This is an optimization exercise on Yosys and OpenROAD, whose aim is small area, a short achievable clock period and few clock cycles per item, not a production implementation.
At most, simulation tests tie the RTL to the original design; equivalence was not proved.
Not every run is shown, and edits may drop behaviour that the tests do not exercise.
The RTL of runs 2 to 8, 11 and 12 was laid out without a check of its function.

<file path="design.v">
`timescale  1ns/1ps
module ascon_round (
	input  wire [7:0]   rc,
	input  wire [319:0] s_i,
	output wire [319:0] s_o
);
	wire [63:0] x0 = s_i[319:256];
	wire [63:0] x1 = s_i[255:192];
	wire [63:0] x2 = s_i[191:128] ^ {56'h0, rc};
	wire [63:0] x3 = s_i[127:64];
	wire [63:0] x4 = s_i[63:0];
	wire [63:0] a0 = x0 ^ x4;
	wire [63:0] a4 = x4 ^ x3;
	wire [63:0] a2 = x2 ^ x1;
	wire [63:0] t0 = a0 ^ (~x1 & a2);
	wire [63:0] t1 = x1 ^ (~a2 & x3);
	wire [63:0] t2 = a2 ^ (~x3 & a4);
	wire [63:0] t3 = x3 ^ (~a4 & a0);
	wire [63:0] t4 = a4 ^ (~a0 & x1);
	wire [63:0] y0 = t0 ^ t4;
	wire [63:0] y1 = t1 ^ t0;
	wire [63:0] y2 = ~t2;
	wire [63:0] y3 = t3 ^ t2;
	wire [63:0] y4 = t4;
	assign s_o[319:256] = y0 ^ {y0[18:0], y0[63:19]} ^ {y0[27:0], y0[63:28]};
	assign s_o[255:192] = y1 ^ {y1[60:0], y1[63:61]} ^ {y1[38:0], y1[63:39]};
	assign s_o[191:128] = y2 ^ {y2[0],    y2[63:1]}  ^ {y2[5:0],  y2[63:6]};
	assign s_o[127:64]  = y3 ^ {y3[9:0],  y3[63:10]} ^ {y3[16:0], y3[63:17]};
	assign s_o[63:0]    = y4 ^ {y4[6:0],  y4[63:7]}  ^ {y4[40:0], y4[63:41]};
endmodule
module ascon_rounds #(parameter NR = 4) (
	input  wire [1:0]   k,
	input  wire [319:0] s_i,
	output wire [319:0] s_o
);
	wire [319:0] s [0:NR];
	assign s[0] = s_i;
	genvar j;
	generate
		for (j = 0; j < NR; j = j + 1) begin : g_round
			wire [3:0] idx = k * NR + j;
			ascon_round u_round (.rc({4'hf - idx, idx}), .s_i(s[j]), .s_o(s[j+1]));
		end
	endgenerate
	assign s_o = s[NR];
endmodule
`timescale  1ns/1ps
module ascon_core (
	input wire clk,
	input wire rst_n,
	input wire [127:0] key,
	input wire [127:0] nonce,
	input wire [1:0] sel_type,
	input wire mode_sel_encrypt_decrypt,
	input wire [31:0] data_length,
	input wire [31:0] data_position,
	input wire [127:0] data_in,
	output wire [127:0] data_out,
	input wire process_en_init,
	input wire process_en_AD_AM,
	input wire process_en_encrypt_decrypt,
	input wire process_en_hash,
	input wire process_en_final,
	output wire [127:0] tag,
	output wire done,
	output wire err
);
localparam [63:0] IV_AEAD = 64'h00001000808c0001;
localparam [319:0] PRE_HASH = 320'h4740f245bc0c76ff_d578071adf1fb690_45ba4d506337ff24_8c4a8e07fbd955bb_d525610bfcfde575;
localparam [319:0] PRE_XOF  = 320'h0519bbffa8745179_c8a682bea352b71e_55a2131bc1115dac_d74a922e079c137a_1a3c0e8ba19b67b6;
localparam [319:0] PRE_CXOF = 320'h309b08246a320292_cf3993a8bbf5775b_52d6b4b4f664c208_0c64590081e89fe0_b073f5f7464b1ad6;
wire en_i = process_en_init;
wire en_a = process_en_AD_AM;
wire en_c = process_en_encrypt_decrypt;
wire en_h = process_en_hash;
wire en_f = process_en_final;
wire multi = (en_i & (en_a | en_c | en_h | en_f)) | (en_a & (en_c | en_h | en_f)) |
             (en_c & (en_h | en_f)) | (en_h & en_f);
assign err = (data_length < data_position) | multi;
reg  [1:0]   pend;    
reg          fin;     
reg          kx;      
reg          ds;      
reg  [319:0] S;
reg  [127:0] dout;
wire aead  = (sel_type == 2'b00);
wire [31:0] lmp = data_length - data_position;
wire full16 = |lmp[31:4];
wire full8  = |lmp[31:3];
wire len0   = ~|data_length;
wire p_le1  = ~pend[1];
wire spec   = en_h & fin;             
wire comp   = ~pend[1] & pend[0];     
wire adz    = en_a & aead & len0;                     
wire ab_ad  = en_a & p_le1 & ~(aead & len0);          
wire ab_c   = en_c & ~fin & p_le1;                    
wire ab_x   = ab_ad | ab_c;
wire last_c = ab_c & ~full16;                         
assign done = en_i | (en_a & (p_le1 | adz)) | ((en_c | en_h | en_f) & fin);
wire [1:0] k = spec ? 2'd0 : ~pend;   
wire [319:0] R;
ascon_rounds #(.NR(4)) u_rounds (.k(k), .s_i(S), .s_o(R));
wire kx_ap = comp & kx;
wire ds_ap = comp & (ds | adz);
wire [63:0] r3 = R[127:64] ^ ({64{kx_ap}} & key[127:64]) ^ ({64{last_c}} & key[63:0]);
wire [63:0] r4 = R[63:0]   ^ ({64{kx_ap}} & key[63:0])   ^ {ds_ap, 63'b0};
wire [63:0] r2 = R[191:128] ^ ({64{last_c}} & key[127:64]);
wire [3:0] n = aead ? lmp[3:0] : {1'b0, lmp[2:0]};
wire fl = aead ? full16 : full8;
wire dec = en_c & mode_sel_encrypt_decrypt;
wire [127:0] rate = R[319:192];
reg  [127:0] rate_n, out_n;
integer b;
always @(*) begin
	for (b = 0; b < 16; b = b + 1) begin : g_byte
		reg in_b, pd_b;
		reg [7:0] r_b, d_b;
		if (b < 8) begin
			r_b = rate[64 + 8*b +: 8];
			d_b = data_in[64 + 8*b +: 8];
			in_b = fl | (b < n);
			pd_b = ~fl & (b == n);
		end else begin
			r_b = rate[8*(b-8) +: 8];
			d_b = data_in[8*(b-8) +: 8];
			in_b = aead & (fl | (b < n));
			pd_b = aead & ~fl & (b == n);
		end
		if (b < 8) begin
			out_n[64 + 8*b +: 8] = in_b ? (r_b ^ d_b) : 8'h00;
			if (!ab_x)                rate_n[64 + 8*b +: 8] = r_b;
			else if (dec & in_b)      rate_n[64 + 8*b +: 8] = d_b;
			else                      rate_n[64 + 8*b +: 8] = r_b ^ (in_b ? d_b : 8'h00) ^ {7'b0, pd_b};
		end else begin
			out_n[8*(b-8) +: 8] = in_b ? (r_b ^ d_b) : 8'h00;
			if (!ab_x)                rate_n[8*(b-8) +: 8] = r_b;
			else if (dec & in_b)      rate_n[8*(b-8) +: 8] = d_b;
			else                      rate_n[8*(b-8) +: 8] = r_b ^ (in_b ? d_b : 8'h00) ^ {7'b0, pd_b};
		end
	end
end
wire [319:0] load = aead ? {IV_AEAD, key, nonce} :
                    (sel_type == 2'b01) ? PRE_HASH :
                    (sel_type == 2'b10) ? PRE_XOF : PRE_CXOF;
wire pass = en_a | en_c | en_h | en_f;
always @(posedge clk) begin
	if (en_i)
		S <= load;
	else if (pass)
		S <= {rate_n, r2, r3, r4};
	dout <= en_h ? {R[319:256], 64'h0} : out_n;
end
assign data_out = dout;
assign tag = {S[63:0] ^ key[63:0], S[127:64] ^ key[127:64]};
always @(posedge clk or negedge rst_n) begin
	if (~rst_n) begin
		pend <= 2'd0;
		fin  <= 1'b0;
		kx   <= 1'b0;
		ds   <= 1'b0;
	end else if (err) begin
		pend <= 2'd0;
		fin  <= 1'b0;
		kx   <= 1'b0;
		ds   <= 1'b0;
	end else if (en_i) begin
		pend <= aead ? 2'd3 : 2'd1;
		fin  <= 1'b0;
		kx   <= aead;
		ds   <= 1'b0;
	end else if (pass) begin
		if (comp) kx <= 1'b0;
		if (en_a) begin
			if (ab_ad) begin
				pend <= aead ? 2'd2 : 2'd3;
				ds   <= aead & ~full16;
			end else begin
				pend <= pend - (|pend);
				if (adz) ds <= ~comp;
				else if (comp) ds <= 1'b0;
			end
		end else if (en_c) begin
			if (fin) begin
				pend <= pend - 2'd1;
				fin  <= 1'b0;
			end else if (ab_c) begin
				pend <= full16 ? 2'd2 : 2'd3;
				fin  <= 1'b1;
				if (comp) ds <= 1'b0;
			end else begin
				pend <= pend - 2'd1;
			end
		end else if (en_h) begin
			if (fin) begin
				pend <= 2'd2;
				fin  <= 1'b0;
			end else begin
				pend <= pend - (|pend);
				fin  <= p_le1;
			end
		end else begin  
			if (fin) begin
				fin  <= 1'b0;
			end else begin
				pend <= pend - (|pend);
				fin  <= p_le1;
			end
		end
	end
end
endmodule
</file>
<file path="run.sh">
#!/bin/bash
# synth_recipe.tcl (not shown) runs the flow's synth.tcl, then flattens the netlist and writes it again
# the make line also repeats each setting of config.mk as NAME=value (left out here)
make -C /OpenROAD-flow-scripts/flow DESIGN_CONFIG=/design/flow/config.mk WORK_HOME=/design/flow/orfs CLKGATE_MAP_FILE= SYNTH_SCRIPT=/design/flow/synth_recipe.tcl finish
</file>
<file path="config.mk">
export PLATFORM = sky130hd
export DESIGN_NAME = ascon_core
export DESIGN_NICKNAME = ascon_core
export VERILOG_FILES = /design/flow/design.v
export SDC_FILE = /design/flow/constraint.sdc
export NUM_CORES = 8
export LEC_CHECK = 0
export CAP_MARGIN = 30
export CORE_MARGIN = 2
export CORE_UTILIZATION = 40
export SETUP_SLACK_MARGIN = 0.5
export SLEW_MARGIN = 30
</file>
<file path="constraint.sdc">
create_clock -name core_clock -period 13.0 [get_ports {clk}]
set_input_delay 2.6000 -clock core_clock [delete_from_list [all_inputs] [get_ports {clk}]]
set_output_delay 2.6000 -clock core_clock [all_outputs]
set_load 0.01 [all_outputs]
</file>
==> results.yml, run 1 <==
min_path:
  hold-path-endpoint: "ds"
  worstHoldStart: "ds"
  hold_depth: 2
  hold_class: "reg -> reg"
clock_network:
  path_clk_slew_ps: 60
  cts_setup_buffers: 0
  clk_path_buf_depth: 3
  root_buffer: "clkbuf_16"
  clk_latency_ps: 780
  cts.sinks: 453
  cts_made_buffers: 58
  cts_tree: "done"
  htreeDepth: 2
worst_setup_path:
  timing.rr.start: "S[90]"
  cp_slowest_stage_delay_ps: 990
  critical_path.max_fanout: 8
  startpoint_type: "primary input"
  worst_setup_path_end_kind: "register"
  required_ps: 13450
  path_class: "in -> reg"
  crit_path_top_delay_cell: "xnor2_1"
drt:
  ant_nets: 0
  dr.pass1.iters: 14
  routed_via_density: 6.54
  drt_iter0_drc: 16900
  num_vias: 90600
sta:
  rsz0062_at_grt: "no"
  drv_slew: 0
  finalHoldViolCount: 0
  worstMarginPinSlew_ps: 1290
  slew_headroom: 0.133
  fmax_mhz: 81.3
  finClkSkew_ps: 89.8
  finalSetupViolations: 0
  layout_setup_ws_ps: 697
  post-route-min-period_ps: 12300
floorplan:
  initial_core_util: 0.401
  ioPinCount: 716
  die_x_um: 489
synthesis:
  async_flop_share: 0.0110
  yosysSeqAreaShare: 0.131
  synth_area_leader_cell: "xnor2_1"
  syn-cell-area_um2: 94200
  avgSynthCellArea_um2: 10.0
  synth_edf_count: 320
  synth-seq-cells: 453
  netlist-cell-type-count: 114
  synthTopCellsByCount: "xnor2_1 (2248), xor2_1 (1060), nand2_1 (842), xnor3_1 (591), inv_1 (579)"
  yosys-top-cells-area: "xnor2_1 (21%), xnor3_1 (14%), edfxtp_1 (10%)"
  netlist.area_leader.share: 0.209
  synth-main-ff-cell: "edfxtp_1"
  yosysMostFrequentCell: "xnor2_1"
place:
  port_buffers: 715
  dpl.hpwl_um: 634000
  dp.cells: 13600
  gp_congestion: 1.27
  dp_slack_ps: 943
global_route:
  grt_util_all_layers: 0.591
  grt_antenna_before_repair: 76
  grt_pass1_wl_um: 898000
  grt_pass1_vias: 82700
finish:
  finalNetCount: 11600
  drive_gt1_frac: 0.154
run:
  cap_violations: 0
run_status:
  status: "no timing/DRC/antenna violations"
Testbench counts for the RTL of run 1, summed over its fixed seeds: cycles 5,441, bytes 24,606.
-- run 1: stage by stage --
| step | hold WS (ps) | instance area (µm²) |
|---|---|---|
| 5_1_grt | 545 | 113000 |
| 3_3_place_gp | 461 | 109000 |
| 4_1_cts | 510 | 113000 |
| 3_5_place_dp | 494 | 111000 |
| 2_1_floorplan | 444 | 94200 |
| 6_report | 517 | 113000 |
-- run 1: per-layer routing --
metal,part of all wire,global-route usage,vias to the layer above
li1,-,-,33600
met1,0.33,0.625,44300
met2,0.36,0.757,9585
met3,0.17,0.374,3043
met4,0.14,0.611,48
met5,0.0036,0.0900,-
-- run 1: kinds of logic (layout without fill, tap and decap cells) --
logic type | Yosys count | count (layout) | synth area share
fa+ha+maj | 737 | 737 | 0.0934
simple gates | 1637 | 1637 | 0.0780
flops | 453 | 453 | 0.131
mux | 405 | 405 | 0.0438
xor+xnor | 4498 | 4498 | 0.563
buf+inv | 786 | 1977 | 0.0316
other cells | 0 | 90 | 0
compound gates | 908 | 908 | 0.0594
-- run 1: worst max-delay path by stage --
| stage | endpoint | slack (ps) | depth (start not counted) | start |
|---|---|---|---|---|
| after floorplan | S[0] | 2280 | 3 | process_en_encrypt_decrypt |
| after global placement | S[103] | 300 | 26 | process_en_hash |
| after detailed placement | S[308] | 940 | 25 | process_en_hash |
| after CTS | S[308] | 1650 | 25 | process_en_hash |
| after global routing | S[103] | 1140 | 28 | process_en_hash |
| final | S[103] | 700 | 28 | process_en_hash |
-- run 1: cells in the final DEF (no fill, tap or decap), types with 153 or more instances in the layout --
cell type           n
clkdlybuf4s50_1   712
xnor3_1           585
edfxtp_1          320
o21ai_0           153
nor2_1            384
a21oi_1           394
xnor2_1          2054
inv_1             578
xnor2_2           571
buf_4             546
nand2_1           839
mux2i_1           364
xor2_1           1024
maj3_1            160
ha_1              552
-- run 1: state kept, by name, indices dropped and copies added, names as in the netlist --
register	cells
fin	1
kx	1
ds	1
dout	128
S	320
pend	2
-- run 1: tightest hold or removal path, delay by kind of cell, from the launching register on --
kind,cells,cell delay [ps]
flip-flops,1,360
AO/OA/AOI/OAI,1,60
AND/OR/NAND/NOR,1,60
-- run 1: final cells by class --
type | instances | area [µm²] | share of cell area
diodes | 90 | 225 | 0.00199
clock buffers | 81 | 1680 | 0.0148
clock inverters | 29 | 339 | 0.00299
inverters | 594 | 2230 | 0.0197
multi-input cells | 8185 | 81200 | 0.717
flip-flops and latches | 453 | 12300 | 0.108
well taps | 3150 | 3940 | 0.0348
repair buffers | 1273 | 11400 | 0.101
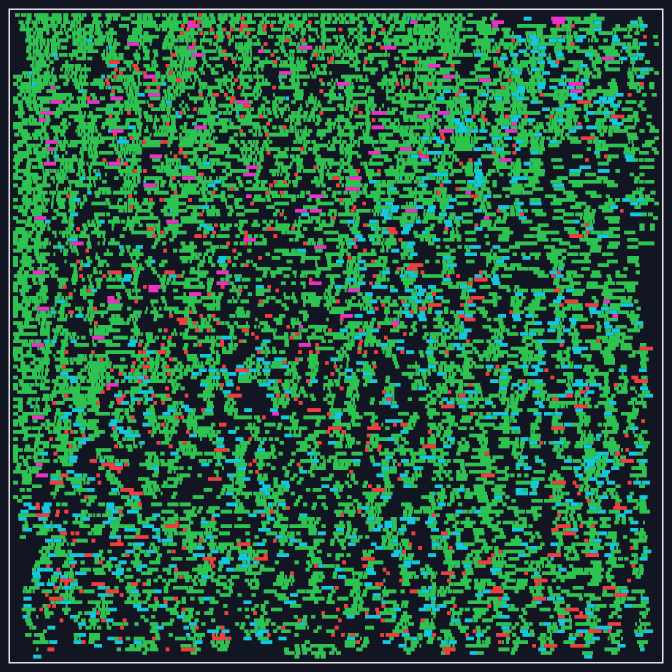
Figure 1: run 1, sizing map.
legend:
  x1 and smaller:
    colour: green
    cells: 8980
  x6 and larger:
    colour: magenta
    cells: 90
  x2:
    colour: cyan
    cells: 880
  x3 and x4:
    colour: red
    cells: 665
Design Area, Final: 113000 µm²
Non-clock buffers: 1273

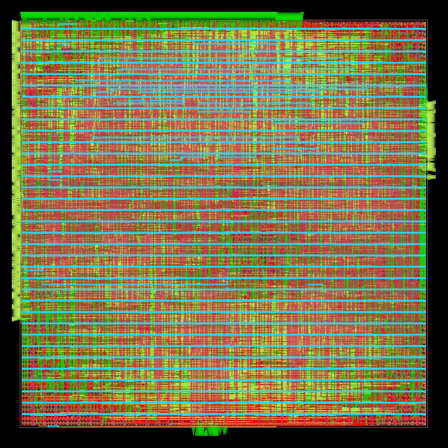
Figure 2: run 1, top view of the die.
Post-Route WL: 731000 µm
final design utilization: 0.483
die area: 239000 µm²

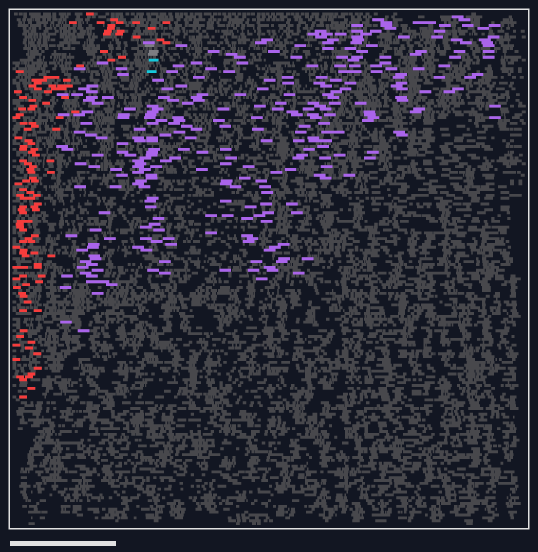
Figure 3: run 1, sequential cells grouped by signal name.
Bar = 100 µm.
legend:
  dout:
    colour: red
    flops: 128
  pend:
    colour: cyan
    flops: 2
  S:
    colour: purple
    flops: 320
not coloured: 3
register area: 12300 µm²

Figure 4. Clock tree after CTS (run 1).
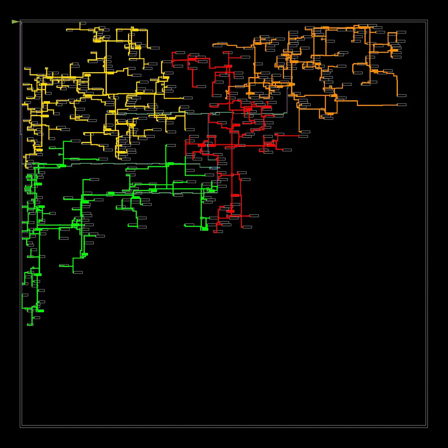

==> inputs of run 2 (changes only) <==
--- a/design.v
+++ b/design.v
@@ -81,6 +81,7 @@
 reg          fin;     
 reg          kx;      
 reg          ds;      
+reg  [1:0]   kp;      
 reg  [319:0] S;
 reg  [127:0] dout;
 wire aead  = (sel_type == 2'b00);
@@ -89,7 +90,6 @@
 wire full8  = |lmp[31:3];
 wire len0   = ~|data_length;
 wire p_le1  = ~pend[1];
-wire spec   = en_h & fin;             
 wire comp   = ~pend[1] & pend[0];     
 wire adz    = en_a & aead & len0;                     
 wire ab_ad  = en_a & p_le1 & ~(aead & len0);          
@@ -97,9 +97,8 @@
 wire ab_x   = ab_ad | ab_c;
 wire last_c = ab_c & ~full16;                         
 assign done = en_i | (en_a & (p_le1 | adz)) | ((en_c | en_h | en_f) & fin);
-wire [1:0] k = spec ? 2'd0 : ~pend;   
 wire [319:0] R;
-ascon_rounds #(.NR(4)) u_rounds (.k(k), .s_i(S), .s_o(R));
+ascon_rounds #(.NR(4)) u_rounds (.k(kp), .s_i(S), .s_o(R));
 wire kx_ap = comp & kx;
 wire ds_ap = comp & (ds | adz);
 wire [63:0] r3 = R[127:64] ^ ({64{kx_ap}} & key[127:64]) ^ ({64{last_c}} & key[63:0]);
@@ -208,4 +207,20 @@
 		end
 	end
 end
+always @(posedge clk or negedge rst_n) begin
+	if (~rst_n)
+		kp <= 2'd0;
+	else if (en_i)
+		kp <= aead ? 2'd0 : 2'd2;
+	else if (pass) begin
+		if (ab_ad)
+			kp <= aead ? 2'd1 : 2'd0;
+		else if (ab_c)
+			kp <= full16 ? 2'd1 : 2'd0;
+		else if (en_h & ~fin & p_le1)
+			kp <= 2'd0;
+		else
+			kp <= kp + 2'd1;
+	end
+end
 endmodule
--- a/config.mk
+++ b/config.mk
@@ -8,5 +8,5 @@
 export CAP_MARGIN = 30
 export CORE_MARGIN = 2
 export CORE_UTILIZATION = 40
-export SETUP_SLACK_MARGIN = 0.5
+export SETUP_SLACK_MARGIN = 4
 export SLEW_MARGIN = 30
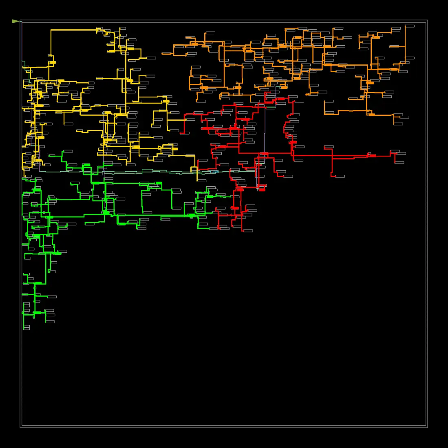
Figure 5: run 2, clock tree after CTS.
Root Buffer: clkbuf_16
TritonCTS Buffers: 56
htree depth: 2
CTS sink count: 455
seq_cells: 455

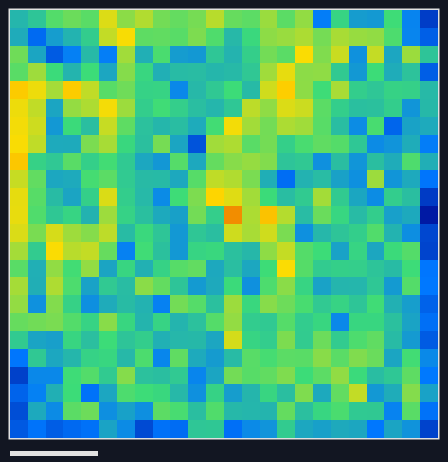
Figure 6: run 2, cell density map.
Bar = 100 µm. The die is cut into 24 by 24 equal tiles; dark blue is low, red is high, 0 to 100% covered.
fullest tile: 84%
mean over tiles: 47%
tiles over 75% full: 1.2%
core box area: 233000 µm²
Starting Density: 0.402
final design utilization: 0.495

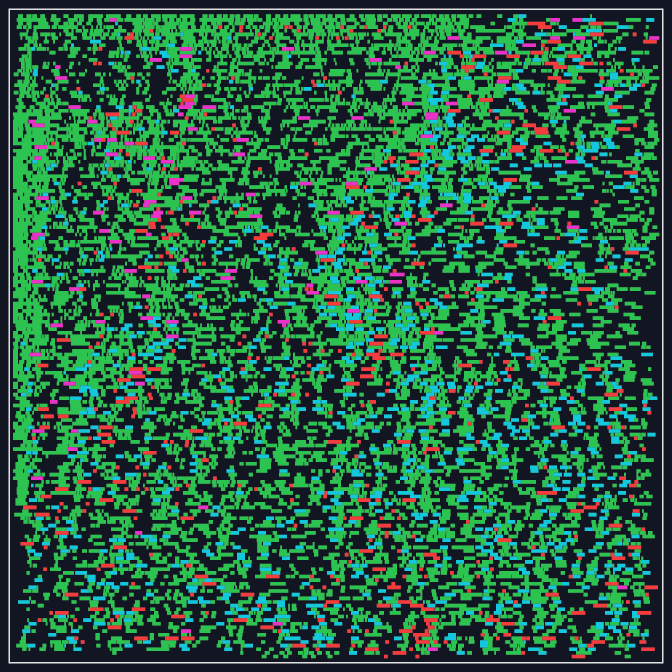
Figure 7: run 2, sizing map.
legend:
  x2:
    colour: cyan
    cells: 1093
  x1 and smaller:
    colour: green
    cells: 8625
  x6 and larger:
    colour: magenta
    cells: 110
  x3 and x4:
    colour: red
    cells: 562

==> results.yml, run 2 <==
run_status:
  status: "no timing/DRC/antenna violations"
drt:
  ant_nets: 0
  dr.pass1.iters: 9
  drt_wl_total_um: 717000
  num_vias: 88100
worst_setup_path:
  required_ps: 13450
  startpoint_type: "register"
  cp_slowest_stage_delay_ps: 730
  timing.rr.start: "S[218]"
  crit_path_top_delay_cell: "edfxtp_1"
  worst_setup_path_end_kind: "register"
finish:
  regMostFlops: "S"
  final_area_um2: 115000
  finalNetCount: 11400
  largest_reg_flops: 320
min_path:
  hold_depth: 2
  hold-path-endpoint: "ds"
  worstHoldStart: "ds"
floorplan:
  die_x_um: 487
  dieArea_um2: 238000
  ioPinCount: 716
global_route:
  grt_util_met1: 0.623
  gr-usage-met2: 0.744
  grt_busiest_layer: "met2"
  grt_pass1_vias: 80500
  use_met3: 0.370
  grt_util_all_layers: 0.584
sta:
  layout_setup_ws_ps: 3440
  slew_headroom: 0.125
  finalSetupViolations: 0
  finalHoldViolCount: 0
  drv_slew: 0
  worstMarginPinSlew_ps: 1310
place:
  port_buffers: 715
  dp_slack_ps: 2440
  dp.cells: 13300
synthesis:
  synth-main-ff-cell: "edfxtp_1"
  avgSynthCellArea_um2: 9.97
  async_flop_share: 0.0154
  syn-cell-area_um2: 93500
  netlist.area_leader.share: 0.204
  synthTopCellsByCount: "xnor2_1 (2176), xor2_1 (1038), nand2_1 (813), xnor3_1 (669), inv_1 (581)"
  synth_edf_count: 320
clock_network:
  cts_tree: "done"
  clk_path_buf_depth: 3
[run 2: logic make-up after synthesis]
logic type / after synthesis / share of synthesized area
AOI/OAI and AO/OA: 937 / 0.0581
xor gates and xnor gates: 4425 / 0.565
adders and majority gates: 765 / 0.0972
buffers and inverters: 808 / 0.0328
DFF: 455 / 0.132
muxes: 329 / 0.0362
and+or+nand+nor: 1657 / 0.0789
[run 2: timing repair]
item,in CTS,in global routing
endpoints found under the setup margin,388,183
pin swaps,8,25
buffers inserted,13,36
gates resized for setup,332,176
[run 2: routing by layer]
| metal | part of all wire | wire [µm] |
|---|---|---|
| met5 | 0.0036 | 2600 |
| met4 | 0.13 | 96500 |
| met3 | 0.17 | 124000 |
| met2 | 0.36 | 260000 |
| met1 | 0.33 | 234000 |
[run 2: area by class of cell]
class	instances	area (µm²)
fillers	21200	117000
multi-input cells	8113	84200
flip-flops and latches	455	12300
repair buffers	1112	10600
well taps	3043	3810
inverters	609	2290
clock buffers	74	1630
clock inverters	27	189
diodes	65	163
[run 2: worst max-delay path: cells and delay by family, from the launching register on]
kind | cells | cell delay (ps)
AO/OA/AOI/OAI | 2 | 510
AND/OR/NAND/NOR | 1 | 220
buffers and inverters | 4 | 800
multiplexers | 1 | 360
XOR/XNOR | 13 | 5870
adder cells (fa/ha/maj) | 2 | 740
flip-flops | 1 | 730
[run 2: worst max path at each step]
| stage | startpoint | to | slack (ps) |
|---|---|---|---|
| global placement | S[307] | S[287] | 470 |
| finish | S[218] | S[250] | 3440 |
| floorplan | data_length[0] | err | 4750 |
| global route | S[117] | S[250] | 3770 |
| CTS | S[244] | S[220] | 3880 |
| detailed placement | kp[1] | S[220] | 2440 |
==> inputs of run 3 (changes only) <==
--- a/config.mk
+++ b/config.mk
@@ -5,8 +5,9 @@
 export SDC_FILE = /design/flow/constraint.sdc
 export NUM_CORES = 8
 export LEC_CHECK = 0
+export ABC_CLOCK_PERIOD_IN_PS = 6000
 export CAP_MARGIN = 30
 export CORE_MARGIN = 2
 export CORE_UTILIZATION = 40
-export SETUP_SLACK_MARGIN = 4
+export SETUP_SLACK_MARGIN = 5
 export SLEW_MARGIN = 30
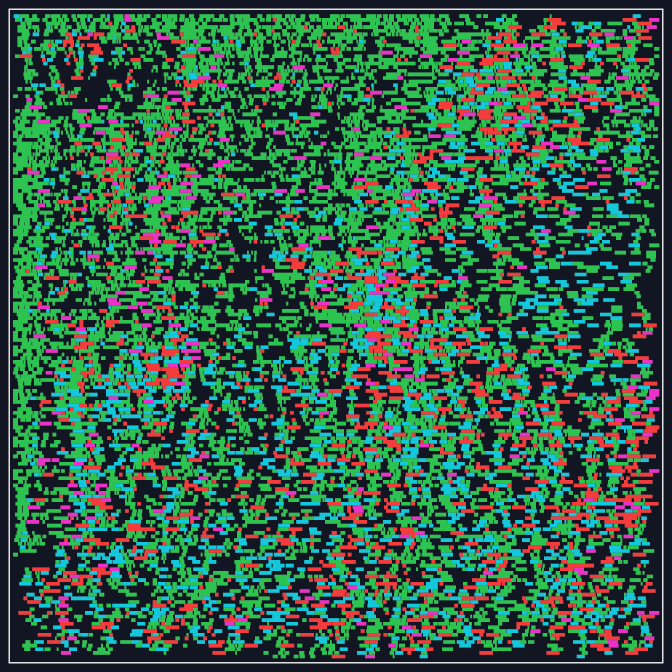
Figure 8: run 3, sizing map.
legend:
  x2:
    colour: cyan
    cells: 1444
  x6 and larger:
    colour: magenta
    cells: 271
  x3 and x4:
    colour: red
    cells: 1352
  x1 and smaller:
    colour: green
    cells: 7887
Non-clock buffers: 1665
Design Area, Final: 129000 µm²
P&R area growth vs syn: 38.3%
PnR worst setup slack: 4130 ps

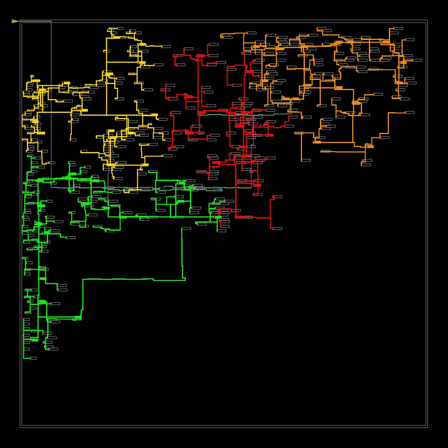
Figure 9: run 3, clock tree after CTS.
TritonCTS Buffers: 61

==> results.yml, run 3 <==
clock_network:
  root_buffer: "clkbuf_16"
  cts_tree: "done"
  path_clk_slew_ps: 70
  clk_path_buf_depth: 3
  cts.sinks: 455
  htreeDepth: 2
  ctsHoldBuffers: 0
  clk_latency_ps: 790
finish:
  drive_gt1_frac: 0.280
  top_regs: "S (320), dout (128)"
  final_cell_mix: "xnor2_1 (1417), xor2_1 (834), nand2_1 (809), xnor2_2 (768), buf_4 (759)"
  finalNetCount: 11900
  final_common_cell: "xnor2_1"
  instances_no_fill: 14100
  largest_reg_flops: 320
  regMostFlops: "S"
worst_setup_path:
  worst_setup_path_end_kind: "register"
  required_ps: 13420
  arrival_ps: 9290
  critical_path.max_fanout: 3
  path_class: "reg -> reg"
  startpoint_type: "register"
floorplan:
  num_rows: 177
  initial_core_util: 0.402
  ioPinCount: 716
  core_um2: 233000
synthesis:
  avgSynthCellArea_um2: 9.97
  yosysMostFrequentCell: "xnor2_1"
  yosys-top-cells-area: "xnor2_1 (20%), xnor3_1 (16%), edfxtp_1 (10%)"
  synthCells: 9376
  syn_nets: 10400
  synth-main-ff-cell: "edfxtp_1"
  netlist-cell-type-count: 96
  yosys_warnings: 2
  yosysSeqAreaShare: 0.132
  synth-seq-cells: 455
  synth_area_leader_cell: "xnor2_1"
  synthTopCellsByCount: "xnor2_1 (2176), xor2_1 (1038), nand2_1 (813), xnor3_1 (669), inv_1 (581)"
  netlist.area_leader.share: 0.204
  synth_edf_count: 320
  async_flop_share: 0.0154
  syn-cell-area_um2: 93500
sta:
  rsz0062_at_grt: "yes"
  final.setup.tns_ps: 0
  hold_slack_ps: 597
  slew_headroom: -0.0362
  finalHoldViolCount: 0
  drv_slew: 3
  finClkSkew_ps: 71.9
  post-route-min-period_ps: 8870
  worstMarginPinSlew_ps: 1550
  layout_worst_path_cycle_share: 0.682
  fmax_mhz: 113
  finalSetupViolations: 0
drt:
  drc: 0
  routed_via_density: 6.56
  num_vias: 92400
  drt_iter0_drc: 16000
  dr.pass1.iters: 15
  ant_nets: 0
  wire_per_inst_um: 52.2
place:
  gp_congestion: 1.24
  dp.cells: 13300
  dpl.hpwl_um: 624000
  port_buffers: 715
global_route:
  grt_max_degree: 82
  grt_antenna_before_repair: 102
  grt_util_all_layers: 0.594
  grt_overflow: 0
  grt_pass1_vias: 83800
  grt_pass1_wl_um: 898000
min_path:
  hold_class: "reg -> reg"
run:
  cap_violations: 1
run_status:
  so_faults: "capacitance limit, slew limit"
  status: "finished with violations"
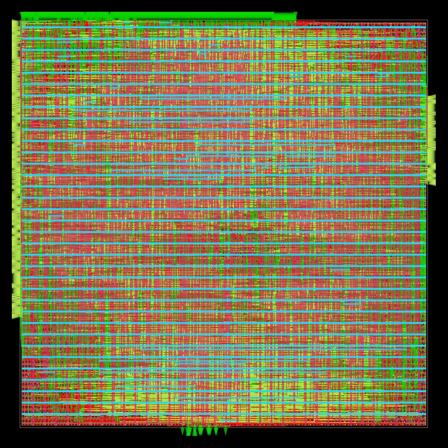
Figure 10: run 3, top view of the die.
final design utilization: 0.556
die area: 238000 µm²
Post-Route WL: 735000 µm
die width: 487 µm

==> run 3: cell count changes in the layout (fill, tap and decap cells not counted), sizes merged <==
cell,previous run,this run
clkdlybuf4s50,711,700
clkinvlp,5,1
buf,399,954
dlygate4sd2,1,7
inv,610,619
clkdlybuf4s15,0,2
clkinv,21,24
clkbuf,75,77
bufinv,0,1
and4,3,4
diode,65,92
==> run 3: metrics by stage <==
stage	util	area [µm²]	setup WS, ps
CTS	0.527	123000	4840
global route	0.555	129000	4570
detailed placement	0.465	108000	2290
global placement	0.459	107000	61.7
finish	0.556	129000	4130
floorplan	-	93500	5010
==> run 3: cell families after synthesis <==
group | count (synthesis) | share of synthesized area
buffers and inverters | 808 | 0.0328
muxes | 329 | 0.0362
AOI/OAI and AO/OA | 937 | 0.0581
DFF | 455 | 0.132
adders and majority gates | 765 | 0.0972
xor gates and xnor gates | 4425 | 0.565
and+or+nand+nor | 1657 | 0.0789
==> run 3: final timing paths <==
path                        start  depth (start not counted)  endpoint  slack (ps)
max reg2reg                S[265]                         20     S[29]        4130
max in group asynchronous   rst_n                          1     kp[0]       10270
min                            ds                          2        ds         600
max                        S[265]                         20     S[29]        4130
min reg2reg                    ds                          2        ds         600
min in group asynchronous   rst_n                          1     kp[1]        2250
==> run 3: routing by layer <==
layer / track usage / vias to the layer above / wire length (µm)
met4: 0.638 / 66 / 103000
li1: - / 34100 / -
met2: 0.759 / 9757 / 267000
met1: 0.619 / 45300 / 233000
met5: 0.0847 / - / 2560
met3: 0.379 / 3230 / 130000
==> run 3: area by class of cell <==
type	count	area (µm²)
Multi-Input combinational cell	8114	92000
Clock buffer	75	1740
Inverter	609	2300
Clock inverter	36	254
Timing Repair Buffer	1665	16500
Fill cell	19800	103000
Tap cell	3043	3810
Sequential cell	455	12400
Antenna cell	92	230
==> run 3: what timing repair did <==
item,in CTS,in global routing
endpoints found under the setup margin,451,327
resized for setup,1157,513
pin swaps,240,219
buffers inserted,351,265
cloned,1,3
==> run 3: worst max-delay path, stage by stage (launching register included) <==
cell and delay (ps):
edfxtp_1 630, xnor2_2 330, nand2_1 140, xor2_2 620, xnor3_1 470, inv_1 90, ha_1 400, xor2_1 210
xnor2_2 620, xnor3_1 520, xor2_1 210, and2b_1 210, xnor2_2 370, xnor2_1 210, xnor2_1 580, ha_1 400
xnor2_2 1190, xor2_1 260, xnor2_1 240, nor2_1 80, a21oi_2 690
==> inputs of run 4 (changes only) <==
--- a/design.v
+++ b/design.v
@@ -29,7 +29,7 @@
 	assign s_o[63:0]    = y4 ^ {y4[6:0],  y4[63:7]}  ^ {y4[40:0], y4[63:41]};
 endmodule
 module ascon_rounds #(parameter NR = 4) (
-	input  wire [1:0]   k,
+	input  wire [2:0]   k,
 	input  wire [319:0] s_i,
 	output wire [319:0] s_o
 );
@@ -65,10 +65,19 @@
 	output wire done,
 	output wire err
 );
+localparam NR  = 2;               
+localparam P12 = 12 / NR;         
+localparam P8  = 8 / NR;          
 localparam [63:0] IV_AEAD = 64'h00001000808c0001;
-localparam [319:0] PRE_HASH = 320'h4740f245bc0c76ff_d578071adf1fb690_45ba4d506337ff24_8c4a8e07fbd955bb_d525610bfcfde575;
-localparam [319:0] PRE_XOF  = 320'h0519bbffa8745179_c8a682bea352b71e_55a2131bc1115dac_d74a922e079c137a_1a3c0e8ba19b67b6;
-localparam [319:0] PRE_CXOF = 320'h309b08246a320292_cf3993a8bbf5775b_52d6b4b4f664c208_0c64590081e89fe0_b073f5f7464b1ad6;
+localparam [319:0] PRE_HASH = (NR == 2) ?
+	320'hd0dec9d479f0af4e_7f0feea630079ddc_2cf6dc20c037822f_948dfde831a83e05_dd78040e4043feae :
+	320'h4740f245bc0c76ff_d578071adf1fb690_45ba4d506337ff24_8c4a8e07fbd955bb_d525610bfcfde575;
+localparam [319:0] PRE_XOF  = (NR == 2) ?
+	320'he924e7d906926c2f_60584a8fcc003863_979d0158c8a59d3b_d433b017e5d03a4b_3927cd25b0d5185c :
+	320'h0519bbffa8745179_c8a682bea352b71e_55a2131bc1115dac_d74a922e079c137a_1a3c0e8ba19b67b6;
+localparam [319:0] PRE_CXOF = (NR == 2) ?
+	320'hdbe98318ee6adc1a_0203b625b2e4106c_c835fb883fad4657_068f9fbb0422d745_d75f32eab5baeec6 :
+	320'h309b08246a320292_cf3993a8bbf5775b_52d6b4b4f664c208_0c64590081e89fe0_b073f5f7464b1ad6;
 wire en_i = process_en_init;
 wire en_a = process_en_AD_AM;
 wire en_c = process_en_encrypt_decrypt;
@@ -77,11 +86,11 @@
 wire multi = (en_i & (en_a | en_c | en_h | en_f)) | (en_a & (en_c | en_h | en_f)) |
              (en_c & (en_h | en_f)) | (en_h & en_f);
 assign err = (data_length < data_position) | multi;
-reg  [1:0]   pend;    
+reg  [2:0]   pend;    
 reg          fin;     
 reg          kx;      
 reg          ds;      
-reg  [1:0]   kp;      
+reg  [2:0]   kp;      
 reg  [319:0] S;
 reg  [127:0] dout;
 wire aead  = (sel_type == 2'b00);
@@ -89,8 +98,8 @@
 wire full16 = |lmp[31:4];
 wire full8  = |lmp[31:3];
 wire len0   = ~|data_length;
-wire p_le1  = ~pend[1];
-wire comp   = ~pend[1] & pend[0];     
+wire p_le1  = (pend <= 3'd1);
+wire comp   = (pend == 3'd1);         
 wire adz    = en_a & aead & len0;                     
 wire ab_ad  = en_a & p_le1 & ~(aead & len0);          
 wire ab_c   = en_c & ~fin & p_le1;                    
@@ -98,8 +107,8 @@
 wire last_c = ab_c & ~full16;                         
 assign done = en_i | (en_a & (p_le1 | adz)) | ((en_c | en_h | en_f) & fin);
 wire [319:0] R;
-ascon_rounds #(.NR(4)) u_rounds (.k(kp), .s_i(S), .s_o(R));
-wire kx_ap = comp & kx;
+ascon_rounds #(.NR(NR)) u_rounds (.k(kp), .s_i(S), .s_o(R));
+wire kx_ap = comp & (kx | en_f);
 wire ds_ap = comp & (ds | adz);
 wire [63:0] r3 = R[127:64] ^ ({64{kx_ap}} & key[127:64]) ^ ({64{last_c}} & key[63:0]);
 wire [63:0] r4 = R[63:0]   ^ ({64{kx_ap}} & key[63:0])   ^ {ds_ap, 63'b0};
@@ -150,20 +159,20 @@
 	dout <= en_h ? {R[319:256], 64'h0} : out_n;
 end
 assign data_out = dout;
-assign tag = {S[63:0] ^ key[63:0], S[127:64] ^ key[127:64]};
+assign tag = {S[63:0], S[127:64]};
 always @(posedge clk or negedge rst_n) begin
 	if (~rst_n) begin
-		pend <= 2'd0;
+		pend <= 3'd0;
 		fin  <= 1'b0;
 		kx   <= 1'b0;
 		ds   <= 1'b0;
 	end else if (err) begin
-		pend <= 2'd0;
+		pend <= 3'd0;
 		fin  <= 1'b0;
 		kx   <= 1'b0;
 		ds   <= 1'b0;
 	end else if (en_i) begin
-		pend <= aead ? 2'd3 : 2'd1;
+		pend <= aead ? P12[2:0] : 3'd1;
 		fin  <= 1'b0;
 		kx   <= aead;
 		ds   <= 1'b0;
@@ -171,7 +180,7 @@
 		if (comp) kx <= 1'b0;
 		if (en_a) begin
 			if (ab_ad) begin
-				pend <= aead ? 2'd2 : 2'd3;
+				pend <= aead ? P8[2:0] : P12[2:0];
 				ds   <= aead & ~full16;
 			end else begin
 				pend <= pend - (|pend);
@@ -180,18 +189,18 @@
 			end
 		end else if (en_c) begin
 			if (fin) begin
-				pend <= pend - 2'd1;
+				pend <= pend - 3'd1;
 				fin  <= 1'b0;
 			end else if (ab_c) begin
-				pend <= full16 ? 2'd2 : 2'd3;
+				pend <= full16 ? P8[2:0] : P12[2:0];
 				fin  <= 1'b1;
 				if (comp) ds <= 1'b0;
 			end else begin
-				pend <= pend - 2'd1;
+				pend <= pend - 3'd1;
 			end
 		end else if (en_h) begin
 			if (fin) begin
-				pend <= 2'd2;
+				pend <= P12[2:0] - 3'd1;
 				fin  <= 1'b0;
 			end else begin
 				pend <= pend - (|pend);
@@ -209,18 +218,18 @@
 end
 always @(posedge clk or negedge rst_n) begin
 	if (~rst_n)
-		kp <= 2'd0;
+		kp <= 3'd0;
 	else if (en_i)
-		kp <= aead ? 2'd0 : 2'd2;
+		kp <= aead ? 3'd0 : P12[2:0] - 3'd1;
 	else if (pass) begin
 		if (ab_ad)
-			kp <= aead ? 2'd1 : 2'd0;
+			kp <= aead ? P12[2:0] - P8[2:0] : 3'd0;
 		else if (ab_c)
-			kp <= full16 ? 2'd1 : 2'd0;
+			kp <= full16 ? P12[2:0] - P8[2:0] : 3'd0;
 		else if (en_h & ~fin & p_le1)
-			kp <= 2'd0;
+			kp <= 3'd0;
 		else
-			kp <= kp + 2'd1;
+			kp <= kp + 3'd1;
 	end
 end
 endmodule
--- a/config.mk
+++ b/config.mk
@@ -5,7 +5,6 @@
 export SDC_FILE = /design/flow/constraint.sdc
 export NUM_CORES = 8
 export LEC_CHECK = 0
-export ABC_CLOCK_PERIOD_IN_PS = 6000
 export CAP_MARGIN = 30
 export CORE_MARGIN = 2
 export CORE_UTILIZATION = 40
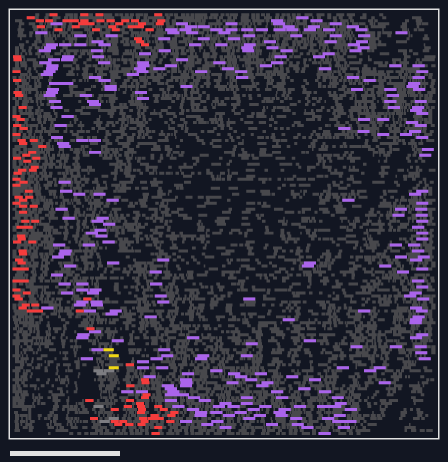
Figure 11: run 4, sequential cells grouped by signal name.
Bar = 100 µm.
legend:
  kp:
    colour: yellow
    flops: 3
  dout:
    colour: red
    flops: 128
  S:
    colour: purple
    flops: 320
    where: all over the die
not coloured: 6
final design utilization: 0.498
register area: 12400 µm²
sequential share of cell area: 0.169

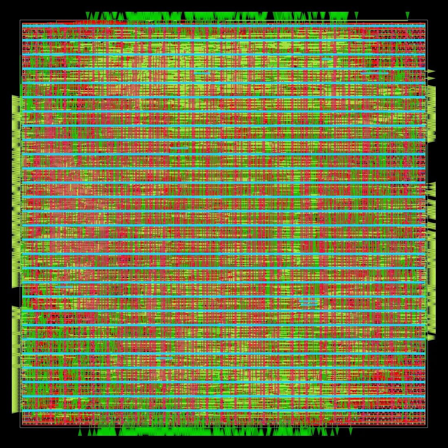
Figure 12: run 4, top view of the die.
Post-Layout Cell Count: 9349
Design Area, Final: 73500 µm²
cell row count: 141

==> results.yml, run 4 <==
worst_setup_path:
  r2r_cells: 14
  critical_path.max_fanout: 2
  startpoint_type: "primary input"
  worst_setup_path_end_kind: "output port"
  required_ps: 10400
  arrival_ps: 5380
finish:
  final_common_cell: "xnor2_1"
  largest_reg_flops: 320
  drive_gt1_frac: 0.0990
  synthToLayoutAreaGrowth_pct: 23.8
  finalNetCount: 8103
  final_cell_mix: "xnor2_1 (1542), clkdlybuf4s50_1 (709), nand2_1 (587), xor2_1 (502), a21oi_1 (468)"
  regMostFlops: "S"
floorplan:
  ioPinCount: 716
  dieArea_um2: 152000
  initial_core_util: 0.403
  core_um2: 147000
drt:
  routed_via_density: 6.27
  drt_wl_total_um: 398000
  ant_nets: 0
  wire_per_inst_um: 42.6
  drc: 0
run:
  cap_violations: 0
sta:
  worstMarginPinSlew_ps: 1280
  hold_slack_ps: 575
  finalHoldViolCount: 0
  fmax_mhz: 125
  drv_slew: 0
  layout_setup_ws_ps: 5020
  finalSetupViolations: 0
  post-route-min-period_ps: 7980
  finClkSkew_ps: 36.3
  slew_headroom: 0.150
  layout_worst_path_cycle_share: 0.614
  final.setup.tns_ps: 0
place:
  placed_area_um2: 71100
  gp_congestion: 1.17
  port_buffers: 715
  dp.cells: 9201
synthesis:
  yosys-top-cells-area: "xnor2_1 (25%), edfxtp_1 (16%), xor2_1 (7.8%)"
  synth-main-ff-cell: "edfxtp_1"
  syn-cell-area_um2: 59400
  netlist.area_leader.share: 0.252
  synthTopCellsByCount: "xnor2_1 (1710), nand2_1 (589), xor2_1 (532), a21oi_1 (470), nor2_1 (369)"
  netlist-cell-type-count: 90
  synth_edf_count: 320
  yosysMostFrequentCell: "xnor2_1"
  syn_nets: 7384
  yosysSeqAreaShare: 0.209
  async_flop_share: 0.0197
  synthCells: 6625
min_path:
  hold_class: "reg -> reg"
  hold_depth: 2
clock_network:
  path_clk_slew_ps: 60
global_route:
  grt_max_degree: 127
  grt_antenna_before_repair: 36
  grt_overflow: 0
  grt_util_all_layers: 0.506
  grt_pass1_wl_um: 507000
run_status:
  status: "no timing/DRC/antenna violations"
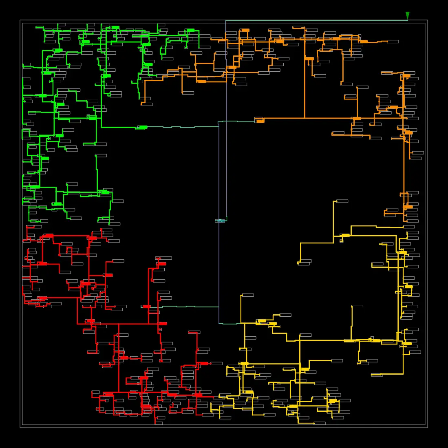
Figure 13: run 4, clock tree after CTS.
CTS sink count: 457
TritonCTS Buffers: 60
seq_cells: 457

[run 4: cell count changes in the layout (fill, tap and decap cells not counted), moves of 213 or more]
cell,delta
xnor3_1,-337
nand2_1,-222
xor2_1,-332
ha_1,-246
inv_1,-245
xnor2_2,-611
buf_4,-465
xnor3_2,-213
xnor2_4,-350
[run 4: area by class of cell]
| class | count | area, µm² |
|---|---|---|
| fillers | 13900 | 74000 |
| multi-input cells | 5481 | 45900 |
| flip-flops and latches | 457 | 12400 |
| repair buffers | 1013 | 9440 |
| well taps | 1930 | 2410 |
| clock buffers | 81 | 1750 |
| inverters | 331 | 1240 |
| clock inverters | 30 | 267 |
| diodes | 26 | 65.1 |
[run 4: final timing paths]
check                                       from      end  slack [ps]
worst max-delay path            data_position[0]      err        5020
worst min-delay path                          kx       kx         580
worst max register to register            S[240]   S[243]        6440
worst min register to register                kx       kx         580
max in group asynchronous                  rst_n      fin       10460
min in group asynchronous                  rst_n  pend[2]        2210
[run 4: repair_timing]
item	4_1_cts	5_1_grt
gates cloned	0	1
buffers inserted	7	1
hold buffers	0	0
setup endpoints to repair	2	35
pin swaps	6	10
resized for setup	15	7
[run 4: worst max-delay path: stages]
cell	delay, ps
clkdlybuf4s50_1	420
ha_2	200
fa_2	350
nand2b_4	160
a211oi_4	230
nor2b_2	90
o41ai_4	380
a21boi_2	120
o21a_1	200
o21ai_1	130
a21oi_1	100
nor2b_1	170
o21ai_2	90
buf_2	150
[run 4: cell families after synthesis]
kind of cell	Yosys count	share of synthesized area
AO/OA/AOI/OAI	1047	0.107
XOR/XNOR	2457	0.412
adder cells (fa/ha/maj)	394	0.0792
buffers and inverters	688	0.0523
flip-flops	457	0.209
multiplexers	224	0.0389
AND/OR/NAND/NOR	1358	0.102
[run 4: metal layers]
| layer | global-route usage | wire length, µm |
|---|---|---|
| met4 | 0.418 | 41500 |
| met3 | 0.176 | 54000 |
| met2 | 0.716 | 159000 |
| met1 | 0.615 | 144000 |
| met5 | 0 | 118 |
==> inputs of run 5 (changes only) <==
==> flow/run.sh (new file) <==
#!/bin/bash
# The standard layout, with timing repair aimed at a tighter period than the clock.
set -euo pipefail
bash standard.sh SETUP_SLACK_MARGIN=6.5 finish > standard_flow.log 2>&1
==> standard.sh (new file) <==
#!/bin/bash
# synth_recipe.tcl (not shown) runs the flow's synth.tcl, then flattens the netlist and writes it again
# the make line also repeats each setting of config.mk as NAME=value (left out here)
make -C /OpenROAD-flow-scripts/flow DESIGN_CONFIG=/design/flow/config.mk WORK_HOME=/design/flow/orfs CLKGATE_MAP_FILE= SYNTH_SCRIPT=/design/flow/synth_recipe.tcl "${@:-finish}"
--- a/config.mk
+++ b/config.mk
@@ -8,5 +8,4 @@
 export CAP_MARGIN = 30
 export CORE_MARGIN = 2
 export CORE_UTILIZATION = 40
-export SETUP_SLACK_MARGIN = 5
 export SLEW_MARGIN = 30
removed: run.sh
==> results.yml, run 5 <==
drt:
  ant_nets: 0
  num_vias: 60700
  drt_wl_total_um: 416000
  dr.pass1.iters: 10
global_route:
  grt_antenna_before_repair: 44
  grt_max_degree: 115
  grt_pass1_vias: 54900
  grt_util_all_layers: 0.519
clock_network:
  clk_path_buf_depth: 3
  cts_tree: "done"
  root_buffer: "clkbuf_16"
  ctsHoldBuffers: 0
place:
  gp_congestion: 1.17
  placed_area_um2: 71200
  port_buffers: 715
min_path:
  hold_class: "reg -> reg"
  worstHoldStart: "kx"
finish:
  drive_gt1_frac: 0.131
  top_regs: "S (320), dout (128)"
  synthToLayoutAreaGrowth_pct: 28.0
  final_common_cell: "xnor2_1"
synthesis:
  syn-cell-area_um2: 59400
  async_flop_share: 0.0197
  synth_area_leader_cell: "xnor2_1"
  yosys-top-cells-area: "xnor2_1 (25%), edfxtp_1 (16%), xor2_1 (7.8%)"
  synthTopCellsByCount: "xnor2_1 (1710), nand2_1 (589), xor2_1 (532), a21oi_1 (470), nor2_1 (369)"
  syn_nets: 7384
  yosys_warnings: 2
  yosysSeqAreaShare: 0.209
  netlist-cell-type-count: 90
sta:
  final.setup.tns_ps: 0
  drv_slew: 0
  finalSetupViolations: 0
  slew_headroom: 0.136
  worstMarginPinSlew_ps: 1290
  rsz0062_at_grt: "yes"
  finalHoldViolCount: 0
run:
  cap_violations: 0
worst_setup_path:
  crit_path_top_delay_cell: "clkdlybuf4s50_1"
  startpoint_type: "primary input"
  rrSetupSlack_ps: 6420
  path_class: "in -> out"
  required_ps: 10400
  timing.rr.start: "S[63]"
  r2r_cells: 13
  worst_setup_path_end_kind: "output port"
floorplan:
  die_x_um: 389
  initial_core_util: 0.403
  core_um2: 147000
  dieArea_um2: 152000
run_status:
  status: "no timing/DRC/antenna violations"
## run 5: routing by layer
layer  wire [µm]  track usage  vias up
li1            -            -    24000
met1      146000        0.610    29300
met2      162000        0.726     5751
met3       60900        0.221     1687
met4       46000        0.432       14
met5         112            0        -
## run 5: logic make-up (layout without fill, tap and decap cells)
| logic type | count (synthesis) | after routing | synth area share |
|---|---|---|---|
| mux | 224 | 224 | 0.0389 |
| fa+ha+maj | 394 | 394 | 0.0792 |
| buf+inv | 688 | 1554 | 0.0523 |
| simple gates | 1358 | 1361 | 0.102 |
| compound gates | 1047 | 1048 | 0.107 |
| other cells | 0 | 26 | 0 |
| flops | 457 | 457 | 0.209 |
| xor+xnor | 2457 | 2457 | 0.412 |
## run 5: metrics by stage
stage               instances   util  setup WS, ps
global route             9429  0.515          5260
global placement         9199  0.477          4350
finish                   9451  0.515          5390
detailed placement       9202  0.483          4300
CTS                      9366  0.504          5350
floorplan                6625      -          5730
## run 5: layout make-up
type,count,area [µm²]
Clock buffer,81,1740
Fill cell,13400,71500
Sequential cell,457,12400
Clock inverter,26,272
Antenna cell,26,65.1
Timing Repair Buffer,1116,10600
Tap cell,1930,2410
Inverter,331,1260
Multi-Input combinational cell,5484,47200
## run 5: how the worst max path moves through the flow
| stage | endpoint | slack [ps] | depth (start not counted) |
|---|---|---|---|
| floorplan | err | 5730 | 13 |
| global route | err | 5260 | 14 |
| CTS | err | 5350 | 15 |
| detailed placement | err | 4300 | 15 |
| finish | err | 5390 | 11 |
| global placement | err | 4350 | 15 |
## run 5: timing repair
item / 4_1_cts / 5_1_grt
setup endpoints to repair: 349 / 286
gates resized for setup: 164 / 162
cloned: 0 / 13
pin swaps: 30 / 57
setup buffers: 57 / 46
## run 5: critical path, delay by kind of cell
| family | cells | cell delay [ps] |
|---|---|---|
| simple gates | 2 | 360 |
| fa+ha+maj | 1 | 360 |
| buf+inv | 2 | 660 |
| compound gates | 6 | 1030 |
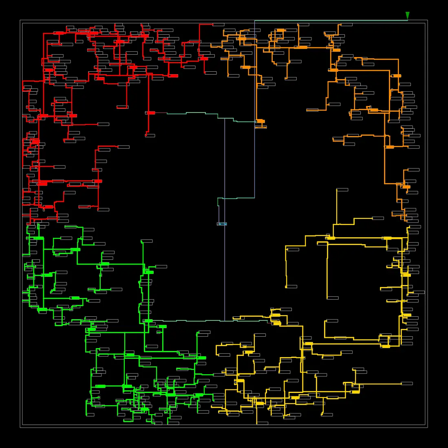
Figure 14: run 5, clock tree after CTS.
TritonCTS Buffers: 58

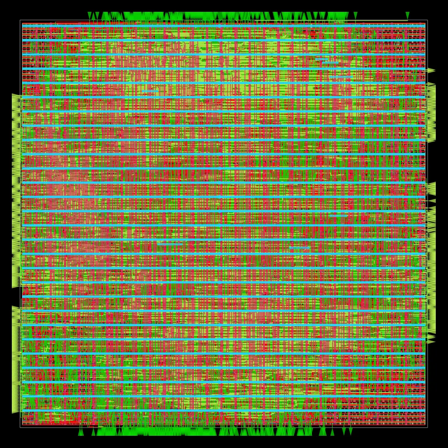
Figure 15: run 5, top view of the die.
final design utilization: 0.515
Die Y: 389 µm

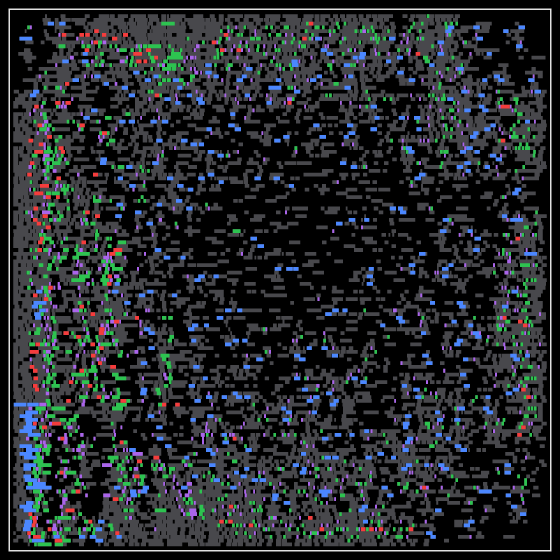
Figure 16: run 5, gate-type map.
legend:
  aoi and oai cells:
    colour: green
    cells: 907
    where: all over the die
  nand cells:
    colour: purple
    cells: 732
    where: all over the die
  fa/ha/maj cells:
    colour: blue
    cells: 394
    where: all over the die
  non-inverting ao/oa cells:
    colour: red
    cells: 141
    where: all over the die

==> inputs of run 6 (changes only) <==
==> flow/run.sh (replaced) <==
#!/bin/bash
# The standard layout, with timing repair aimed at a tighter period than the clock.
set -euo pipefail
bash standard.sh SETUP_SLACK_MARGIN=7.5 finish > standard_flow.log 2>&1
==> results.yml, run 6 <==
clock_network:
  cts_tree: "done"
  cts_made_buffers: 59
  clk_latency_ps: 740
  htreeDepth: 2
  ctsHoldBuffers: 0
  cts.sinks: 457
  root_buffer: "clkbuf_16"
drt:
  num_vias: 58700
  ant_nets: 0
  dr.pass1.iters: 6
  drt_iter0_drc: 8825
sta:
  worstMarginPinSlew_ps: 1250
  layout_worst_path_cycle_share: 0.582
  finClkSkew_ps: 42.6
  rsz0062_at_grt: "yes"
  drv_slew: 0
synthesis:
  async_flop_share: 0.0197
  netlist-cell-type-count: 90
  syn-cell-area_um2: 59400
  synth-main-ff-cell: "edfxtp_1"
  yosys_warnings: 2
  synthTopCellsByCount: "xnor2_1 (1710), nand2_1 (589), xor2_1 (532), a21oi_1 (470), nor2_1 (369)"
  synth_area_leader_cell: "xnor2_1"
  syn_nets: 7384
  synth-seq-cells: 457
  synth_edf_count: 320
global_route:
  grt_antenna_before_repair: 41
  grt_pass1_wl_um: 509000
  grt_max_degree: 103
finish:
  regMostFlops: "S"
  top_regs: "S (320), dout (128)"
  synthToLayoutAreaGrowth_pct: 29.1
  drive_gt1_frac: 0.147
  finalNetCount: 8200
  final_area_um2: 76600
  final_cell_mix: "xnor2_1 (1527), clkdlybuf4s50_1 (681), nand2_1 (526), xor2_1 (506), a21oi_1 (410)"
worst_setup_path:
  arrival_ps: 4960
  critical-path-top-delay-family: "compound AO/OA/AOI/OAI gates"
  path_class: "in -> out"
  cp.buffers_inverters: 3
  cp_slowest_stage_delay_ps: 360
  worst_setup_path_end_kind: "output port"
  required_ps: 10400
  crit_path_top_delay_cell: "fa_2"
min_path:
  hold_depth: 2
  hold_class: "reg -> reg"
place:
  gp_congestion: 1.20
  placed_area_um2: 71700
run:
  cap_violations: 0
floorplan:
  initial_core_util: 0.403
run_status:
  status: "no timing/DRC/antenna violations"
==> run 6: tightest hold or removal path, delay by kind of cell (launching register included) <==
kind | cells | cell delay, ps
flops | 1 | 380
compound gates | 2 | 150
==> run 6: final timing paths <==
path	start	to
setup reg to reg	S[303]	S[214]
hold / removal	kx	kx
max in group asynchronous	rst_n	kp[2]
setup / recovery	data_length[0]	err
min in group asynchronous	rst_n	pend[1]
hold reg to reg	kx	kx
==> run 6: layer usage <==
metal	share of wire	GRT usage	vias to the layer above
met4	0.099	0.397	18
li1	-	-	24000
met2	0.40	0.718	4593
met1	0.37	0.613	28800
met3	0.13	0.186	1263
met5	0.00033	0	-
==> run 6: cell type report <==
cell class	count	area (µm²)
clock buffers	86	1750
clock inverters	25	298
diodes	25	62.6
well taps	1930	2410
flip-flops and latches	457	12400
fillers	13700	70900
inverters	331	1270
multi-input cells	5482	47700
repair buffers	1110	10700
==> run 6: cells by family (layout without fill, tap and decap cells) <==
| group | count (synthesis) | after routing | synth area share |
|---|---|---|---|
| flops | 457 | 457 | 0.209 |
| mux | 224 | 224 | 0.0389 |
| buf+inv | 688 | 1552 | 0.0523 |
| other cells | 0 | 25 | 0 |
| xor+xnor | 2457 | 2457 | 0.412 |
| fa+ha+maj | 394 | 394 | 0.0792 |
| simple gates | 1358 | 1358 | 0.102 |
| compound gates | 1047 | 1049 | 0.107 |
==> run 6: timing repair <==
item	CTS	global route
setup buffers	90	6
gates cloned	16	0
setup endpoints to repair	461	393
pin swaps	60	14
resized for setup	277	18
==> run 6: metrics by stage <==
step	util	worst slack, ps
3_3_place_gp	0.481	4330
4_1_cts	0.516	5300
5_1_grt	0.519	5280
2_1_floorplan	-	5730
6_report	0.519	5440
3_5_place_dp	0.486	4340
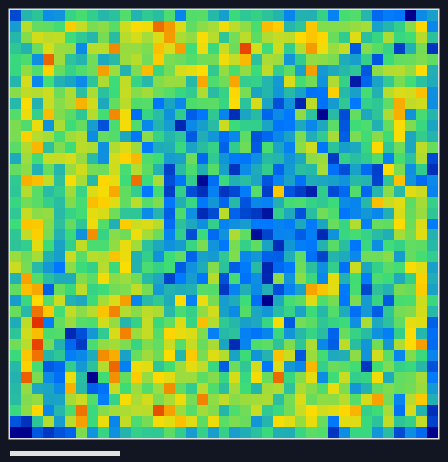
Figure 17: run 6, cell density map.
Bar = 100 µm. The die is cut into 39 by 39 equal tiles; dark blue is low, red is high, 0 to 100% covered.
mean over tiles: 49%
fullest tile: 95%
emptiest ninth of the die: centre
tiles over 75% full: 7.0%
nearly empty tiles: 0.50%

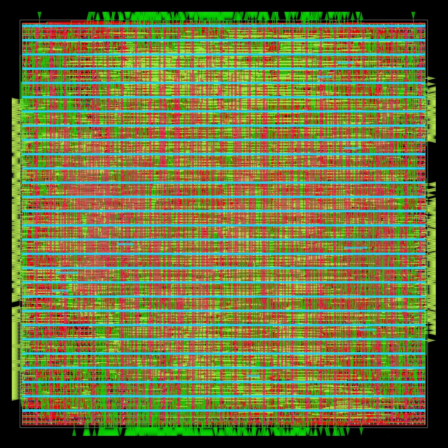
Figure 18: run 6, top view of the die.
die area: 152000 µm²
Post-Route WL: 394000 µm
I/O pins: 716
Post-Layout Cell Count: 9446
die width: 389 µm

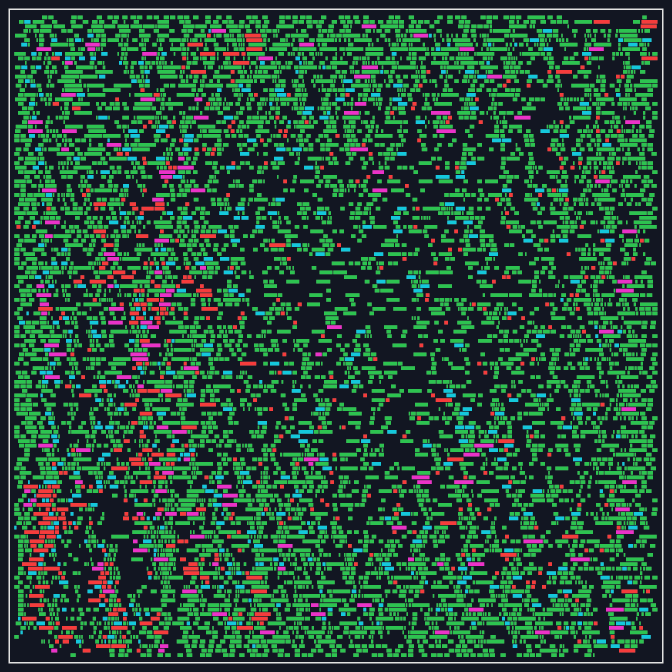
Figure 19: run 6, sizing map.
legend:
  x2:
    colour: cyan
    cells: 463
  x1 and smaller:
    colour: green
    cells: 6389
  x3 and x4:
    colour: red
    cells: 503
  x6 and larger:
    colour: magenta
    cells: 136

==> inputs of run 7 (changes only) <==
--- a/design.v
+++ b/design.v
@@ -65,7 +65,7 @@
 	output wire done,
 	output wire err
 );
-localparam NR  = 2;               
+localparam NR  = 4;               
 localparam P12 = 12 / NR;         
 localparam P8  = 8 / NR;          
 localparam [63:0] IV_AEAD = 64'h00001000808c0001;
==> flow/run.sh (replaced) <==
#!/bin/bash
# The standard layout with two changes: timing repair aims at a shorter
# period than the clock's, and the port buffers are buf_2 cells.
set -euo pipefail
bash standard.sh SETUP_SLACK_MARGIN=5 'BUFFER_PORTS_ARGS=-buffer_cell sky130_fd_sc_hd__buf_2' finish > standard_flow.log 2>&1
--- a/config.mk
+++ b/config.mk
@@ -7,5 +7,5 @@
 export LEC_CHECK = 0
 export CAP_MARGIN = 30
 export CORE_MARGIN = 2
-export CORE_UTILIZATION = 40
+export CORE_UTILIZATION = 60
 export SLEW_MARGIN = 30
==> results.yml, run 7 <==
place:
  gp_congestion: 1.36
  port_buffers: 715
  dpl.hpwl_um: 511000
  placed_area_um2: 101000
run_status:
  status: "stopped before the end"
  error_line: "[ERROR GRT-0116] Global routing finished with congestion. Check the congestion regions in the DRC Viewer."
  haltStage: "global routing (5_1_grt)"
synthesis:
  synth-seq-cells: 456
  avgSynthCellArea_um2: 9.96
  netlist.area_leader.share: 0.202
  yosys-top-cells-area: "xnor2_1 (20%), xnor3_1 (15%), edfxtp_1 (10%)"
  synth_area_leader_cell: "xnor2_1"
  yosys_warnings: 2
  yosysSeqAreaShare: 0.131
  netlist-cell-type-count: 108
  synthTopCellsByCount: "xnor2_1 (2177), xor2_1 (902), nand2_1 (830), xnor3_1 (620), ha_1 (555)"
  synth-main-ff-cell: "edfxtp_1"
  syn_nets: 10500
  syn-cell-area_um2: 94200
  async_flop_share: 0.0175
  synth_edf_count: 320
  yosysMostFrequentCell: "xnor2_1"
  synthCells: 9465
clock_network:
  root_buffer: "clkbuf_16"
  cts.sinks: 456
  ctsHoldBuffers: 0
  htreeDepth: 2
  cts_made_buffers: 52
  clk_path_buf_depth: 3
floorplan:
  die_h_um: 400
  die_x_um: 400
  num_rows: 145
  ioPinCount: 716
  initial_core_util: 0.604
global_route:
  grt_overflow: 354
  grt_util_all_layers: 0.811
  grt_pass1_wl_um: 889000
  grt_pass1_vias: 93500
  grt_max_degree: 166
## run 7: cell types whose count changed after synthesis, sizes merged, moves of 85 or more
cell,change
xnor3,+524
xnor2,+916
inv,+231
ha,+255
mux2i,+164
nor2,+86
nand2,+241
nor2b,+85
xor2,+427
## run 7: cell families after synthesis
logic type | synth area share
xor+xnor | 0.551
simple gates | 0.0801
compound gates | 0.0611
buf+inv | 0.0406
fa+ha+maj | 0.0924
flops | 0.131
mux | 0.0433
## run 7: stage by stage
stage,worst slack (ps),std cells,util
after global placement,2180,12100,0.643
after floorplan,4610,9465,-
after CTS,4260,12300,0.719
after detailed placement,2700,12100,0.648
## run 7: worst max-delay path by stage
stage,to,slack [ps],cells past startpoint
floorplan,err,4610,21
CTS,err,4260,23
detailed placement,S[215],2700,22
global placement,S[218],2180,21
## run 7: timing repair
action / 4_1_cts
resized for setup: 966
buffers inserted: 142
gates cloned: 1
endpoints found under the setup margin: 450
pin swaps: 90
## run 7: per-layer routing
metal / global-route usage / overflow
met5: 0.531 / 1
met4: 0.754 / 142
met1: 0.819 / 3
met3: 0.726 / 4
met2: 0.921 / 204
==> inputs of run 8 (changes only) <==
--- a/config.mk
+++ b/config.mk
@@ -7,5 +7,5 @@
 export LEC_CHECK = 0
 export CAP_MARGIN = 30
 export CORE_MARGIN = 2
-export CORE_UTILIZATION = 60
+export CORE_UTILIZATION = 45
 export SLEW_MARGIN = 30
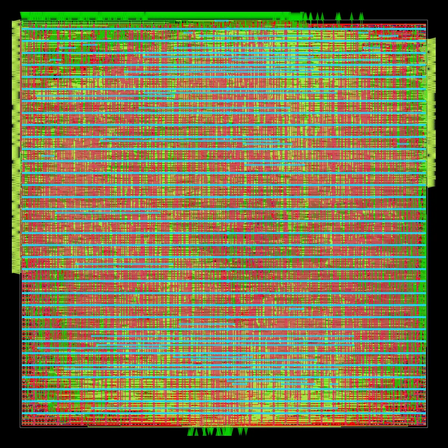
Figure 20: run 8, top view of the die.
Die Y: 462 µm
Post-Route WL: 689000 µm
final design utilization: 0.592

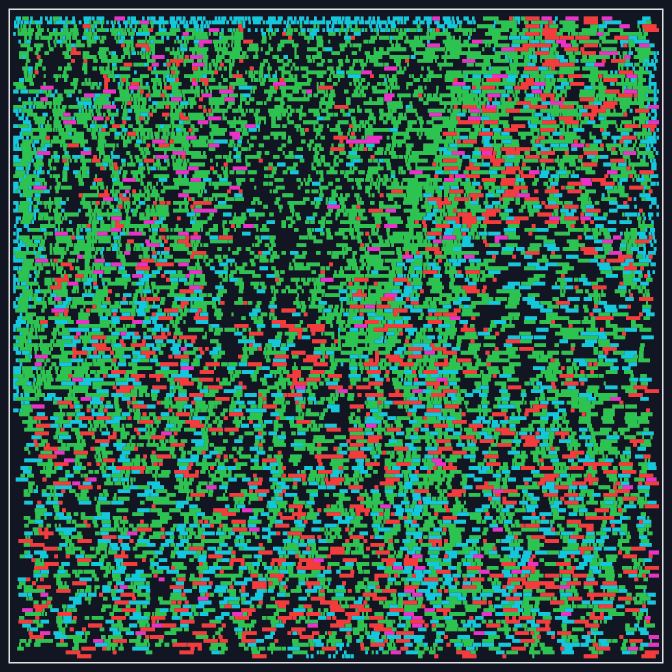
Figure 21: run 8, sizing map.
legend:
  x2:
    colour: cyan
    cells: 2081
  x6 and larger:
    colour: magenta
    cells: 218
  x3 and x4:
    colour: red
    cells: 1259
  x1 and smaller:
    colour: green
    cells: 7195
P&R area growth vs syn: 30.6%
PnR worst setup slack: 3530 ps
Design Area, Final: 123000 µm²

==> results.yml, run 8 <==
run_status:
  status: "finished with violations"
  so_faults: "capacitance limit, slew limit"
finish:
  drive_gt1_frac: 0.331
  final_cell_mix: "xnor2_1 (1430), nand2_1 (823), xnor2_2 (775), xor2_1 (722), buf_2 (711)"
  finalNetCount: 11700
  final_common_cell: "xnor2_1"
  largest_reg_flops: 320
clock_network:
  cts_made_buffers: 51
  htreeDepth: 2
  cts_tree: "done"
  clk_path_buf_depth: 3
  ctsHoldBuffers: 0
  clk_latency_ps: 710
  root_buffer: "clkbuf_16"
worst_setup_path:
  cp_slowest_stage_delay_ps: 1180
  r2r_cells: 19
  path_class: "reg -> reg"
  crit_path_top_delay_cell: "xnor3_1"
  crit_top_cell: "xnor3_1"
  critical-path-top-delay-family: "XOR/XNOR gates"
  required_ps: 13320
  timing.rr.start: "S[37]"
  cp-startpoint: "S[37]"
  regToRegEndpoint: "S[235]"
  critical_path.cell_chain: "ha_1 > xor2_2 > xnor3_1 > inv_1 > ha_1 > xnor2_1 > xnor2_2 > xnor3_1 > xor2_2 > nor2b_4 > xor2_2 > xnor3_1 > xnor3_1 > xnor3_2 > xnor2_2 > xnor2_2 > mux2i_1 > a21oi_1 > o21ai_1"
  worst_setup_path_end_kind: "register"
  cp.buffers_inverters: 1
  rrSetupSlack_ps: 3530
min_path:
  hold_depth: 2
  hold-path-endpoint: "pend[1]"
drt:
  drt_iter0_drc: 17300
  dr.pass1.iters: 13
  num_vias: 91400
  wire_per_inst_um: 50.5
  routed_via_density: 6.70
  ant_nets: 0
  drc: 0
synthesis:
  synth-seq-cells: 456
  synth_compound_area_frac: 0.0611
  synth_mux_area_frac: 0.0433
  synth_xor_area_frac: 0.551
  netlist-cell-type-count: 108
  yosys-top-cells-area: "xnor2_1 (20%), xnor3_1 (15%), edfxtp_1 (10%)"
  syn-cell-area_um2: 94200
  synthAdderAreaFrac: 0.0924
  async_flop_share: 0.0175
  synth_top_family_by_area: "XOR/XNOR gates"
  synth_edf_count: 320
  yosysSeqAreaShare: 0.131
  avgSynthCellArea_um2: 9.96
  yosysMostFrequentCell: "xnor2_1"
sta:
  drv_slew: 2
  fmax_mhz: 106
  worstMarginPinSlew_ps: 2350
  rsz0062_at_grt: "yes"
  layout_worst_path_cycle_share: 0.729
  final.setup.tns_ps: 0
  finalHoldViolCount: 0
  finClkSkew_ps: 43.9
  post-route-min-period_ps: 9470
  slew_headroom: -0.581
global_route:
  grt_max_degree: 138
  grt_util_all_layers: 0.624
  grt_antenna_before_repair: 93
floorplan:
  dieArea_um2: 213000
  initial_core_util: 0.454
  core_um2: 208000
  num_rows: 167
place:
  port_buffers: 715
  placed_area_um2: 104000
  dpl.hpwl_um: 586000
  gp_congestion: 1.28
run:
  cap_violations: 1
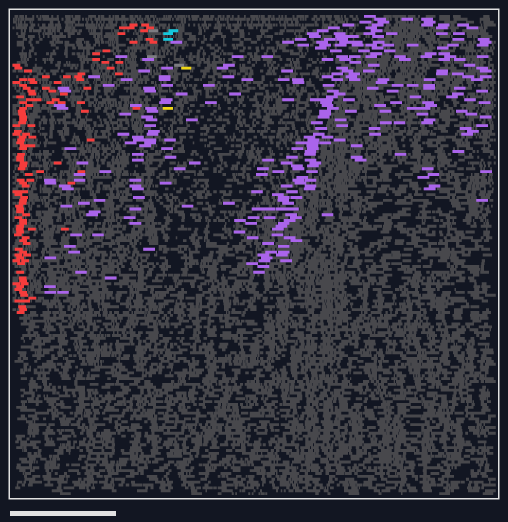
Figure 22: run 8, sequential cells grouped by signal name.
Bar = 100 µm.
legend:
  kp:
    colour: yellow
    flops: 2
  pend:
    colour: cyan
    flops: 3
  S:
    colour: purple
    flops: 320
  dout:
    colour: red
    flops: 128
not coloured: 3
sequential share of cell area: 0.101
register area: 12400 µm²

[run 8: cell counts after synthesis]
No cell type changed its count.
[run 8: final cells by class]
type,count,area share
tap,2788,0.0283
timing repair buffer,1517,0.0919
multi-input combinational,8125,0.746
clock buffer,61,0.0118
antenna,94,0.00191
sequential,456,0.101
inverter,562,0.0173
clock inverter,32,0.00221
[run 8: worst max path at each step]
stage / end / slack, ps / cells past startpoint
4_1_cts: err / 4100 / 23
2_1_floorplan: err / 4610 / 21
3_3_place_gp: S[285] / 1360 / 25
3_5_place_dp: S[242] / 2180 / 25
5_1_grt: err / 3970 / 23
6_report: S[235] / 3530 / 19
[run 8: tightest hold or removal path, stage by stage (launching register included)]
cell and delay [ps]:
dfrtp_1 360, nand2_1 50, o31ai_1 50
[run 8: timing repair]
action | in CTS | in global routing
pin swaps | 167 | 161
buffers inserted | 267 | 257
gates resized for setup | 1124 | 434
endpoints found under the setup margin | 449 | 338
[run 8: per-layer routing]
layer,vias up,part of all wire,GRT usage
met5,-,0.0059,0.128
met1,44200,0.31,0.654
met4,74,0.14,0.637
li1,33900,-,-
met2,9929,0.36,0.783
met3,3326,0.19,0.427
[run 8: kinds of logic (layout without fill, tap and decap cells)]
| family | count (synthesis) | in the layout |
|---|---|---|
| XOR/XNOR | 4321 | 4321 |
| multiplexers | 398 | 398 |
| other | 0 | 94 |
| adder cells (fa/ha/maj) | 727 | 727 |
| buffers and inverters | 884 | 2172 |
| AND/OR/NAND/NOR | 1704 | 1704 |
| AO/OA/AOI/OAI | 975 | 975 |
| flip-flops | 456 | 456 |
[run 8: metrics by stage]
stage	hold WS, ps	instances	setup slack [ps]	utilization
finish	494	13600	3530	0.592
global route	526	13600	3970	0.592
CTS	484	13300	4100	0.563
detailed placement	468	12900	2180	0.499
global placement	460	12900	1360	0.493
floorplan	449	9465	4610	-
==> inputs of run 9 (changes only) <==
--- a/design.v
+++ b/design.v
@@ -29,8 +29,9 @@
 	assign s_o[63:0]    = y4 ^ {y4[6:0],  y4[63:7]}  ^ {y4[40:0], y4[63:41]};
 endmodule
 module ascon_rounds #(parameter NR = 4) (
-	input  wire [2:0]   k,
+	input  wire [3:0]   rs,
 	input  wire [319:0] s_i,
+	output wire [319:0] s_m,
 	output wire [319:0] s_o
 );
 	wire [319:0] s [0:NR];
@@ -38,10 +39,11 @@
 	genvar j;
 	generate
 		for (j = 0; j < NR; j = j + 1) begin : g_round
-			wire [3:0] idx = k * NR + j;
-			ascon_round u_round (.rc({4'hf - idx, idx}), .s_i(s[j]), .s_o(s[j+1]));
+			wire [3:0] idx = rs + j;
+			ascon_round u_round (.rc({~idx, idx}), .s_i(s[j]), .s_o(s[j+1]));
 		end
 	endgenerate
+	assign s_m = s[NR-1];
 	assign s_o = s[NR];
 endmodule
 `timescale  1ns/1ps
@@ -65,32 +67,36 @@
 	output wire done,
 	output wire err
 );
-localparam NR  = 4;               
+localparam NR  = 2;               
 localparam P12 = 12 / NR;         
-localparam P8  = 8 / NR;          
+localparam P8  = (8 + NR - 1) / NR;   
 localparam [63:0] IV_AEAD = 64'h00001000808c0001;
 localparam [319:0] PRE_HASH = (NR == 2) ?
-	320'hd0dec9d479f0af4e_7f0feea630079ddc_2cf6dc20c037822f_948dfde831a83e05_dd78040e4043feae :
+	320'hd0dec9d479f0af4e_7f0feea630079ddc_2cf6dc20c037822f_948dfde831a83e05_dd78040e4043feae : (NR == 3) ?
+	320'h68e7c04817fa1028_34d5a66ed67395ff_7decddb111155115_5cc7b9bc9847ff9e_2e031180ce14fa02 :
 	320'h4740f245bc0c76ff_d578071adf1fb690_45ba4d506337ff24_8c4a8e07fbd955bb_d525610bfcfde575;
 localparam [319:0] PRE_XOF  = (NR == 2) ?
-	320'he924e7d906926c2f_60584a8fcc003863_979d0158c8a59d3b_d433b017e5d03a4b_3927cd25b0d5185c :
+	320'he924e7d906926c2f_60584a8fcc003863_979d0158c8a59d3b_d433b017e5d03a4b_3927cd25b0d5185c : (NR == 3) ?
+	320'he933e79017a167c8_055e437ed5278b64_1a03ee3dcf9634af_d23498accdaaf40a_a26d7ce9b4192078 :
 	320'h0519bbffa8745179_c8a682bea352b71e_55a2131bc1115dac_d74a922e079c137a_1a3c0e8ba19b67b6;
 localparam [319:0] PRE_CXOF = (NR == 2) ?
-	320'hdbe98318ee6adc1a_0203b625b2e4106c_c835fb883fad4657_068f9fbb0422d745_d75f32eab5baeec6 :
+	320'hdbe98318ee6adc1a_0203b625b2e4106c_c835fb883fad4657_068f9fbb0422d745_d75f32eab5baeec6 : (NR == 3) ?
+	320'h6986ffeb003a0c41_790848de327de421_b04acfeedd8a5a88_9f7647711d3f6b00_c74ab073fc762ebe :
 	320'h309b08246a320292_cf3993a8bbf5775b_52d6b4b4f664c208_0c64590081e89fe0_b073f5f7464b1ad6;
 wire en_i = process_en_init;
 wire en_a = process_en_AD_AM;
 wire en_c = process_en_encrypt_decrypt;
 wire en_h = process_en_hash;
 wire en_f = process_en_final;
-wire multi = (en_i & (en_a | en_c | en_h | en_f)) | (en_a & (en_c | en_h | en_f)) |
-             (en_c & (en_h | en_f)) | (en_h & en_f);
-assign err = (data_length < data_position) | multi;
+ascon_err u_err (
+	.data_length(data_length), .data_position(data_position),
+	.en({en_i, en_a, en_c, en_h, en_f}), .err(err)
+);
 reg  [2:0]   pend;    
 reg          fin;     
 reg          kx;      
 reg          ds;      
-reg  [2:0]   kp;      
+reg  [3:0]   rs;      
 reg  [319:0] S;
 reg  [127:0] dout;
 wire aead  = (sel_type == 2'b00);
@@ -106,8 +112,9 @@
 wire ab_x   = ab_ad | ab_c;
 wire last_c = ab_c & ~full16;                         
 assign done = en_i | (en_a & (p_le1 | adz)) | ((en_c | en_h | en_f) & fin);
-wire [319:0] R;
-ascon_rounds #(.NR(NR)) u_rounds (.k(kp), .s_i(S), .s_o(R));
+wire [319:0] R, Rm, Ro;
+ascon_rounds #(.NR(NR)) u_rounds (.rs(rs), .s_i(S), .s_m(Rm), .s_o(Ro));
+assign R = (NR == 3 && rs == 4'd10) ? Rm : Ro;
 wire kx_ap = comp & (kx | en_f);
 wire ds_ap = comp & (ds | adz);
 wire [63:0] r3 = R[127:64] ^ ({64{kx_ap}} & key[127:64]) ^ ({64{last_c}} & key[63:0]);
@@ -166,11 +173,6 @@
 		fin  <= 1'b0;
 		kx   <= 1'b0;
 		ds   <= 1'b0;
-	end else if (err) begin
-		pend <= 3'd0;
-		fin  <= 1'b0;
-		kx   <= 1'b0;
-		ds   <= 1'b0;
 	end else if (en_i) begin
 		pend <= aead ? P12[2:0] : 3'd1;
 		fin  <= 1'b0;
@@ -218,18 +220,40 @@
 end
 always @(posedge clk or negedge rst_n) begin
 	if (~rst_n)
-		kp <= 3'd0;
+		rs <= 4'd0;
 	else if (en_i)
-		kp <= aead ? 3'd0 : P12[2:0] - 3'd1;
+		rs <= aead ? 4'd0 : 4'd12 - NR[3:0];
 	else if (pass) begin
 		if (ab_ad)
-			kp <= aead ? P12[2:0] - P8[2:0] : 3'd0;
+			rs <= aead ? 4'd4 : 4'd0;
 		else if (ab_c)
-			kp <= full16 ? P12[2:0] - P8[2:0] : 3'd0;
+			rs <= full16 ? 4'd4 : 4'd0;
 		else if (en_h & ~fin & p_le1)
-			kp <= 3'd0;
+			rs <= 4'd0;
 		else
-			kp <= kp + 3'd1;
-	end
-end
-endmodule
+			rs <= rs + NR[3:0];
+	end
+end
+endmodule
+module ascon_err (
+	input  wire [31:0] data_length,
+	input  wire [31:0] data_position,
+	input  wire [4:0]  en,
+	output wire        err
+);
+	wire multi = (en[4] & (|en[3:0])) | (en[3] & (|en[2:0])) | (en[2] & (|en[1:0])) | (en[1] & en[0]);
+	reg len_lt;
+	always @(*) begin : cmp
+		reg [31:0] lt, eq;
+		integer w, i;
+		lt = ~data_length & data_position;
+		eq = ~(data_length ^ data_position);
+		for (w = 1; w < 32; w = w * 2)
+			for (i = 0; i < 32; i = i + 2 * w) begin
+				lt[i] = lt[i + w] | (eq[i + w] & lt[i]);
+				eq[i] = eq[i + w] & eq[i];
+			end
+		len_lt = lt[0];
+	end
+	assign err = len_lt | multi;
+endmodule
==> run.sh (new file) <==
#!/bin/bash
# synth_recipe.tcl (not shown) runs the flow's synth.tcl, then flattens the netlist and writes it again
# the make line also repeats each setting of config.mk as NAME=value (left out here)
make -C /OpenROAD-flow-scripts/flow DESIGN_CONFIG=/design/flow/config.mk WORK_HOME=/design/flow/orfs CLKGATE_MAP_FILE= SYNTH_SCRIPT=/design/flow/synth_recipe.tcl finish
--- a/config.mk
+++ b/config.mk
@@ -7,5 +7,6 @@
 export LEC_CHECK = 0
 export CAP_MARGIN = 30
 export CORE_MARGIN = 2
-export CORE_UTILIZATION = 45
+export CORE_UTILIZATION = 40
+export SETUP_SLACK_MARGIN = 5
 export SLEW_MARGIN = 30
removed: flow/run.sh
removed: standard.sh
==> results.yml, run 9 <==
drt:
  wire_per_inst_um: 41.8
  drt_iter0_drc: 9671
  num_vias: 59600
  ant_nets: 0
  drc: 0
  drt_wl_total_um: 406000
  routed_via_density: 6.12
finish:
  regMostFlops: "S"
  top_regs: "S (320), dout (128)"
  largest_reg_flops: 320
  drive_gt1_frac: 0.0953
  fill_cells: 14100
  synthToLayoutAreaGrowth_pct: 23.6
synthesis:
  async_flop_share: 0.0197
  syn-cell-area_um2: 60300
  synth-seq-cells: 457
  avgSynthCellArea_um2: 8.71
  yosysSeqAreaShare: 0.205
  yosys_warnings: 3
  synthTopCellsByCount: "xnor2_1 (1738), nand2_1 (701), xor2_1 (604), nor2_1 (453), a21oi_1 (426)"
  yosys-top-cells-area: "xnor2_1 (25%), edfxtp_1 (16%), xor2_1 (8.8%)"
  yosysMostFrequentCell: "xnor2_1"
  synth-main-ff-cell: "edfxtp_1"
  synth_area_leader_cell: "xnor2_1"
worst_setup_path:
  r2r_cells: 12
  critical_path.max_fanout: 8
  required_ps: 10400
  arrival_ps: 5350
  rrSetupSlack_ps: 6480
  startpoint_type: "primary input"
  regToRegEndpoint: "S[239]"
  path_class: "in -> out"
  timing.rr.start: "S[285]"
clock_network:
  cts_made_buffers: 61
  cts.sinks: 457
  ctsHoldBuffers: 0
  root_buffer: "clkbuf_16"
  path_clk_slew_ps: 60
  clk_path_buf_depth: 3
sta:
  layout_worst_path_cycle_share: 0.611
  final.setup.tns_ps: 0
  drv_slew: 0
  finalSetupViolations: 0
  worstMarginPinSlew_ps: 1190
  post-route-min-period_ps: 7950
  layout_setup_ws_ps: 5050
  fmax_mhz: 126
  slew_headroom: 0.202
run:
  cap_violations: 0
global_route:
  grt_max_degree: 131
  grt_antenna_before_repair: 52
  grt_util_all_layers: 0.514
  grt_overflow: 0
floorplan:
  die_h_um: 392
  die_x_um: 392
  ioPinCount: 716
  num_rows: 142
place:
  gp_congestion: 1.20
  dpl.hpwl_um: 345000
min_path:
  worstHoldStart: "pend[1]"
  hold_depth: 1
  hold_class: "reg -> reg"
run_status:
  status: "no timing/DRC/antenna violations"
Testbench counts for the RTL of run 9, summed over its fixed seeds: cycles 10,447, bytes 24,606.
[run 9: cell count changes in the layout (fill, tap and decap cells not counted), moves of 161 or more]
cell	previous run	this run
ha_1	552	319
buf_2	711	2
xnor2_2	775	160
inv_1	541	380
buf_4	661	272
xnor3_2	200	2
xnor3_1	459	121
xnor2_4	436	33
clkdlybuf4s50_1	0	708
[run 9: cell type report]
cell class,instances,area [µm²],share of cell area
well taps,2016,2520,0.0338
clock buffers,83,1760,0.0236
clock inverters,32,308,0.00413
diodes,28,70.1,0.000939
flip-flops and latches,457,12400,0.166
multi-input cells,5731,46700,0.626
repair buffers,996,9360,0.125
inverters,386,1450,0.0195
[run 9: layer usage]
layer | vias up | global-route usage | part of all wire
met1 | 28900 | 0.606 | 0.36
li1 | 24400 | - | -
met4 | 24 | 0.433 | 0.10
met3 | 1352 | 0.213 | 0.14
met5 | - | 0 | 0.00051
met2 | 4863 | 0.718 | 0.40
[run 9: how the worst max path moves through the flow]
stage / start / to / slack (ps)
floorplan: process_en_encrypt_decrypt / S[0] / 5520
global placement: data_length[1] / err / 4120
detailed placement: data_length[1] / err / 4180
CTS: data_length[2] / err / 4960
global route: data_length[4] / err / 4960
finish: data_length[4] / err / 5050
[run 9: critical path, cell delays in order]
cell and delay (ps):
clkdlybuf4s50_1 550, inv_1 100, ha_4 310, inv_1 60, o21bai_1 140, a21oi_1 90
o21bai_1 150, a21oi_1 100, nor3_2 170, a211oi_2 80, o41ai_2 360, a221oi_2 130
o311ai_1 310, buf_2 190
[run 9: stage by stage]
| step | instance area, µm² | utilization | hold slack [ps] | instances |
|---|---|---|---|---|
| global placement | 70900 | 0.474 | 501 | 9572 |
| CTS | 74200 | 0.495 | 515 | 9694 |
| global route | 74600 | 0.498 | 552 | 9713 |
| floorplan | 60300 | - | 481 | 6932 |
| detailed placement | 72000 | 0.481 | 502 | 9575 |
| finish | 74600 | 0.498 | 519 | 9729 |
[run 9: repair_timing]
action	CTS	global route
cloned	0	0
setup buffers	4	5
endpoints found under the setup margin	2	2
resized for setup	25	16
pin swaps	10	11
[run 9: logic make-up after synthesis]
group                      after synthesis  synth area share
and+or+nand+nor                       1488             0.106
buffers and inverters                  744            0.0551
muxes                                  197            0.0335
DFF                                    457             0.205
adders and majority gates              427            0.0847
xor gates and xnor gates              2525             0.405
AOI/OAI and AO/OA                     1094             0.110
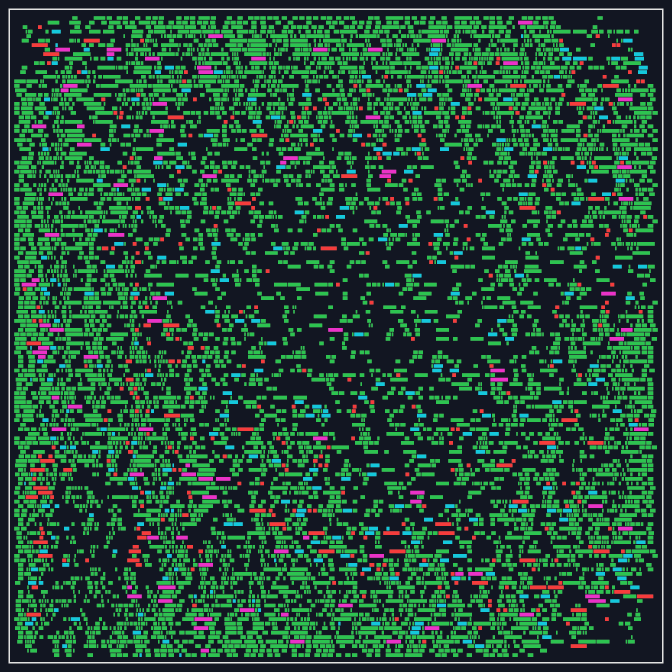
Figure 23: run 9, sizing map.
legend:
  x3 and x4:
    colour: red
    cells: 347
  x6 and larger:
    colour: magenta
    cells: 91
  x1 and smaller:
    colour: green
    cells: 6953
  x2:
    colour: cyan
    cells: 294

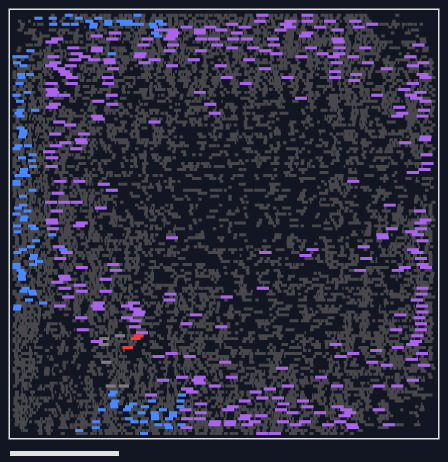
Figure 24: run 9, sequential cells grouped by signal name.
Bar = 100 µm.
legend:
  rs:
    colour: red
    flops: 3
  dout:
    colour: blue
    flops: 128
  S:
    colour: purple
    flops: 320
    where: all over the die
not coloured: 6

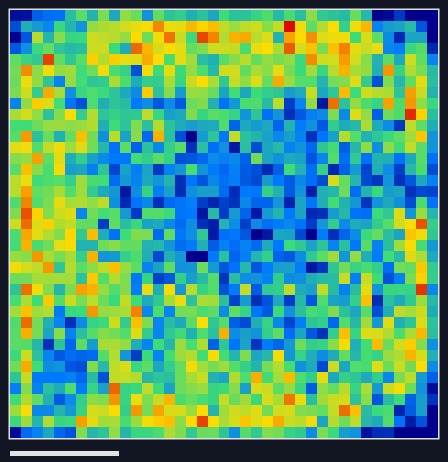
Figure 25: run 9, cell density map.
Bar = 100 µm. The die is cut into 39 by 39 equal tiles; dark blue is low, red is high, 0 to 100% covered.
fullest tile: 99%
emptiest ninth of the die: centre
mean over tiles: 47%
Starting Density: 0.403
core box area: 150000 µm²
final design utilization: 0.498

Figure 26. Top view of the die (run 9).
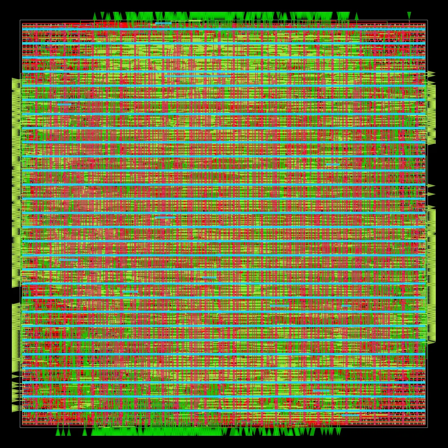

==> inputs of run 10 (changes only) <==
==> flow/run.sh (new file) <==
#!/bin/bash
# The standard layout with three changes: the err logic (module ascon_err)
# is mapped on its own, timing repair aims at a shorter period than the clock's,
# and the port buffers are buf_2 cells.
set -euo pipefail
bash standard.sh SYNTH_KEEP_MODULES=ascon_err SETUP_SLACK_MARGIN=6.5 \
	'BUFFER_PORTS_ARGS=-buffer_cell sky130_fd_sc_hd__buf_2' finish > standard_flow.log 2>&1
==> standard.sh (new file) <==
#!/bin/bash
# synth_recipe.tcl (not shown) runs the flow's synth.tcl, then flattens the netlist and writes it again
# the make line also repeats each setting of config.mk as NAME=value (left out here)
make -C /OpenROAD-flow-scripts/flow DESIGN_CONFIG=/design/flow/config.mk WORK_HOME=/design/flow/orfs CLKGATE_MAP_FILE= SYNTH_SCRIPT=/design/flow/synth_recipe.tcl "${@:-finish}"
--- a/config.mk
+++ b/config.mk
@@ -7,6 +7,5 @@
 export LEC_CHECK = 0
 export CAP_MARGIN = 30
 export CORE_MARGIN = 2
-export CORE_UTILIZATION = 40
-export SETUP_SLACK_MARGIN = 5
+export CORE_UTILIZATION = 45
 export SLEW_MARGIN = 30
removed: run.sh
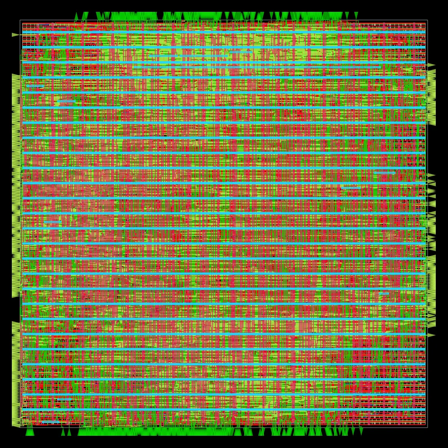
Figure 27: run 10, top view of the die.
Die Y: 367 µm
cell row count: 133

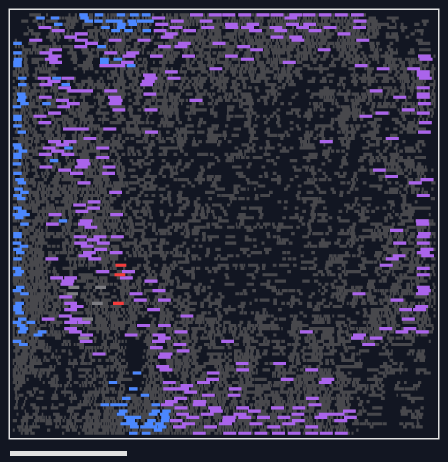
Figure 28: run 10, sequential cells grouped by signal name.
Bar = 100 µm.
legend:
  S:
    colour: purple
    flops: 320
    where: all over the die
  dout:
    colour: blue
    flops: 128
  rs:
    colour: red
    flops: 3

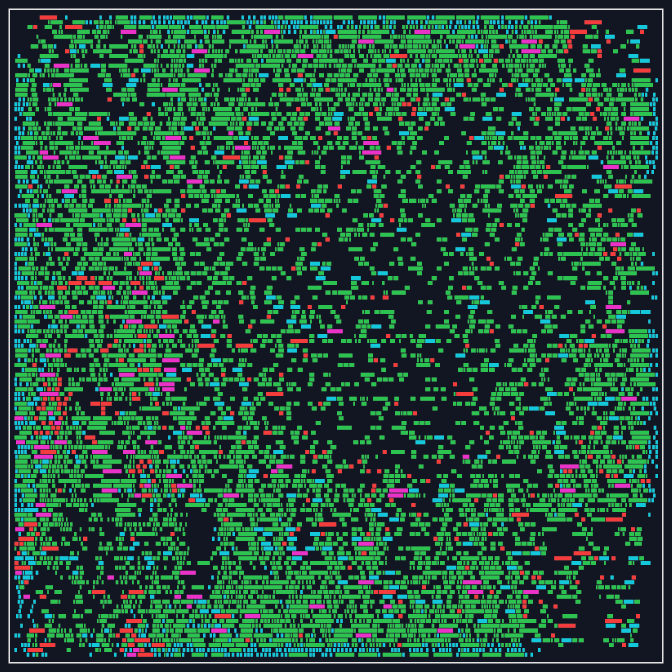
Figure 29: run 10, sizing map.
legend:
  x6 and larger:
    colour: magenta
    cells: 109
  x3 and x4:
    colour: red
    cells: 411
  x1 and smaller:
    colour: green
    cells: 6220
  x2:
    colour: cyan
    cells: 1012
PnR worst setup slack: 6100 ps
Design Area, Final: 70600 µm²
Non-clock buffers: 1048
P&R area growth vs syn: 18.8%

==> results.yml, run 10 <==
run_status:
  status: "no timing/DRC/antenna violations"
synthesis:
  synthTopCellsByCount: "xnor2_1 (1840), nand2_1 (719), xor2_1 (704), a21oi_1 (508), nor2_1 (410)"
  synth-main-ff-cell: "edfxtp_1"
  synth-seq-cells: 457
  netlist-cell-type-count: 103
  synth_area_leader_cell: "xnor2_1"
  netlist.area_leader.share: 0.271
  syn-cell-area_um2: 59400
  synthCells: 6943
  yosys-top-cells-area: "xnor2_1 (27%), edfxtp_1 (16%), xor2_1 (10%)"
  syn_nets: 7732
  yosys_warnings: 3
  yosysMostFrequentCell: "xnor2_1"
  avgSynthCellArea_um2: 8.55
  yosysSeqAreaShare: 0.209
clock_network:
  cts.sinks: 457
  cts_tree: "done"
  cts_made_buffers: 56
  clk_latency_ps: 730
  clk_path_buf_depth: 3
  root_buffer: "clkbuf_16"
  htreeDepth: 2
sta:
  rsz0062_at_grt: "yes"
  drv_slew: 0
  finClkSkew_ps: 59.7
  finalSetupViolations: 0
  worstMarginPinSlew_ps: 1300
  slew_headroom: 0.129
  layout_worst_path_cycle_share: 0.531
  fmax_mhz: 145
  final.setup.tns_ps: 0
  finalHoldViolCount: 0
drt:
  drt_iter0_drc: 10700
  ant_nets: 0
  wire_per_inst_um: 40.7
  routed_via_density: 6.41
  drt_wl_total_um: 389000
worst_setup_path:
  required_ps: 10400
  worst_setup_path_end_kind: "output port"
  arrival_ps: 4300
  startpoint_type: "primary input"
  crit_path_top_delay_cell: "clkinv_2"
  cp_slowest_stage_delay_ps: 640
  path_class: "in -> out"
  cp-startpoint: "process_en_init"
  timing.rr.start: "S[75]"
  critical_path.max_fanout: 67
global_route:
  grt_max_degree: 145
  grt_antenna_before_repair: 52
  grt_pass1_wl_um: 498000
  grt_pass1_vias: 56300
  grt_overflow: 0
  grt_util_all_layers: 0.550
finish:
  regMostFlops: "S"
  largest_reg_flops: 320
  final_core_util: 0.537
  final_cell_mix: "xnor2_1 (1674), nand2_1 (712), buf_2 (699), xor2_1 (678), a21oi_1 (503)"
  top_regs: "S (320), dout (128)"
  finalNetCount: 8493
place:
  dpl.hpwl_um: 323000
  port_buffers: 715
  gp_congestion: 1.21
floorplan:
  core_um2: 131000
  die_x_um: 367
  initial_core_util: 0.452
  ioPinCount: 716
run:
  cap_violations: 0
min_path:
  hold_class: "reg -> reg"
  worstHoldStart: "kx"
[run 10: cells by family (layout without fill, tap and decap cells)]
group / Yosys count / after routing / synth area share
compound gates: 1103 / 1103 / 0.111
other cells: 0 / 43 / 0
buf+inv: 690 / 1498 / 0.0527
simple gates: 1455 / 1456 / 0.105
flops: 457 / 457 / 0.209
xor+xnor: 2632 / 2632 / 0.406
mux: 195 / 195 / 0.0336
fa+ha+maj: 411 / 411 / 0.0833
[run 10: per-module statistics from Yosys, one instance, submodules excluded]
module      cells  cell area, µm²  copies in the design  flip-flops and latches
ascon_err     110             808                     1                       0
ascon_core   6833           58600                     1                     457
[run 10: layout make-up]
cell class / instances / area (µm²)
inverter: 344 / 1300
fill: 12100 / 60700
tap: 1755 / 2200
sequential: 457 / 12400
clock inverter: 38 / 487
multi-input combinational: 5797 / 46200
clock buffer: 68 / 1540
timing repair buffer: 1048 / 6380
antenna: 43 / 108
[run 10: path summary, 6_finish.rpt]
path	cells past startpoint	end	slack (ps)
setup reg to reg	13	S[251]	6530
setup / recovery	4	done	6100
hold reg to reg	2	kx	510
hold / removal	2	kx	510
min in group asynchronous	1	pend[2]	1770
max in group asynchronous	1	pend[0]	10990
[run 10: routing by layer]
layer / GRT usage / vias up / share of wire
met5: 0.0128 / - / 0.0011
met1: 0.637 / 29200 / 0.34
met2: 0.752 / 5675 / 0.38
li1: - / 24500 / -
met4: 0.517 / 24 / 0.12
met3: 0.235 / 1793 / 0.15
[run 10: worst max-delay path, delay by kind of cell]
kind            cells  cell delay (ps)
compound gates      1              380
buf+inv             3             1280
[run 10: repair_timing]
item / CTS / global route
cloned: 1 / 3
gates resized for setup: 92 / 40
endpoints found under the setup margin: 282 / 300
hold buffers: 0 / 0
buffers inserted: 33 / 17
pin swaps: 20 / 19
[run 10: per-stage QoR]
step | worst slack, ps | hold WS, ps | cells | area (µm²)
6_report | 6100 | 512 | 9550 | 70600
5_1_grt | 6160 | 530 | 9527 | 70500
4_1_cts | 6190 | 502 | 9484 | 69800
3_5_place_dp | 5240 | 485 | 9344 | 67100
3_3_place_gp | 5170 | 461 | 9343 | 66200
2_1_floorplan | 6510 | 448 | 6943 | 59400
--- run 11 (changed files replaced; the others as in run 10) ---
==> design.v <==
`timescale  1ns/1ps
module ascon_round (
	input  wire [7:0]   rc,
	input  wire [319:0] s_i,
	output wire [319:0] s_o
);
	wire [63:0] x0 = s_i[319:256];
	wire [63:0] x1 = s_i[255:192];
	wire [63:0] x2 = s_i[191:128] ^ {56'h0, rc};
	wire [63:0] x3 = s_i[127:64];
	wire [63:0] x4 = s_i[63:0];
	wire [63:0] a0 = x0 ^ x4;
	wire [63:0] a4 = x4 ^ x3;
	wire [63:0] a2 = x2 ^ x1;
	wire [63:0] t0 = a0 ^ (~x1 & a2);
	wire [63:0] t1 = x1 ^ (~a2 & x3);
	wire [63:0] t2 = a2 ^ (~x3 & a4);
	wire [63:0] t3 = x3 ^ (~a4 & a0);
	wire [63:0] t4 = a4 ^ (~a0 & x1);
	wire [63:0] y0 = t0 ^ t4;
	wire [63:0] y1 = t1 ^ t0;
	wire [63:0] y2 = ~t2;
	wire [63:0] y3 = t3 ^ t2;
	wire [63:0] y4 = t4;
	assign s_o[319:256] = y0 ^ {y0[18:0], y0[63:19]} ^ {y0[27:0], y0[63:28]};
	assign s_o[255:192] = y1 ^ {y1[60:0], y1[63:61]} ^ {y1[38:0], y1[63:39]};
	assign s_o[191:128] = y2 ^ {y2[0],    y2[63:1]}  ^ {y2[5:0],  y2[63:6]};
	assign s_o[127:64]  = y3 ^ {y3[9:0],  y3[63:10]} ^ {y3[16:0], y3[63:17]};
	assign s_o[63:0]    = y4 ^ {y4[6:0],  y4[63:7]}  ^ {y4[40:0], y4[63:41]};
endmodule
module ascon_rounds #(parameter NR = 4) (
	input  wire [3:0]   rs,
	input  wire [319:0] s_i,
	output wire [319:0] s_m,
	output wire [319:0] s_o
);
	wire [319:0] s [0:NR];
	assign s[0] = s_i;
	genvar j;
	generate
		for (j = 0; j < NR; j = j + 1) begin : g_round
			wire [3:0] idx = rs + j;
			ascon_round u_round (.rc({~idx, idx}), .s_i(s[j]), .s_o(s[j+1]));
		end
	endgenerate
	assign s_m = s[NR-1];
	assign s_o = s[NR];
endmodule
`timescale  1ns/1ps
module ascon_core (
	input wire clk,
	input wire rst_n,
	input wire [127:0] key,
	input wire [127:0] nonce,
	input wire [1:0] sel_type,
	input wire mode_sel_encrypt_decrypt,
	input wire [31:0] data_length,
	input wire [31:0] data_position,
	input wire [127:0] data_in,
	output wire [127:0] data_out,
	input wire process_en_init,
	input wire process_en_AD_AM,
	input wire process_en_encrypt_decrypt,
	input wire process_en_hash,
	input wire process_en_final,
	output wire [127:0] tag,
	output wire done,
	output wire err
);
localparam NR  = 2;               
localparam P12 = 12 / NR;         
localparam P8  = 8 / NR;          
localparam PH  = 3;               
localparam [63:0] IV_AEAD = 64'h00001000808c0001;
localparam [319:0] PRE_HASH = 320'h15fb923a68d7d3de_462065172816566f_34bd868de5fd2580_ada58450f66cd2b8_89afbd5136ee8453;
localparam [319:0] PRE_XOF  = 320'hf32572a345da5dfb_1de85723ee1a83ab_3b49b45b6808518c_274ce98048048859_85dda81f5c981e59;
localparam [319:0] PRE_CXOF = 320'ha5ccdb9a7cc3b277_10b25004f333df43_068625b167d8adb2_5de3c2aa2110bcee_befb38bcb5856749;
wire en_i = process_en_init;
wire en_a = process_en_AD_AM;
wire en_c = process_en_encrypt_decrypt;
wire en_h = process_en_hash;
wire en_f = process_en_final;
ascon_err u_err (
	.data_length(data_length), .data_position(data_position),
	.en({en_i, en_a, en_c, en_h, en_f}), .err(err)
);
reg  [2:0]   pend;    
reg  [3:0]   rs;      
reg          fin;     
reg          kx;      
reg          ds;      
reg          aead;    
reg  [319:0] S;
reg  [127:0] dout;
assign done = fin;
wire [31:0] lmp = data_length - data_position;
reg  [3:0]  n_r;      
reg         fl_r;     
reg         len0_r;   
reg         dec_r;    
always @(posedge clk) begin
	n_r    <= aead ? lmp[3:0] : {1'b0, lmp[2:0]};
	fl_r   <= aead ? |lmp[31:4] : |lmp[31:3];
	len0_r <= ~|data_length;
	dec_r  <= mode_sel_encrypt_decrypt;
end
wire pass   = en_a | en_c | en_h | en_f | (en_i & fin);
wire p_le1  = (pend <= 3'd1);
wire comp   = (pend == 3'd1);         
wire adz    = aead & ~|data_length;   
wire ab_ad  = en_a & ~fin & p_le1 & ~(aead & len0_r);   
wire ab_c   = en_c & ~fin & p_le1;                       
wire ab_x   = ab_ad | ab_c;
wire last_c = ab_c & ~fl_r;           
wire [319:0] R, Rm;
ascon_rounds #(.NR(NR)) u_rounds (.rs(rs), .s_i(S), .s_m(Rm), .s_o(R));
wire kx_ap = comp & (kx | en_f);
wire ds_ap = comp & ds;
wire [63:0] r2 = R[191:128] ^ ({64{last_c}} & key[127:64]);
wire [63:0] r3 = R[127:64]  ^ ({64{kx_ap}} & key[127:64]) ^ ({64{last_c}} & key[63:0]);
wire [63:0] r4 = R[63:0]    ^ ({64{kx_ap}} & key[63:0]) ^ {ds_ap, 63'b0};
wire dec = en_c & dec_r;
wire [127:0] rate = R[319:192];
reg  [127:0] rate_n, out_n;
integer b;
always @(*) begin
	for (b = 0; b < 16; b = b + 1) begin : g_byte
		reg in_b, pd_b;
		reg [7:0] r_b, d_b;
		if (b < 8) begin
			r_b = rate[64 + 8*b +: 8];
			d_b = data_in[64 + 8*b +: 8];
			in_b = fl_r | (b < n_r);
			pd_b = ~fl_r & (b == n_r);
		end else begin
			r_b = rate[8*(b-8) +: 8];
			d_b = data_in[8*(b-8) +: 8];
			in_b = aead & (fl_r | (b < n_r));
			pd_b = aead & ~fl_r & (b == n_r);
		end
		if (b < 8) begin
			out_n[64 + 8*b +: 8] = in_b ? (r_b ^ d_b) : 8'h00;
			if (!ab_x)                rate_n[64 + 8*b +: 8] = r_b;
			else if (dec & in_b)      rate_n[64 + 8*b +: 8] = d_b;
			else                      rate_n[64 + 8*b +: 8] = r_b ^ (in_b ? d_b : 8'h00) ^ {7'b0, pd_b};
		end else begin
			out_n[8*(b-8) +: 8] = in_b ? (r_b ^ d_b) : 8'h00;
			if (!ab_x)                rate_n[8*(b-8) +: 8] = r_b;
			else if (dec & in_b)      rate_n[8*(b-8) +: 8] = d_b;
			else                      rate_n[8*(b-8) +: 8] = r_b ^ (in_b ? d_b : 8'h00) ^ {7'b0, pd_b};
		end
	end
end
wire sel_aead = (sel_type == 2'b00);
wire [319:0] load = sel_aead ? {IV_AEAD, key, nonce} :
                    (sel_type == 2'b01) ? PRE_HASH :
                    (sel_type == 2'b10) ? PRE_XOF : PRE_CXOF;
always @(posedge clk) begin
	if (en_i & ~fin)
		S <= load;
	else if (pass)
		S <= {rate_n, r2, r3, r4};
	dout <= en_h ? {R[319:256], 64'h0} : out_n;
end
assign data_out = dout;
assign tag = {S[63:0], S[127:64]};
always @(posedge clk or negedge rst_n) begin
	if (~rst_n) begin
		pend <= 3'd0;
		rs   <= 4'd0;
		fin  <= 1'b0;
		kx   <= 1'b0;
		ds   <= 1'b0;
		aead <= 1'b0;
	end else begin
		if (en_i & ~fin) begin
			pend <= sel_aead ? P12[2:0] : PH[2:0];
			rs   <= sel_aead ? 4'd0 : 4'd12 - PH[3:0] * NR[3:0];
			kx   <= sel_aead;
			ds   <= 1'b0;
			aead <= sel_aead;
		end else if (pass) begin
			pend <= pend - 3'd1;
			rs   <= rs + NR[3:0];
			if (comp) begin
				kx <= 1'b0;
				ds <= 1'b0;
			end
			if (ab_x) begin
				if (aead & (en_a | fl_r)) begin
					pend <= P8[2:0];
					rs   <= 4'd12 - P8[3:0] * NR[3:0];
				end else begin
					pend <= P12[2:0];
					rs   <= 4'd0;
				end
				ds <= en_a & aead & ~fl_r;
			end
			if (en_a & ~fin & adz)
				ds <= 1'b1;
			if (en_h & ~fin & comp)
				rs <= 4'd0;   
			if (en_h & fin)
				pend <= P12[2:0] - 3'd1;
		end
		fin <= ~err & ~fin & (en_i | (en_a & adz) | ((en_a | en_c | en_h | en_f) & comp));
	end
end
endmodule
module ascon_err (
	input  wire [31:0] data_length,
	input  wire [31:0] data_position,
	input  wire [4:0]  en,
	output wire        err
);
	wire multi = (en[4] & (|en[3:0])) | (en[3] & (|en[2:0])) | (en[2] & (|en[1:0])) | (en[1] & en[0]);
	reg len_lt;
	always @(*) begin : cmp
		reg [31:0] lt, gt;
		integer w, i;
		lt = ~data_length & data_position;
		gt = data_length & ~data_position;
		for (w = 1; w < 32; w = w * 2)
			for (i = 0; i < 32; i = i + 2 * w) begin
				lt[i] = lt[i + w] | (~gt[i + w] & lt[i]);
				gt[i] = gt[i + w] | (~lt[i + w] & gt[i]);
			end
		len_lt = lt[0];
	end
	assign err = len_lt | multi;
endmodule
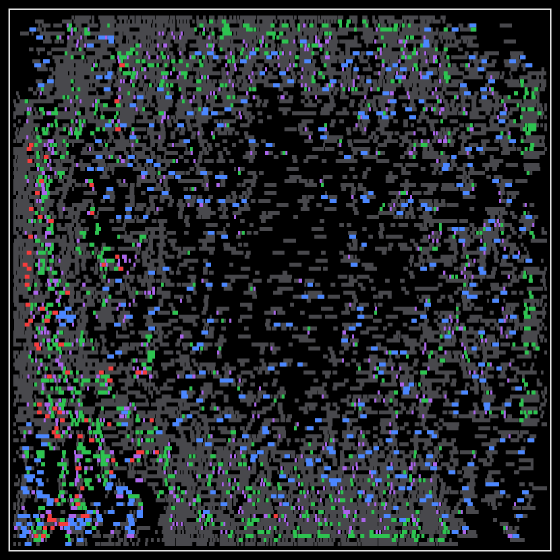
Figure 30: run 11, gate-type map.
legend:
  nand cells:
    colour: purple
    cells: 785
    where: all over the die
  non-inverting ao/oa cells:
    colour: red
    cells: 75
    where: a vertical strip on the left
  fa/ha/maj cells:
    colour: blue
    cells: 401
    where: all over the die
  aoi and oai cells:
    colour: green
    cells: 965
    where: all over the die
most common cell after layout, fill and taps aside: xnor2_1
Post-Layout Cell Count: 9193
multi-input combinational area share: 0.660

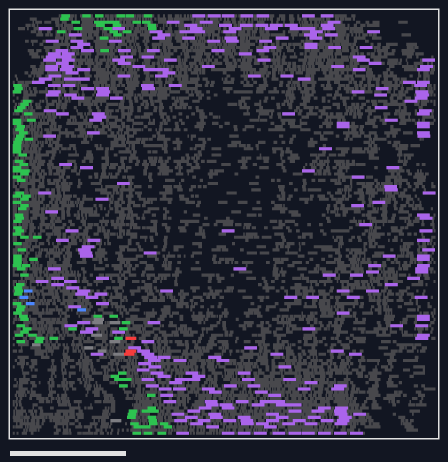
Figure 31: run 11, sequential cells grouped by signal name.
Bar = 100 µm.
legend:
  dout:
    colour: green
    flops: 128
  S:
    colour: purple
    flops: 320
    where: all over the die
  rs:
    colour: red
    flops: 3
  n_r:
    colour: blue
    flops: 4
not coloured: 10
sequential share of cell area: 0.180
register area: 12600 µm²

==> results.yml, run 11 <==
run_status:
  status: "no timing/DRC/antenna violations"
global_route:
  grt_pass1_vias: 53800
  grt_antenna_before_repair: 59
  grt_util_all_layers: 0.544
  grt_max_degree: 130
  grt_overflow: 0
  grt_pass1_wl_um: 490000
drt:
  ant_nets: 0
  drt_wl_total_um: 382000
  drc: 0
  routed_via_density: 6.46
  drt_iter0_drc: 10700
  num_vias: 59400
  wire_per_inst_um: 41.6
  dr.pass1.iters: 8
synthesis:
  avgSynthCellArea_um2: 8.95
  async_flop_share: 0.0215
  yosys-top-cells-area: "xnor2_1 (24%), edfxtp_1 (16%), xor2_1 (8.9%)"
  synth-main-ff-cell: "edfxtp_1"
  yosys_warnings: 3
  yosysSeqAreaShare: 0.210
  synthCells: 6673
  syn_nets: 7428
  syn-cell-area_um2: 59700
  netlist-cell-type-count: 101
  yosysMostFrequentCell: "xnor2_1"
  synth-seq-cells: 465
  synthTopCellsByCount: "xnor2_1 (1624), nand2_1 (656), xor2_1 (606), nor2_1 (442), a21oi_1 (391)"
  synth_area_leader_cell: "xnor2_1"
place:
  dp_slack_ps: 5980
  gp_congestion: 1.19
  dp.cells: 9050
  placed_area_um2: 67100
  dpl.hpwl_um: 321000
  port_buffers: 715
floorplan:
  num_rows: 133
  dieArea_um2: 136000
  ioPinCount: 716
  core_um2: 132000
  initial_core_util: 0.453
  die_h_um: 368
  die_x_um: 368
sta:
  final.setup.tns_ps: 0
  fmax_mhz: 146
  finClkSkew_ps: 45.1
  rsz0062_at_grt: "yes"
  post-route-min-period_ps: 6860
  layout_setup_ws_ps: 6140
  hold_slack_ps: 527
  finalHoldViolCount: 0
  finalSetupViolations: 0
  layout_worst_path_cycle_share: 0.528
  drv_slew: 0
  slew_headroom: 0.169
  worstMarginPinSlew_ps: 1240
clock_network:
  htreeDepth: 2
  cts_made_buffers: 59
  clk_path_buf_depth: 3
  path_clk_slew_ps: 60
  clk_latency_ps: 740
  cts.sinks: 465
  cts_tree: "done"
worst_setup_path:
  arrival_ps: 4260
  critical_path.cell_chain: "buf_6 > nor2b_1 > maj3_2 > maj3_2 > maj3_2 > a21oi_2 > nor2_2 > a31oi_4 > buf_2"
  critical-path-top-delay-family: "adder cells"
  crit_path_top_delay_cell: "maj3_2"
  worst_setup_path_end_kind: "output port"
  cp_slowest_stage_delay_ps: 310
  rrSetupSlack_ps: 6170
  cp-startpoint: "data_length[24]"
  critical_path.max_fanout: 4
  path_class: "in -> out"
  cp.buffers_inverters: 2
  required_ps: 10400
  startpoint_type: "primary input"
  crit_top_cell: "maj3_2"
  timing.rr.start: "S[227]"
finish:
  final_core_util: 0.529
  multi_input_area_um2: 46000
  fill_cells: 11900
  synthToLayoutAreaGrowth_pct: 16.7
  finalNetCount: 8113
  final_area_um2: 69700
  top_regs: "S (320), dout (128), n_r (4)"
  final_cell_mix: "xnor2_1 (1476), buf_2 (714), nand2_1 (653), xor2_1 (573), nor2_1 (436)"
  largest_reg_flops: 320
  regMostFlops: "S"
  drive_gt1_frac: 0.202
min_path:
  worstHoldStart: "ds"
  hold_class: "reg -> reg"
run:
  cap_violations: 0
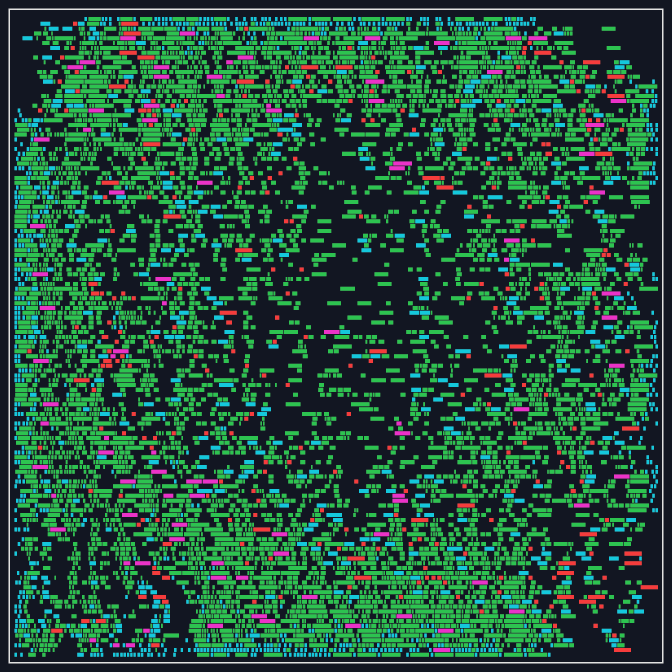
Figure 32: run 11, sizing map.
legend:
  x1 and smaller:
    colour: green
    cells: 5913
  x6 and larger:
    colour: magenta
    cells: 93
  x3 and x4:
    colour: red
    cells: 293
  x2:
    colour: cyan
    cells: 1108

[run 11: cell count changes after synthesis, sizes merged, moves of 62 or more]
cell / previous run / this run
a211oi: 22 / 145
a21oi: 510 / 392
nand2: 721 / 659
xnor2: 1865 / 1751
xnor3: 41 / 114
xor2: 710 / 619
[run 11: cells by family after synthesis]
| group | after synthesis | synth area share |
|---|---|---|
| adders and majority gates | 401 | 0.0801 |
| DFF | 465 | 0.210 |
| and+or+nand+nor | 1410 | 0.101 |
| buffers and inverters | 691 | 0.0516 |
| AOI/OAI and AO/OA | 1040 | 0.106 |
| muxes | 140 | 0.0242 |
| xor gates and xnor gates | 2526 | 0.427 |
[run 11: timing repair]
action | 4_1_cts | 5_1_grt
resized for setup | 24 | 11
pin swaps | 21 | 12
hold buffers | 0 | 0
endpoints found under the setup margin | 1 | 1
buffers inserted | 0 | 0
[run 11: modules after synthesis, one instance, submodules excluded]
module      times used  area (µm²)  cells inside
ascon_core           1       59000          6569
ascon_err            1         727           104
[run 11: final timing paths]
check | end | depth (start not counted)
max in group asynchronous | pend[2] | 1
hold / removal | ds | 2
setup reg to reg | S[213] | 14
min in group asynchronous | fin | 1
hold reg to reg | ds | 2
setup / recovery | err | 9
[run 11: worst min-delay path, stage by stage, from the launching register on]
cell	delay (ps)
dfrtp_1	350
o21ai_0	80
o31ai_1	60
[run 11: metal layers]
metal | global-route usage | wire, µm | vias to the layer above
met5 | 0.00321 | 248 | -
met2 | 0.744 | 147000 | 5670
met1 | 0.631 | 130000 | 28300
met4 | 0.489 | 44800 | 24
li1 | - | - | 23600
met3 | 0.246 | 59800 | 1737
[run 11: layout make-up]
class / count / area share
clock buffer: 81 / 0.0250
clock inverter: 29 / 0.00472
tap: 1755 / 0.0315
inverter: 365 / 0.0198
antenna: 31 / 0.00111
multi-input combinational: 5517 / 0.660
sequential: 465 / 0.180
timing repair buffer: 950 / 0.0777
Figure 33. Cell density map (run 11).
Bar = 100 µm. The die is cut into 37 by 37 equal tiles; dark blue is low, red is high, 0 to 100% covered.
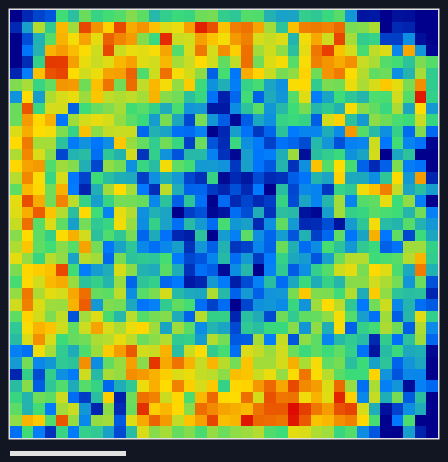

==> inputs of run 12 (changes only) <==
==> flow/run.sh (replaced) <==
#!/bin/bash
# The standard layout with these changes:
# - module ascon_err (the logic of the err output, a path from the inputs to
#   an output) is mapped on its own by a delay-driven ABC script (premap.py)
#   and kept as a separate module until the final flatten;
# - timing repair aims at a shorter period than the clock's;
# - the port buffers are buf_2 cells.
set -euo pipefail
YOSYS="$FLOW_HOME/../tools/install/yosys/bin/yosys"
[[ -x "$YOSYS" ]] || YOSYS=yosys
LIB="$FLOW_HOME/platforms/sky130hd/lib/sky130_fd_sc_hd__tt_025C_1v80.lib"
python3 flow/premap.py "$PWD/design.v" "$YOSYS" "$LIB" "$PWD/design_premap.v" > premap.log 2>&1
bash standard.sh VERILOG_FILES="$PWD/design_premap.v" SYNTH_KEEP_MODULES=ascon_err SETUP_SLACK_MARGIN=6.5 \
	'BUFFER_PORTS_ARGS=-buffer_cell sky130_fd_sc_hd__buf_2' finish > standard_flow.log 2>&1
==> flow/dont_use.txt (new file) <==
sky130_fd_sc_hd__lpflow_bleeder_1
sky130_fd_sc_hd__lpflow_clkbufkapwr_1
sky130_fd_sc_hd__lpflow_clkbufkapwr_16
sky130_fd_sc_hd__lpflow_clkbufkapwr_2
sky130_fd_sc_hd__lpflow_clkbufkapwr_4
sky130_fd_sc_hd__lpflow_clkbufkapwr_8
sky130_fd_sc_hd__lpflow_clkinvkapwr_1
sky130_fd_sc_hd__lpflow_clkinvkapwr_16
sky130_fd_sc_hd__lpflow_clkinvkapwr_2
sky130_fd_sc_hd__lpflow_clkinvkapwr_4
sky130_fd_sc_hd__lpflow_clkinvkapwr_8
sky130_fd_sc_hd__lpflow_decapkapwr_12
sky130_fd_sc_hd__lpflow_decapkapwr_3
sky130_fd_sc_hd__lpflow_decapkapwr_4
sky130_fd_sc_hd__lpflow_decapkapwr_6
sky130_fd_sc_hd__lpflow_decapkapwr_8
sky130_fd_sc_hd__lpflow_inputiso0n_1
sky130_fd_sc_hd__lpflow_inputiso0p_1
sky130_fd_sc_hd__lpflow_inputiso1n_1
sky130_fd_sc_hd__lpflow_inputiso1p_1
sky130_fd_sc_hd__lpflow_inputisolatch_1
sky130_fd_sc_hd__lpflow_isobufsrc_1
sky130_fd_sc_hd__lpflow_isobufsrc_16
sky130_fd_sc_hd__lpflow_isobufsrc_2
sky130_fd_sc_hd__lpflow_isobufsrc_4
sky130_fd_sc_hd__lpflow_isobufsrc_8
sky130_fd_sc_hd__lpflow_isobufsrckapwr_16
sky130_fd_sc_hd__lpflow_lsbuf_lh_hl_isowell_tap_1
sky130_fd_sc_hd__lpflow_lsbuf_lh_hl_isowell_tap_2
sky130_fd_sc_hd__lpflow_lsbuf_lh_hl_isowell_tap_4
sky130_fd_sc_hd__lpflow_lsbuf_lh_isowell_4
sky130_fd_sc_hd__lpflow_lsbuf_lh_isowell_tap_1
sky130_fd_sc_hd__lpflow_lsbuf_lh_isowell_tap_2
sky130_fd_sc_hd__lpflow_lsbuf_lh_isowell_tap_4
sky130_fd_sc_hd__probe_p_8
sky130_fd_sc_hd__probec_p_8
==> flow/premap.py (new file) <==
#!/usr/bin/env python3
"""Maps module ascon_err (the err output's logic, a path from the inputs to an
output) on its own with a delay-driven ABC script, and writes design_premap.v:
design.v with that module replaced by its gate-level netlist.
usage: premap.py DESIGN_V YOSYS LIBERTY OUT_V   (writes err_*.v/ys/log in the cwd)"""
import re, subprocess, sys

design, yosys, lib, out = sys.argv[1:5]
src = open(design).read()
m = re.search(r"^module ascon_err\b.*?^endmodule\b", src, re.S | re.M)
assert m, "module ascon_err not found"
open("err_rtl.v", "w").write(src[:0] + m.group(0) + "\n")

dont_use = open(sys.argv[0].rsplit("/", 1)[0] + "/dont_use.txt").read().split()
abc_script = "strash; dch; map -D 300; topo; buffer -p; upsize -D 300; dnsize -D 300"
open("err_map.abc", "w").write(abc_script + "\n")
ys = f"""read_verilog err_rtl.v
synth -top ascon_err -flatten -nofsm -noshare
opt -purge
abc -script err_map.abc -liberty {lib} {' '.join('-dont_use ' + c for c in dont_use)}
opt_clean -purge
stat -liberty {lib}
write_verilog -noattr -noexpr err_map.v
"""
open("err_map.ys", "w").write(ys)
with open("err_map.log", "w") as log:
    subprocess.run([yosys, "-s", "err_map.ys"], stdout=log, stderr=subprocess.STDOUT, check=True)
net = open("err_map.v").read()
n = re.search(r"^module ascon_err\b.*?^endmodule\b", net, re.S | re.M)
assert n, "mapped module not found"
open(out, "w").write(src[:m.start()] + n.group(0) + src[m.end():])
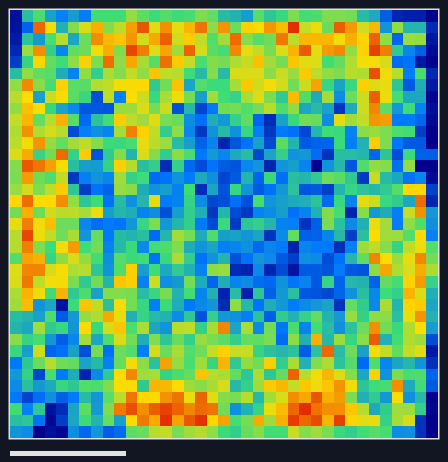
Figure 34: run 12, cell density map.
Bar = 100 µm. The die is cut into 37 by 37 equal tiles; dark blue is low, red is high, 0 to 100% covered.
nearly empty tiles: 1.2%
emptiest ninth of the die: centre
fullest tile: 95%
tiles over 75% full: 14%

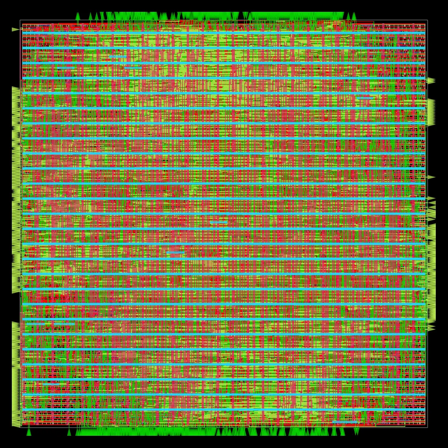
Figure 35: run 12, top view of the die.
Post-Route WL: 383000 µm
die width: 368 µm
final design utilization: 0.528

==> results.yml, run 12 <==
run_status:
  status: "no timing/DRC/antenna violations"
finish:
  finalNetCount: 8203
  final_common_cell: "xnor2_1"
  multi_input_area_um2: 45700
  final_cell_mix: "xnor2_1 (1555), nand2_1 (724), buf_2 (715), xor2_1 (608), nor2_1 (451)"
  fill_cells: 12100
  top_regs: "S (320), dout (128), n_r (4)"
  final_area_um2: 69400
  regMostFlops: "S"
  synthToLayoutAreaGrowth_pct: 16.3
  largest_reg_flops: 320
  drive_gt1_frac: 0.200
worst_setup_path:
  path_class: "reg -> reg"
  crit_top_cell: "xnor2_1"
  timing.rr.start: "S[122]"
  arrival_ps: 6970
  crit_path_top_delay_cell: "xnor2_1"
  critical_path.cell_chain: "inv_1 > ha_1 > xnor2_1 > xnor2_1 > xor2_1 > xnor2_1 > mux2i_1 > xnor2_2 > xnor2_1 > xnor2_1 > mux2_1 > o211ai_1 > o21ai_1"
  r2r_cells: 13
  critical_path.max_fanout: 4
sta:
  post-route-min-period_ps: 6510
  hold_slack_ps: 530
  worstMarginPinSlew_ps: 1280
  slew_headroom: 0.139
  fmax_mhz: 154
  layout_worst_path_cycle_share: 0.501
  finalHoldViolCount: 0
  rsz0062_at_grt: "no"
  drv_slew: 0
clock_network:
  path_clk_slew_ps: 60
  htreeDepth: 2
  root_buffer: "clkbuf_16"
  ctsHoldBuffers: 0
  cts_tree: "done"
global_route:
  grt_pass1_wl_um: 491000
  grt_util_all_layers: 0.545
  grt_overflow: 0
  grt_antenna_before_repair: 39
  grt_max_degree: 129
  grt_pass1_vias: 54500
synthesis:
  avgSynthCellArea_um2: 8.83
  yosysSeqAreaShare: 0.211
  syn-cell-area_um2: 59600
  synth_edf_count: 320
  netlist.area_leader.share: 0.248
  synth_area_leader_cell: "xnor2_1"
  netlist-cell-type-count: 97
  synthCells: 6753
  yosys-top-cells-area: "xnor2_1 (25%), edfxtp_1 (16%), xor2_1 (9.3%)"
  synth-seq-cells: 465
floorplan:
  core_um2: 131000
  num_rows: 133
  dieArea_um2: 135000
  ioPinCount: 716
run:
  cap_violations: 0
place:
  dp.cells: 9137
  dp_slack_ps: 6300
  dpl.hpwl_um: 324000
  placed_area_um2: 67000
drt:
  drt_iter0_drc: 10000
  drc: 0
  routed_via_density: 6.32
  ant_nets: 0
  wire_per_inst_um: 41.2
min_path:
  hold_depth: 2
  worstHoldStart: "ds"
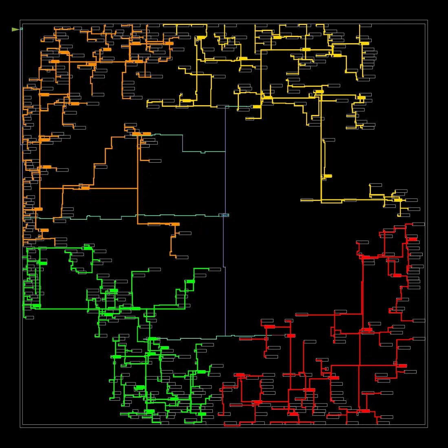
Figure 36: run 12, clock tree after CTS.
CTS sink count: 465
TritonCTS Buffers: 60
seq_cells: 465

## run 12: cell count changes after synthesis, sizes merged, moves of 9 or more
cell / before / now
xnor2: 1751 / 1834
o211ai: 28 / 16
xor2: 619 / 648
and2: 22 / 13
and3: 13 / 23
nand2b: 40 / 30
xnor3: 114 / 99
nand2: 659 / 727
xor3: 42 / 14
nor2: 445 / 463
maj3: 104 / 64
a211oi: 145 / 127
nor2b: 63 / 75
## run 12: worst max-delay path by stage
stage	from	end	slack (ps)
final	S[122]	S[233]	6490
after global routing	data_length[31]	err	6490
after CTS	data_length[31]	err	6510
after detailed placement	process_en_encrypt_decrypt	S[94]	6300
after global placement	S[250]	S[269]	5820
after floorplan	process_en_hash	S[0]	4510
## run 12: Yosys stat by module, one instance, submodules excluded
| module | times used | cells | cell area, µm² |
|---|---|---|---|
| ascon_core | 1 | 6591 | 58700 |
| ascon_err | 1 | 162 | 897 |
## run 12: critical path, delay by kind of cell, from the launching register on
kind,cells,cell delay (ps)
AO/OA/AOI/OAI,2,450
XOR/XNOR,7,4200
adder cells (fa/ha/maj),1,230
buffers and inverters,1,130
flip-flops,1,540
multiplexers,2,660
## run 12: cell families (layout without fill, tap and decap cells)
kind of cell | count (synthesis) | in the layout | synth area share
AO/OA/AOI/OAI | 1018 | 1018 | 0.104
XOR/XNOR | 2595 | 2595 | 0.429
adder cells (fa/ha/maj) | 361 | 361 | 0.0733
buffers and inverters | 682 | 1428 | 0.0519
flip-flops | 465 | 465 | 0.211
multiplexers | 144 | 144 | 0.0249
other | 0 | 21 | 0
AND/OR/NAND/NOR | 1488 | 1488 | 0.106
## run 12: routing by layer
| layer | GRT usage | vias to the layer above | wire [µm] |
|---|---|---|---|
| met5 | 0.00534 | - | 146 |
| met4 | 0.486 | 20 | 44600 |
| li1 | - | 23700 | - |
| met2 | 0.757 | 5227 | 148000 |
| met3 | 0.252 | 1649 | 59100 |
| met1 | 0.622 | 28100 | 130000 |
## run 12: cell type report
type	instances	area share
Multi-Input combinational cell	5606	0.659
Clock inverter	35	0.00424
Inverter	360	0.0202
Tap cell	1755	0.0317
Sequential cell	465	0.181
Timing Repair Buffer	955	0.0781
Clock buffer	78	0.0246
Antenna cell	21	0.000758
## run 12: what timing repair did
item                       CTS  global route
setup buffers                0             1
gates cloned                 0             0
gates resized for setup      2             8
pin swaps                    0             1
setup endpoints to repair    1             1

==> static timing again, ports no longer ideal <==
No port has a modelled driver above. Below, the same layouts with a new extraction and two added sets of constraints.
Step 1, drivers: a clkbuf_16 drives clk and a buf_2 each remaining input, both assumed.
Step 2, shift: input delay + t, output delay - t, t = (earliest + latest rising clock arrival at the registers) / 2. This alone moves slack from input paths to output paths.
Three values: ideal ports, drivers, drivers and shift; two values: the first two.
| run | t (ns) | setup slack, ns | worst hold slack (ns) | latest minus earliest clock arrival (ns) | worst register clock-pin slew, ns |
|---|---|---|---|---|---|
| run 1 | 0.839 | 0.697 / 0.773 / -0.066 | 0.517 / 0.517 / 0.517 | 0.089 / 0.090 | 0.08 / 0.08 |
| run 2 | 0.838 | 3.440 / 3.440 / 3.264 | 0.579 / 0.579 / 0.579 | 0.044 / 0.044 | 0.08 / 0.08 |
| run 3 | 0.862 | 4.133 / 4.133 / 4.133 | 0.597 / 0.597 / 0.597 | 0.072 / 0.072 | 0.11 / 0.11 |
| run 4 | 0.790 | 5.023 / 4.996 / 4.459 | 0.575 / 0.575 / 0.575 | 0.036 / 0.036 | 0.08 / 0.08 |
| run 5 | 0.791 | 5.393 / 5.312 / 4.689 | 0.582 / 0.582 / 0.582 | 0.062 / 0.062 | 0.08 / 0.08 |
| run 6 | 0.820 | 5.437 / 5.356 / 5.356 | 0.567 / 0.567 / 0.567 | 0.043 / 0.043 | 0.08 / 0.08 |
| run 8 | 0.773 | 3.528 / 3.528 / 3.528 | 0.494 / 0.494 / 0.494 | 0.044 / 0.044 | 0.10 / 0.10 |
| run 9 | 0.815 | 5.054 / 5.030 / 4.556 | 0.519 / 0.519 / 0.519 | 0.047 / 0.047 | 0.08 / 0.08 |
| run 10 | 0.793 | 6.098 / 6.048 / 5.727 | 0.512 / 0.512 / 0.512 | 0.059 / 0.060 | 0.09 / 0.09 |
| run 11 | 0.805 | 6.140 / 6.102 / 6.102 | 0.527 / 0.527 / 0.527 | 0.046 / 0.045 | 0.07 / 0.07 |
| run 12 | 0.818 | 6.487 / 6.487 / 6.156 | 0.530 / 0.530 / 0.530 | 0.039 / 0.039 | 0.08 / 0.08 |
Met with ideal ports but missed after step 2: setup timing in run 1. The setup slack of run 1, which loses most, moves by +0.076 ns with the drivers and by -0.763 ns with both steps.
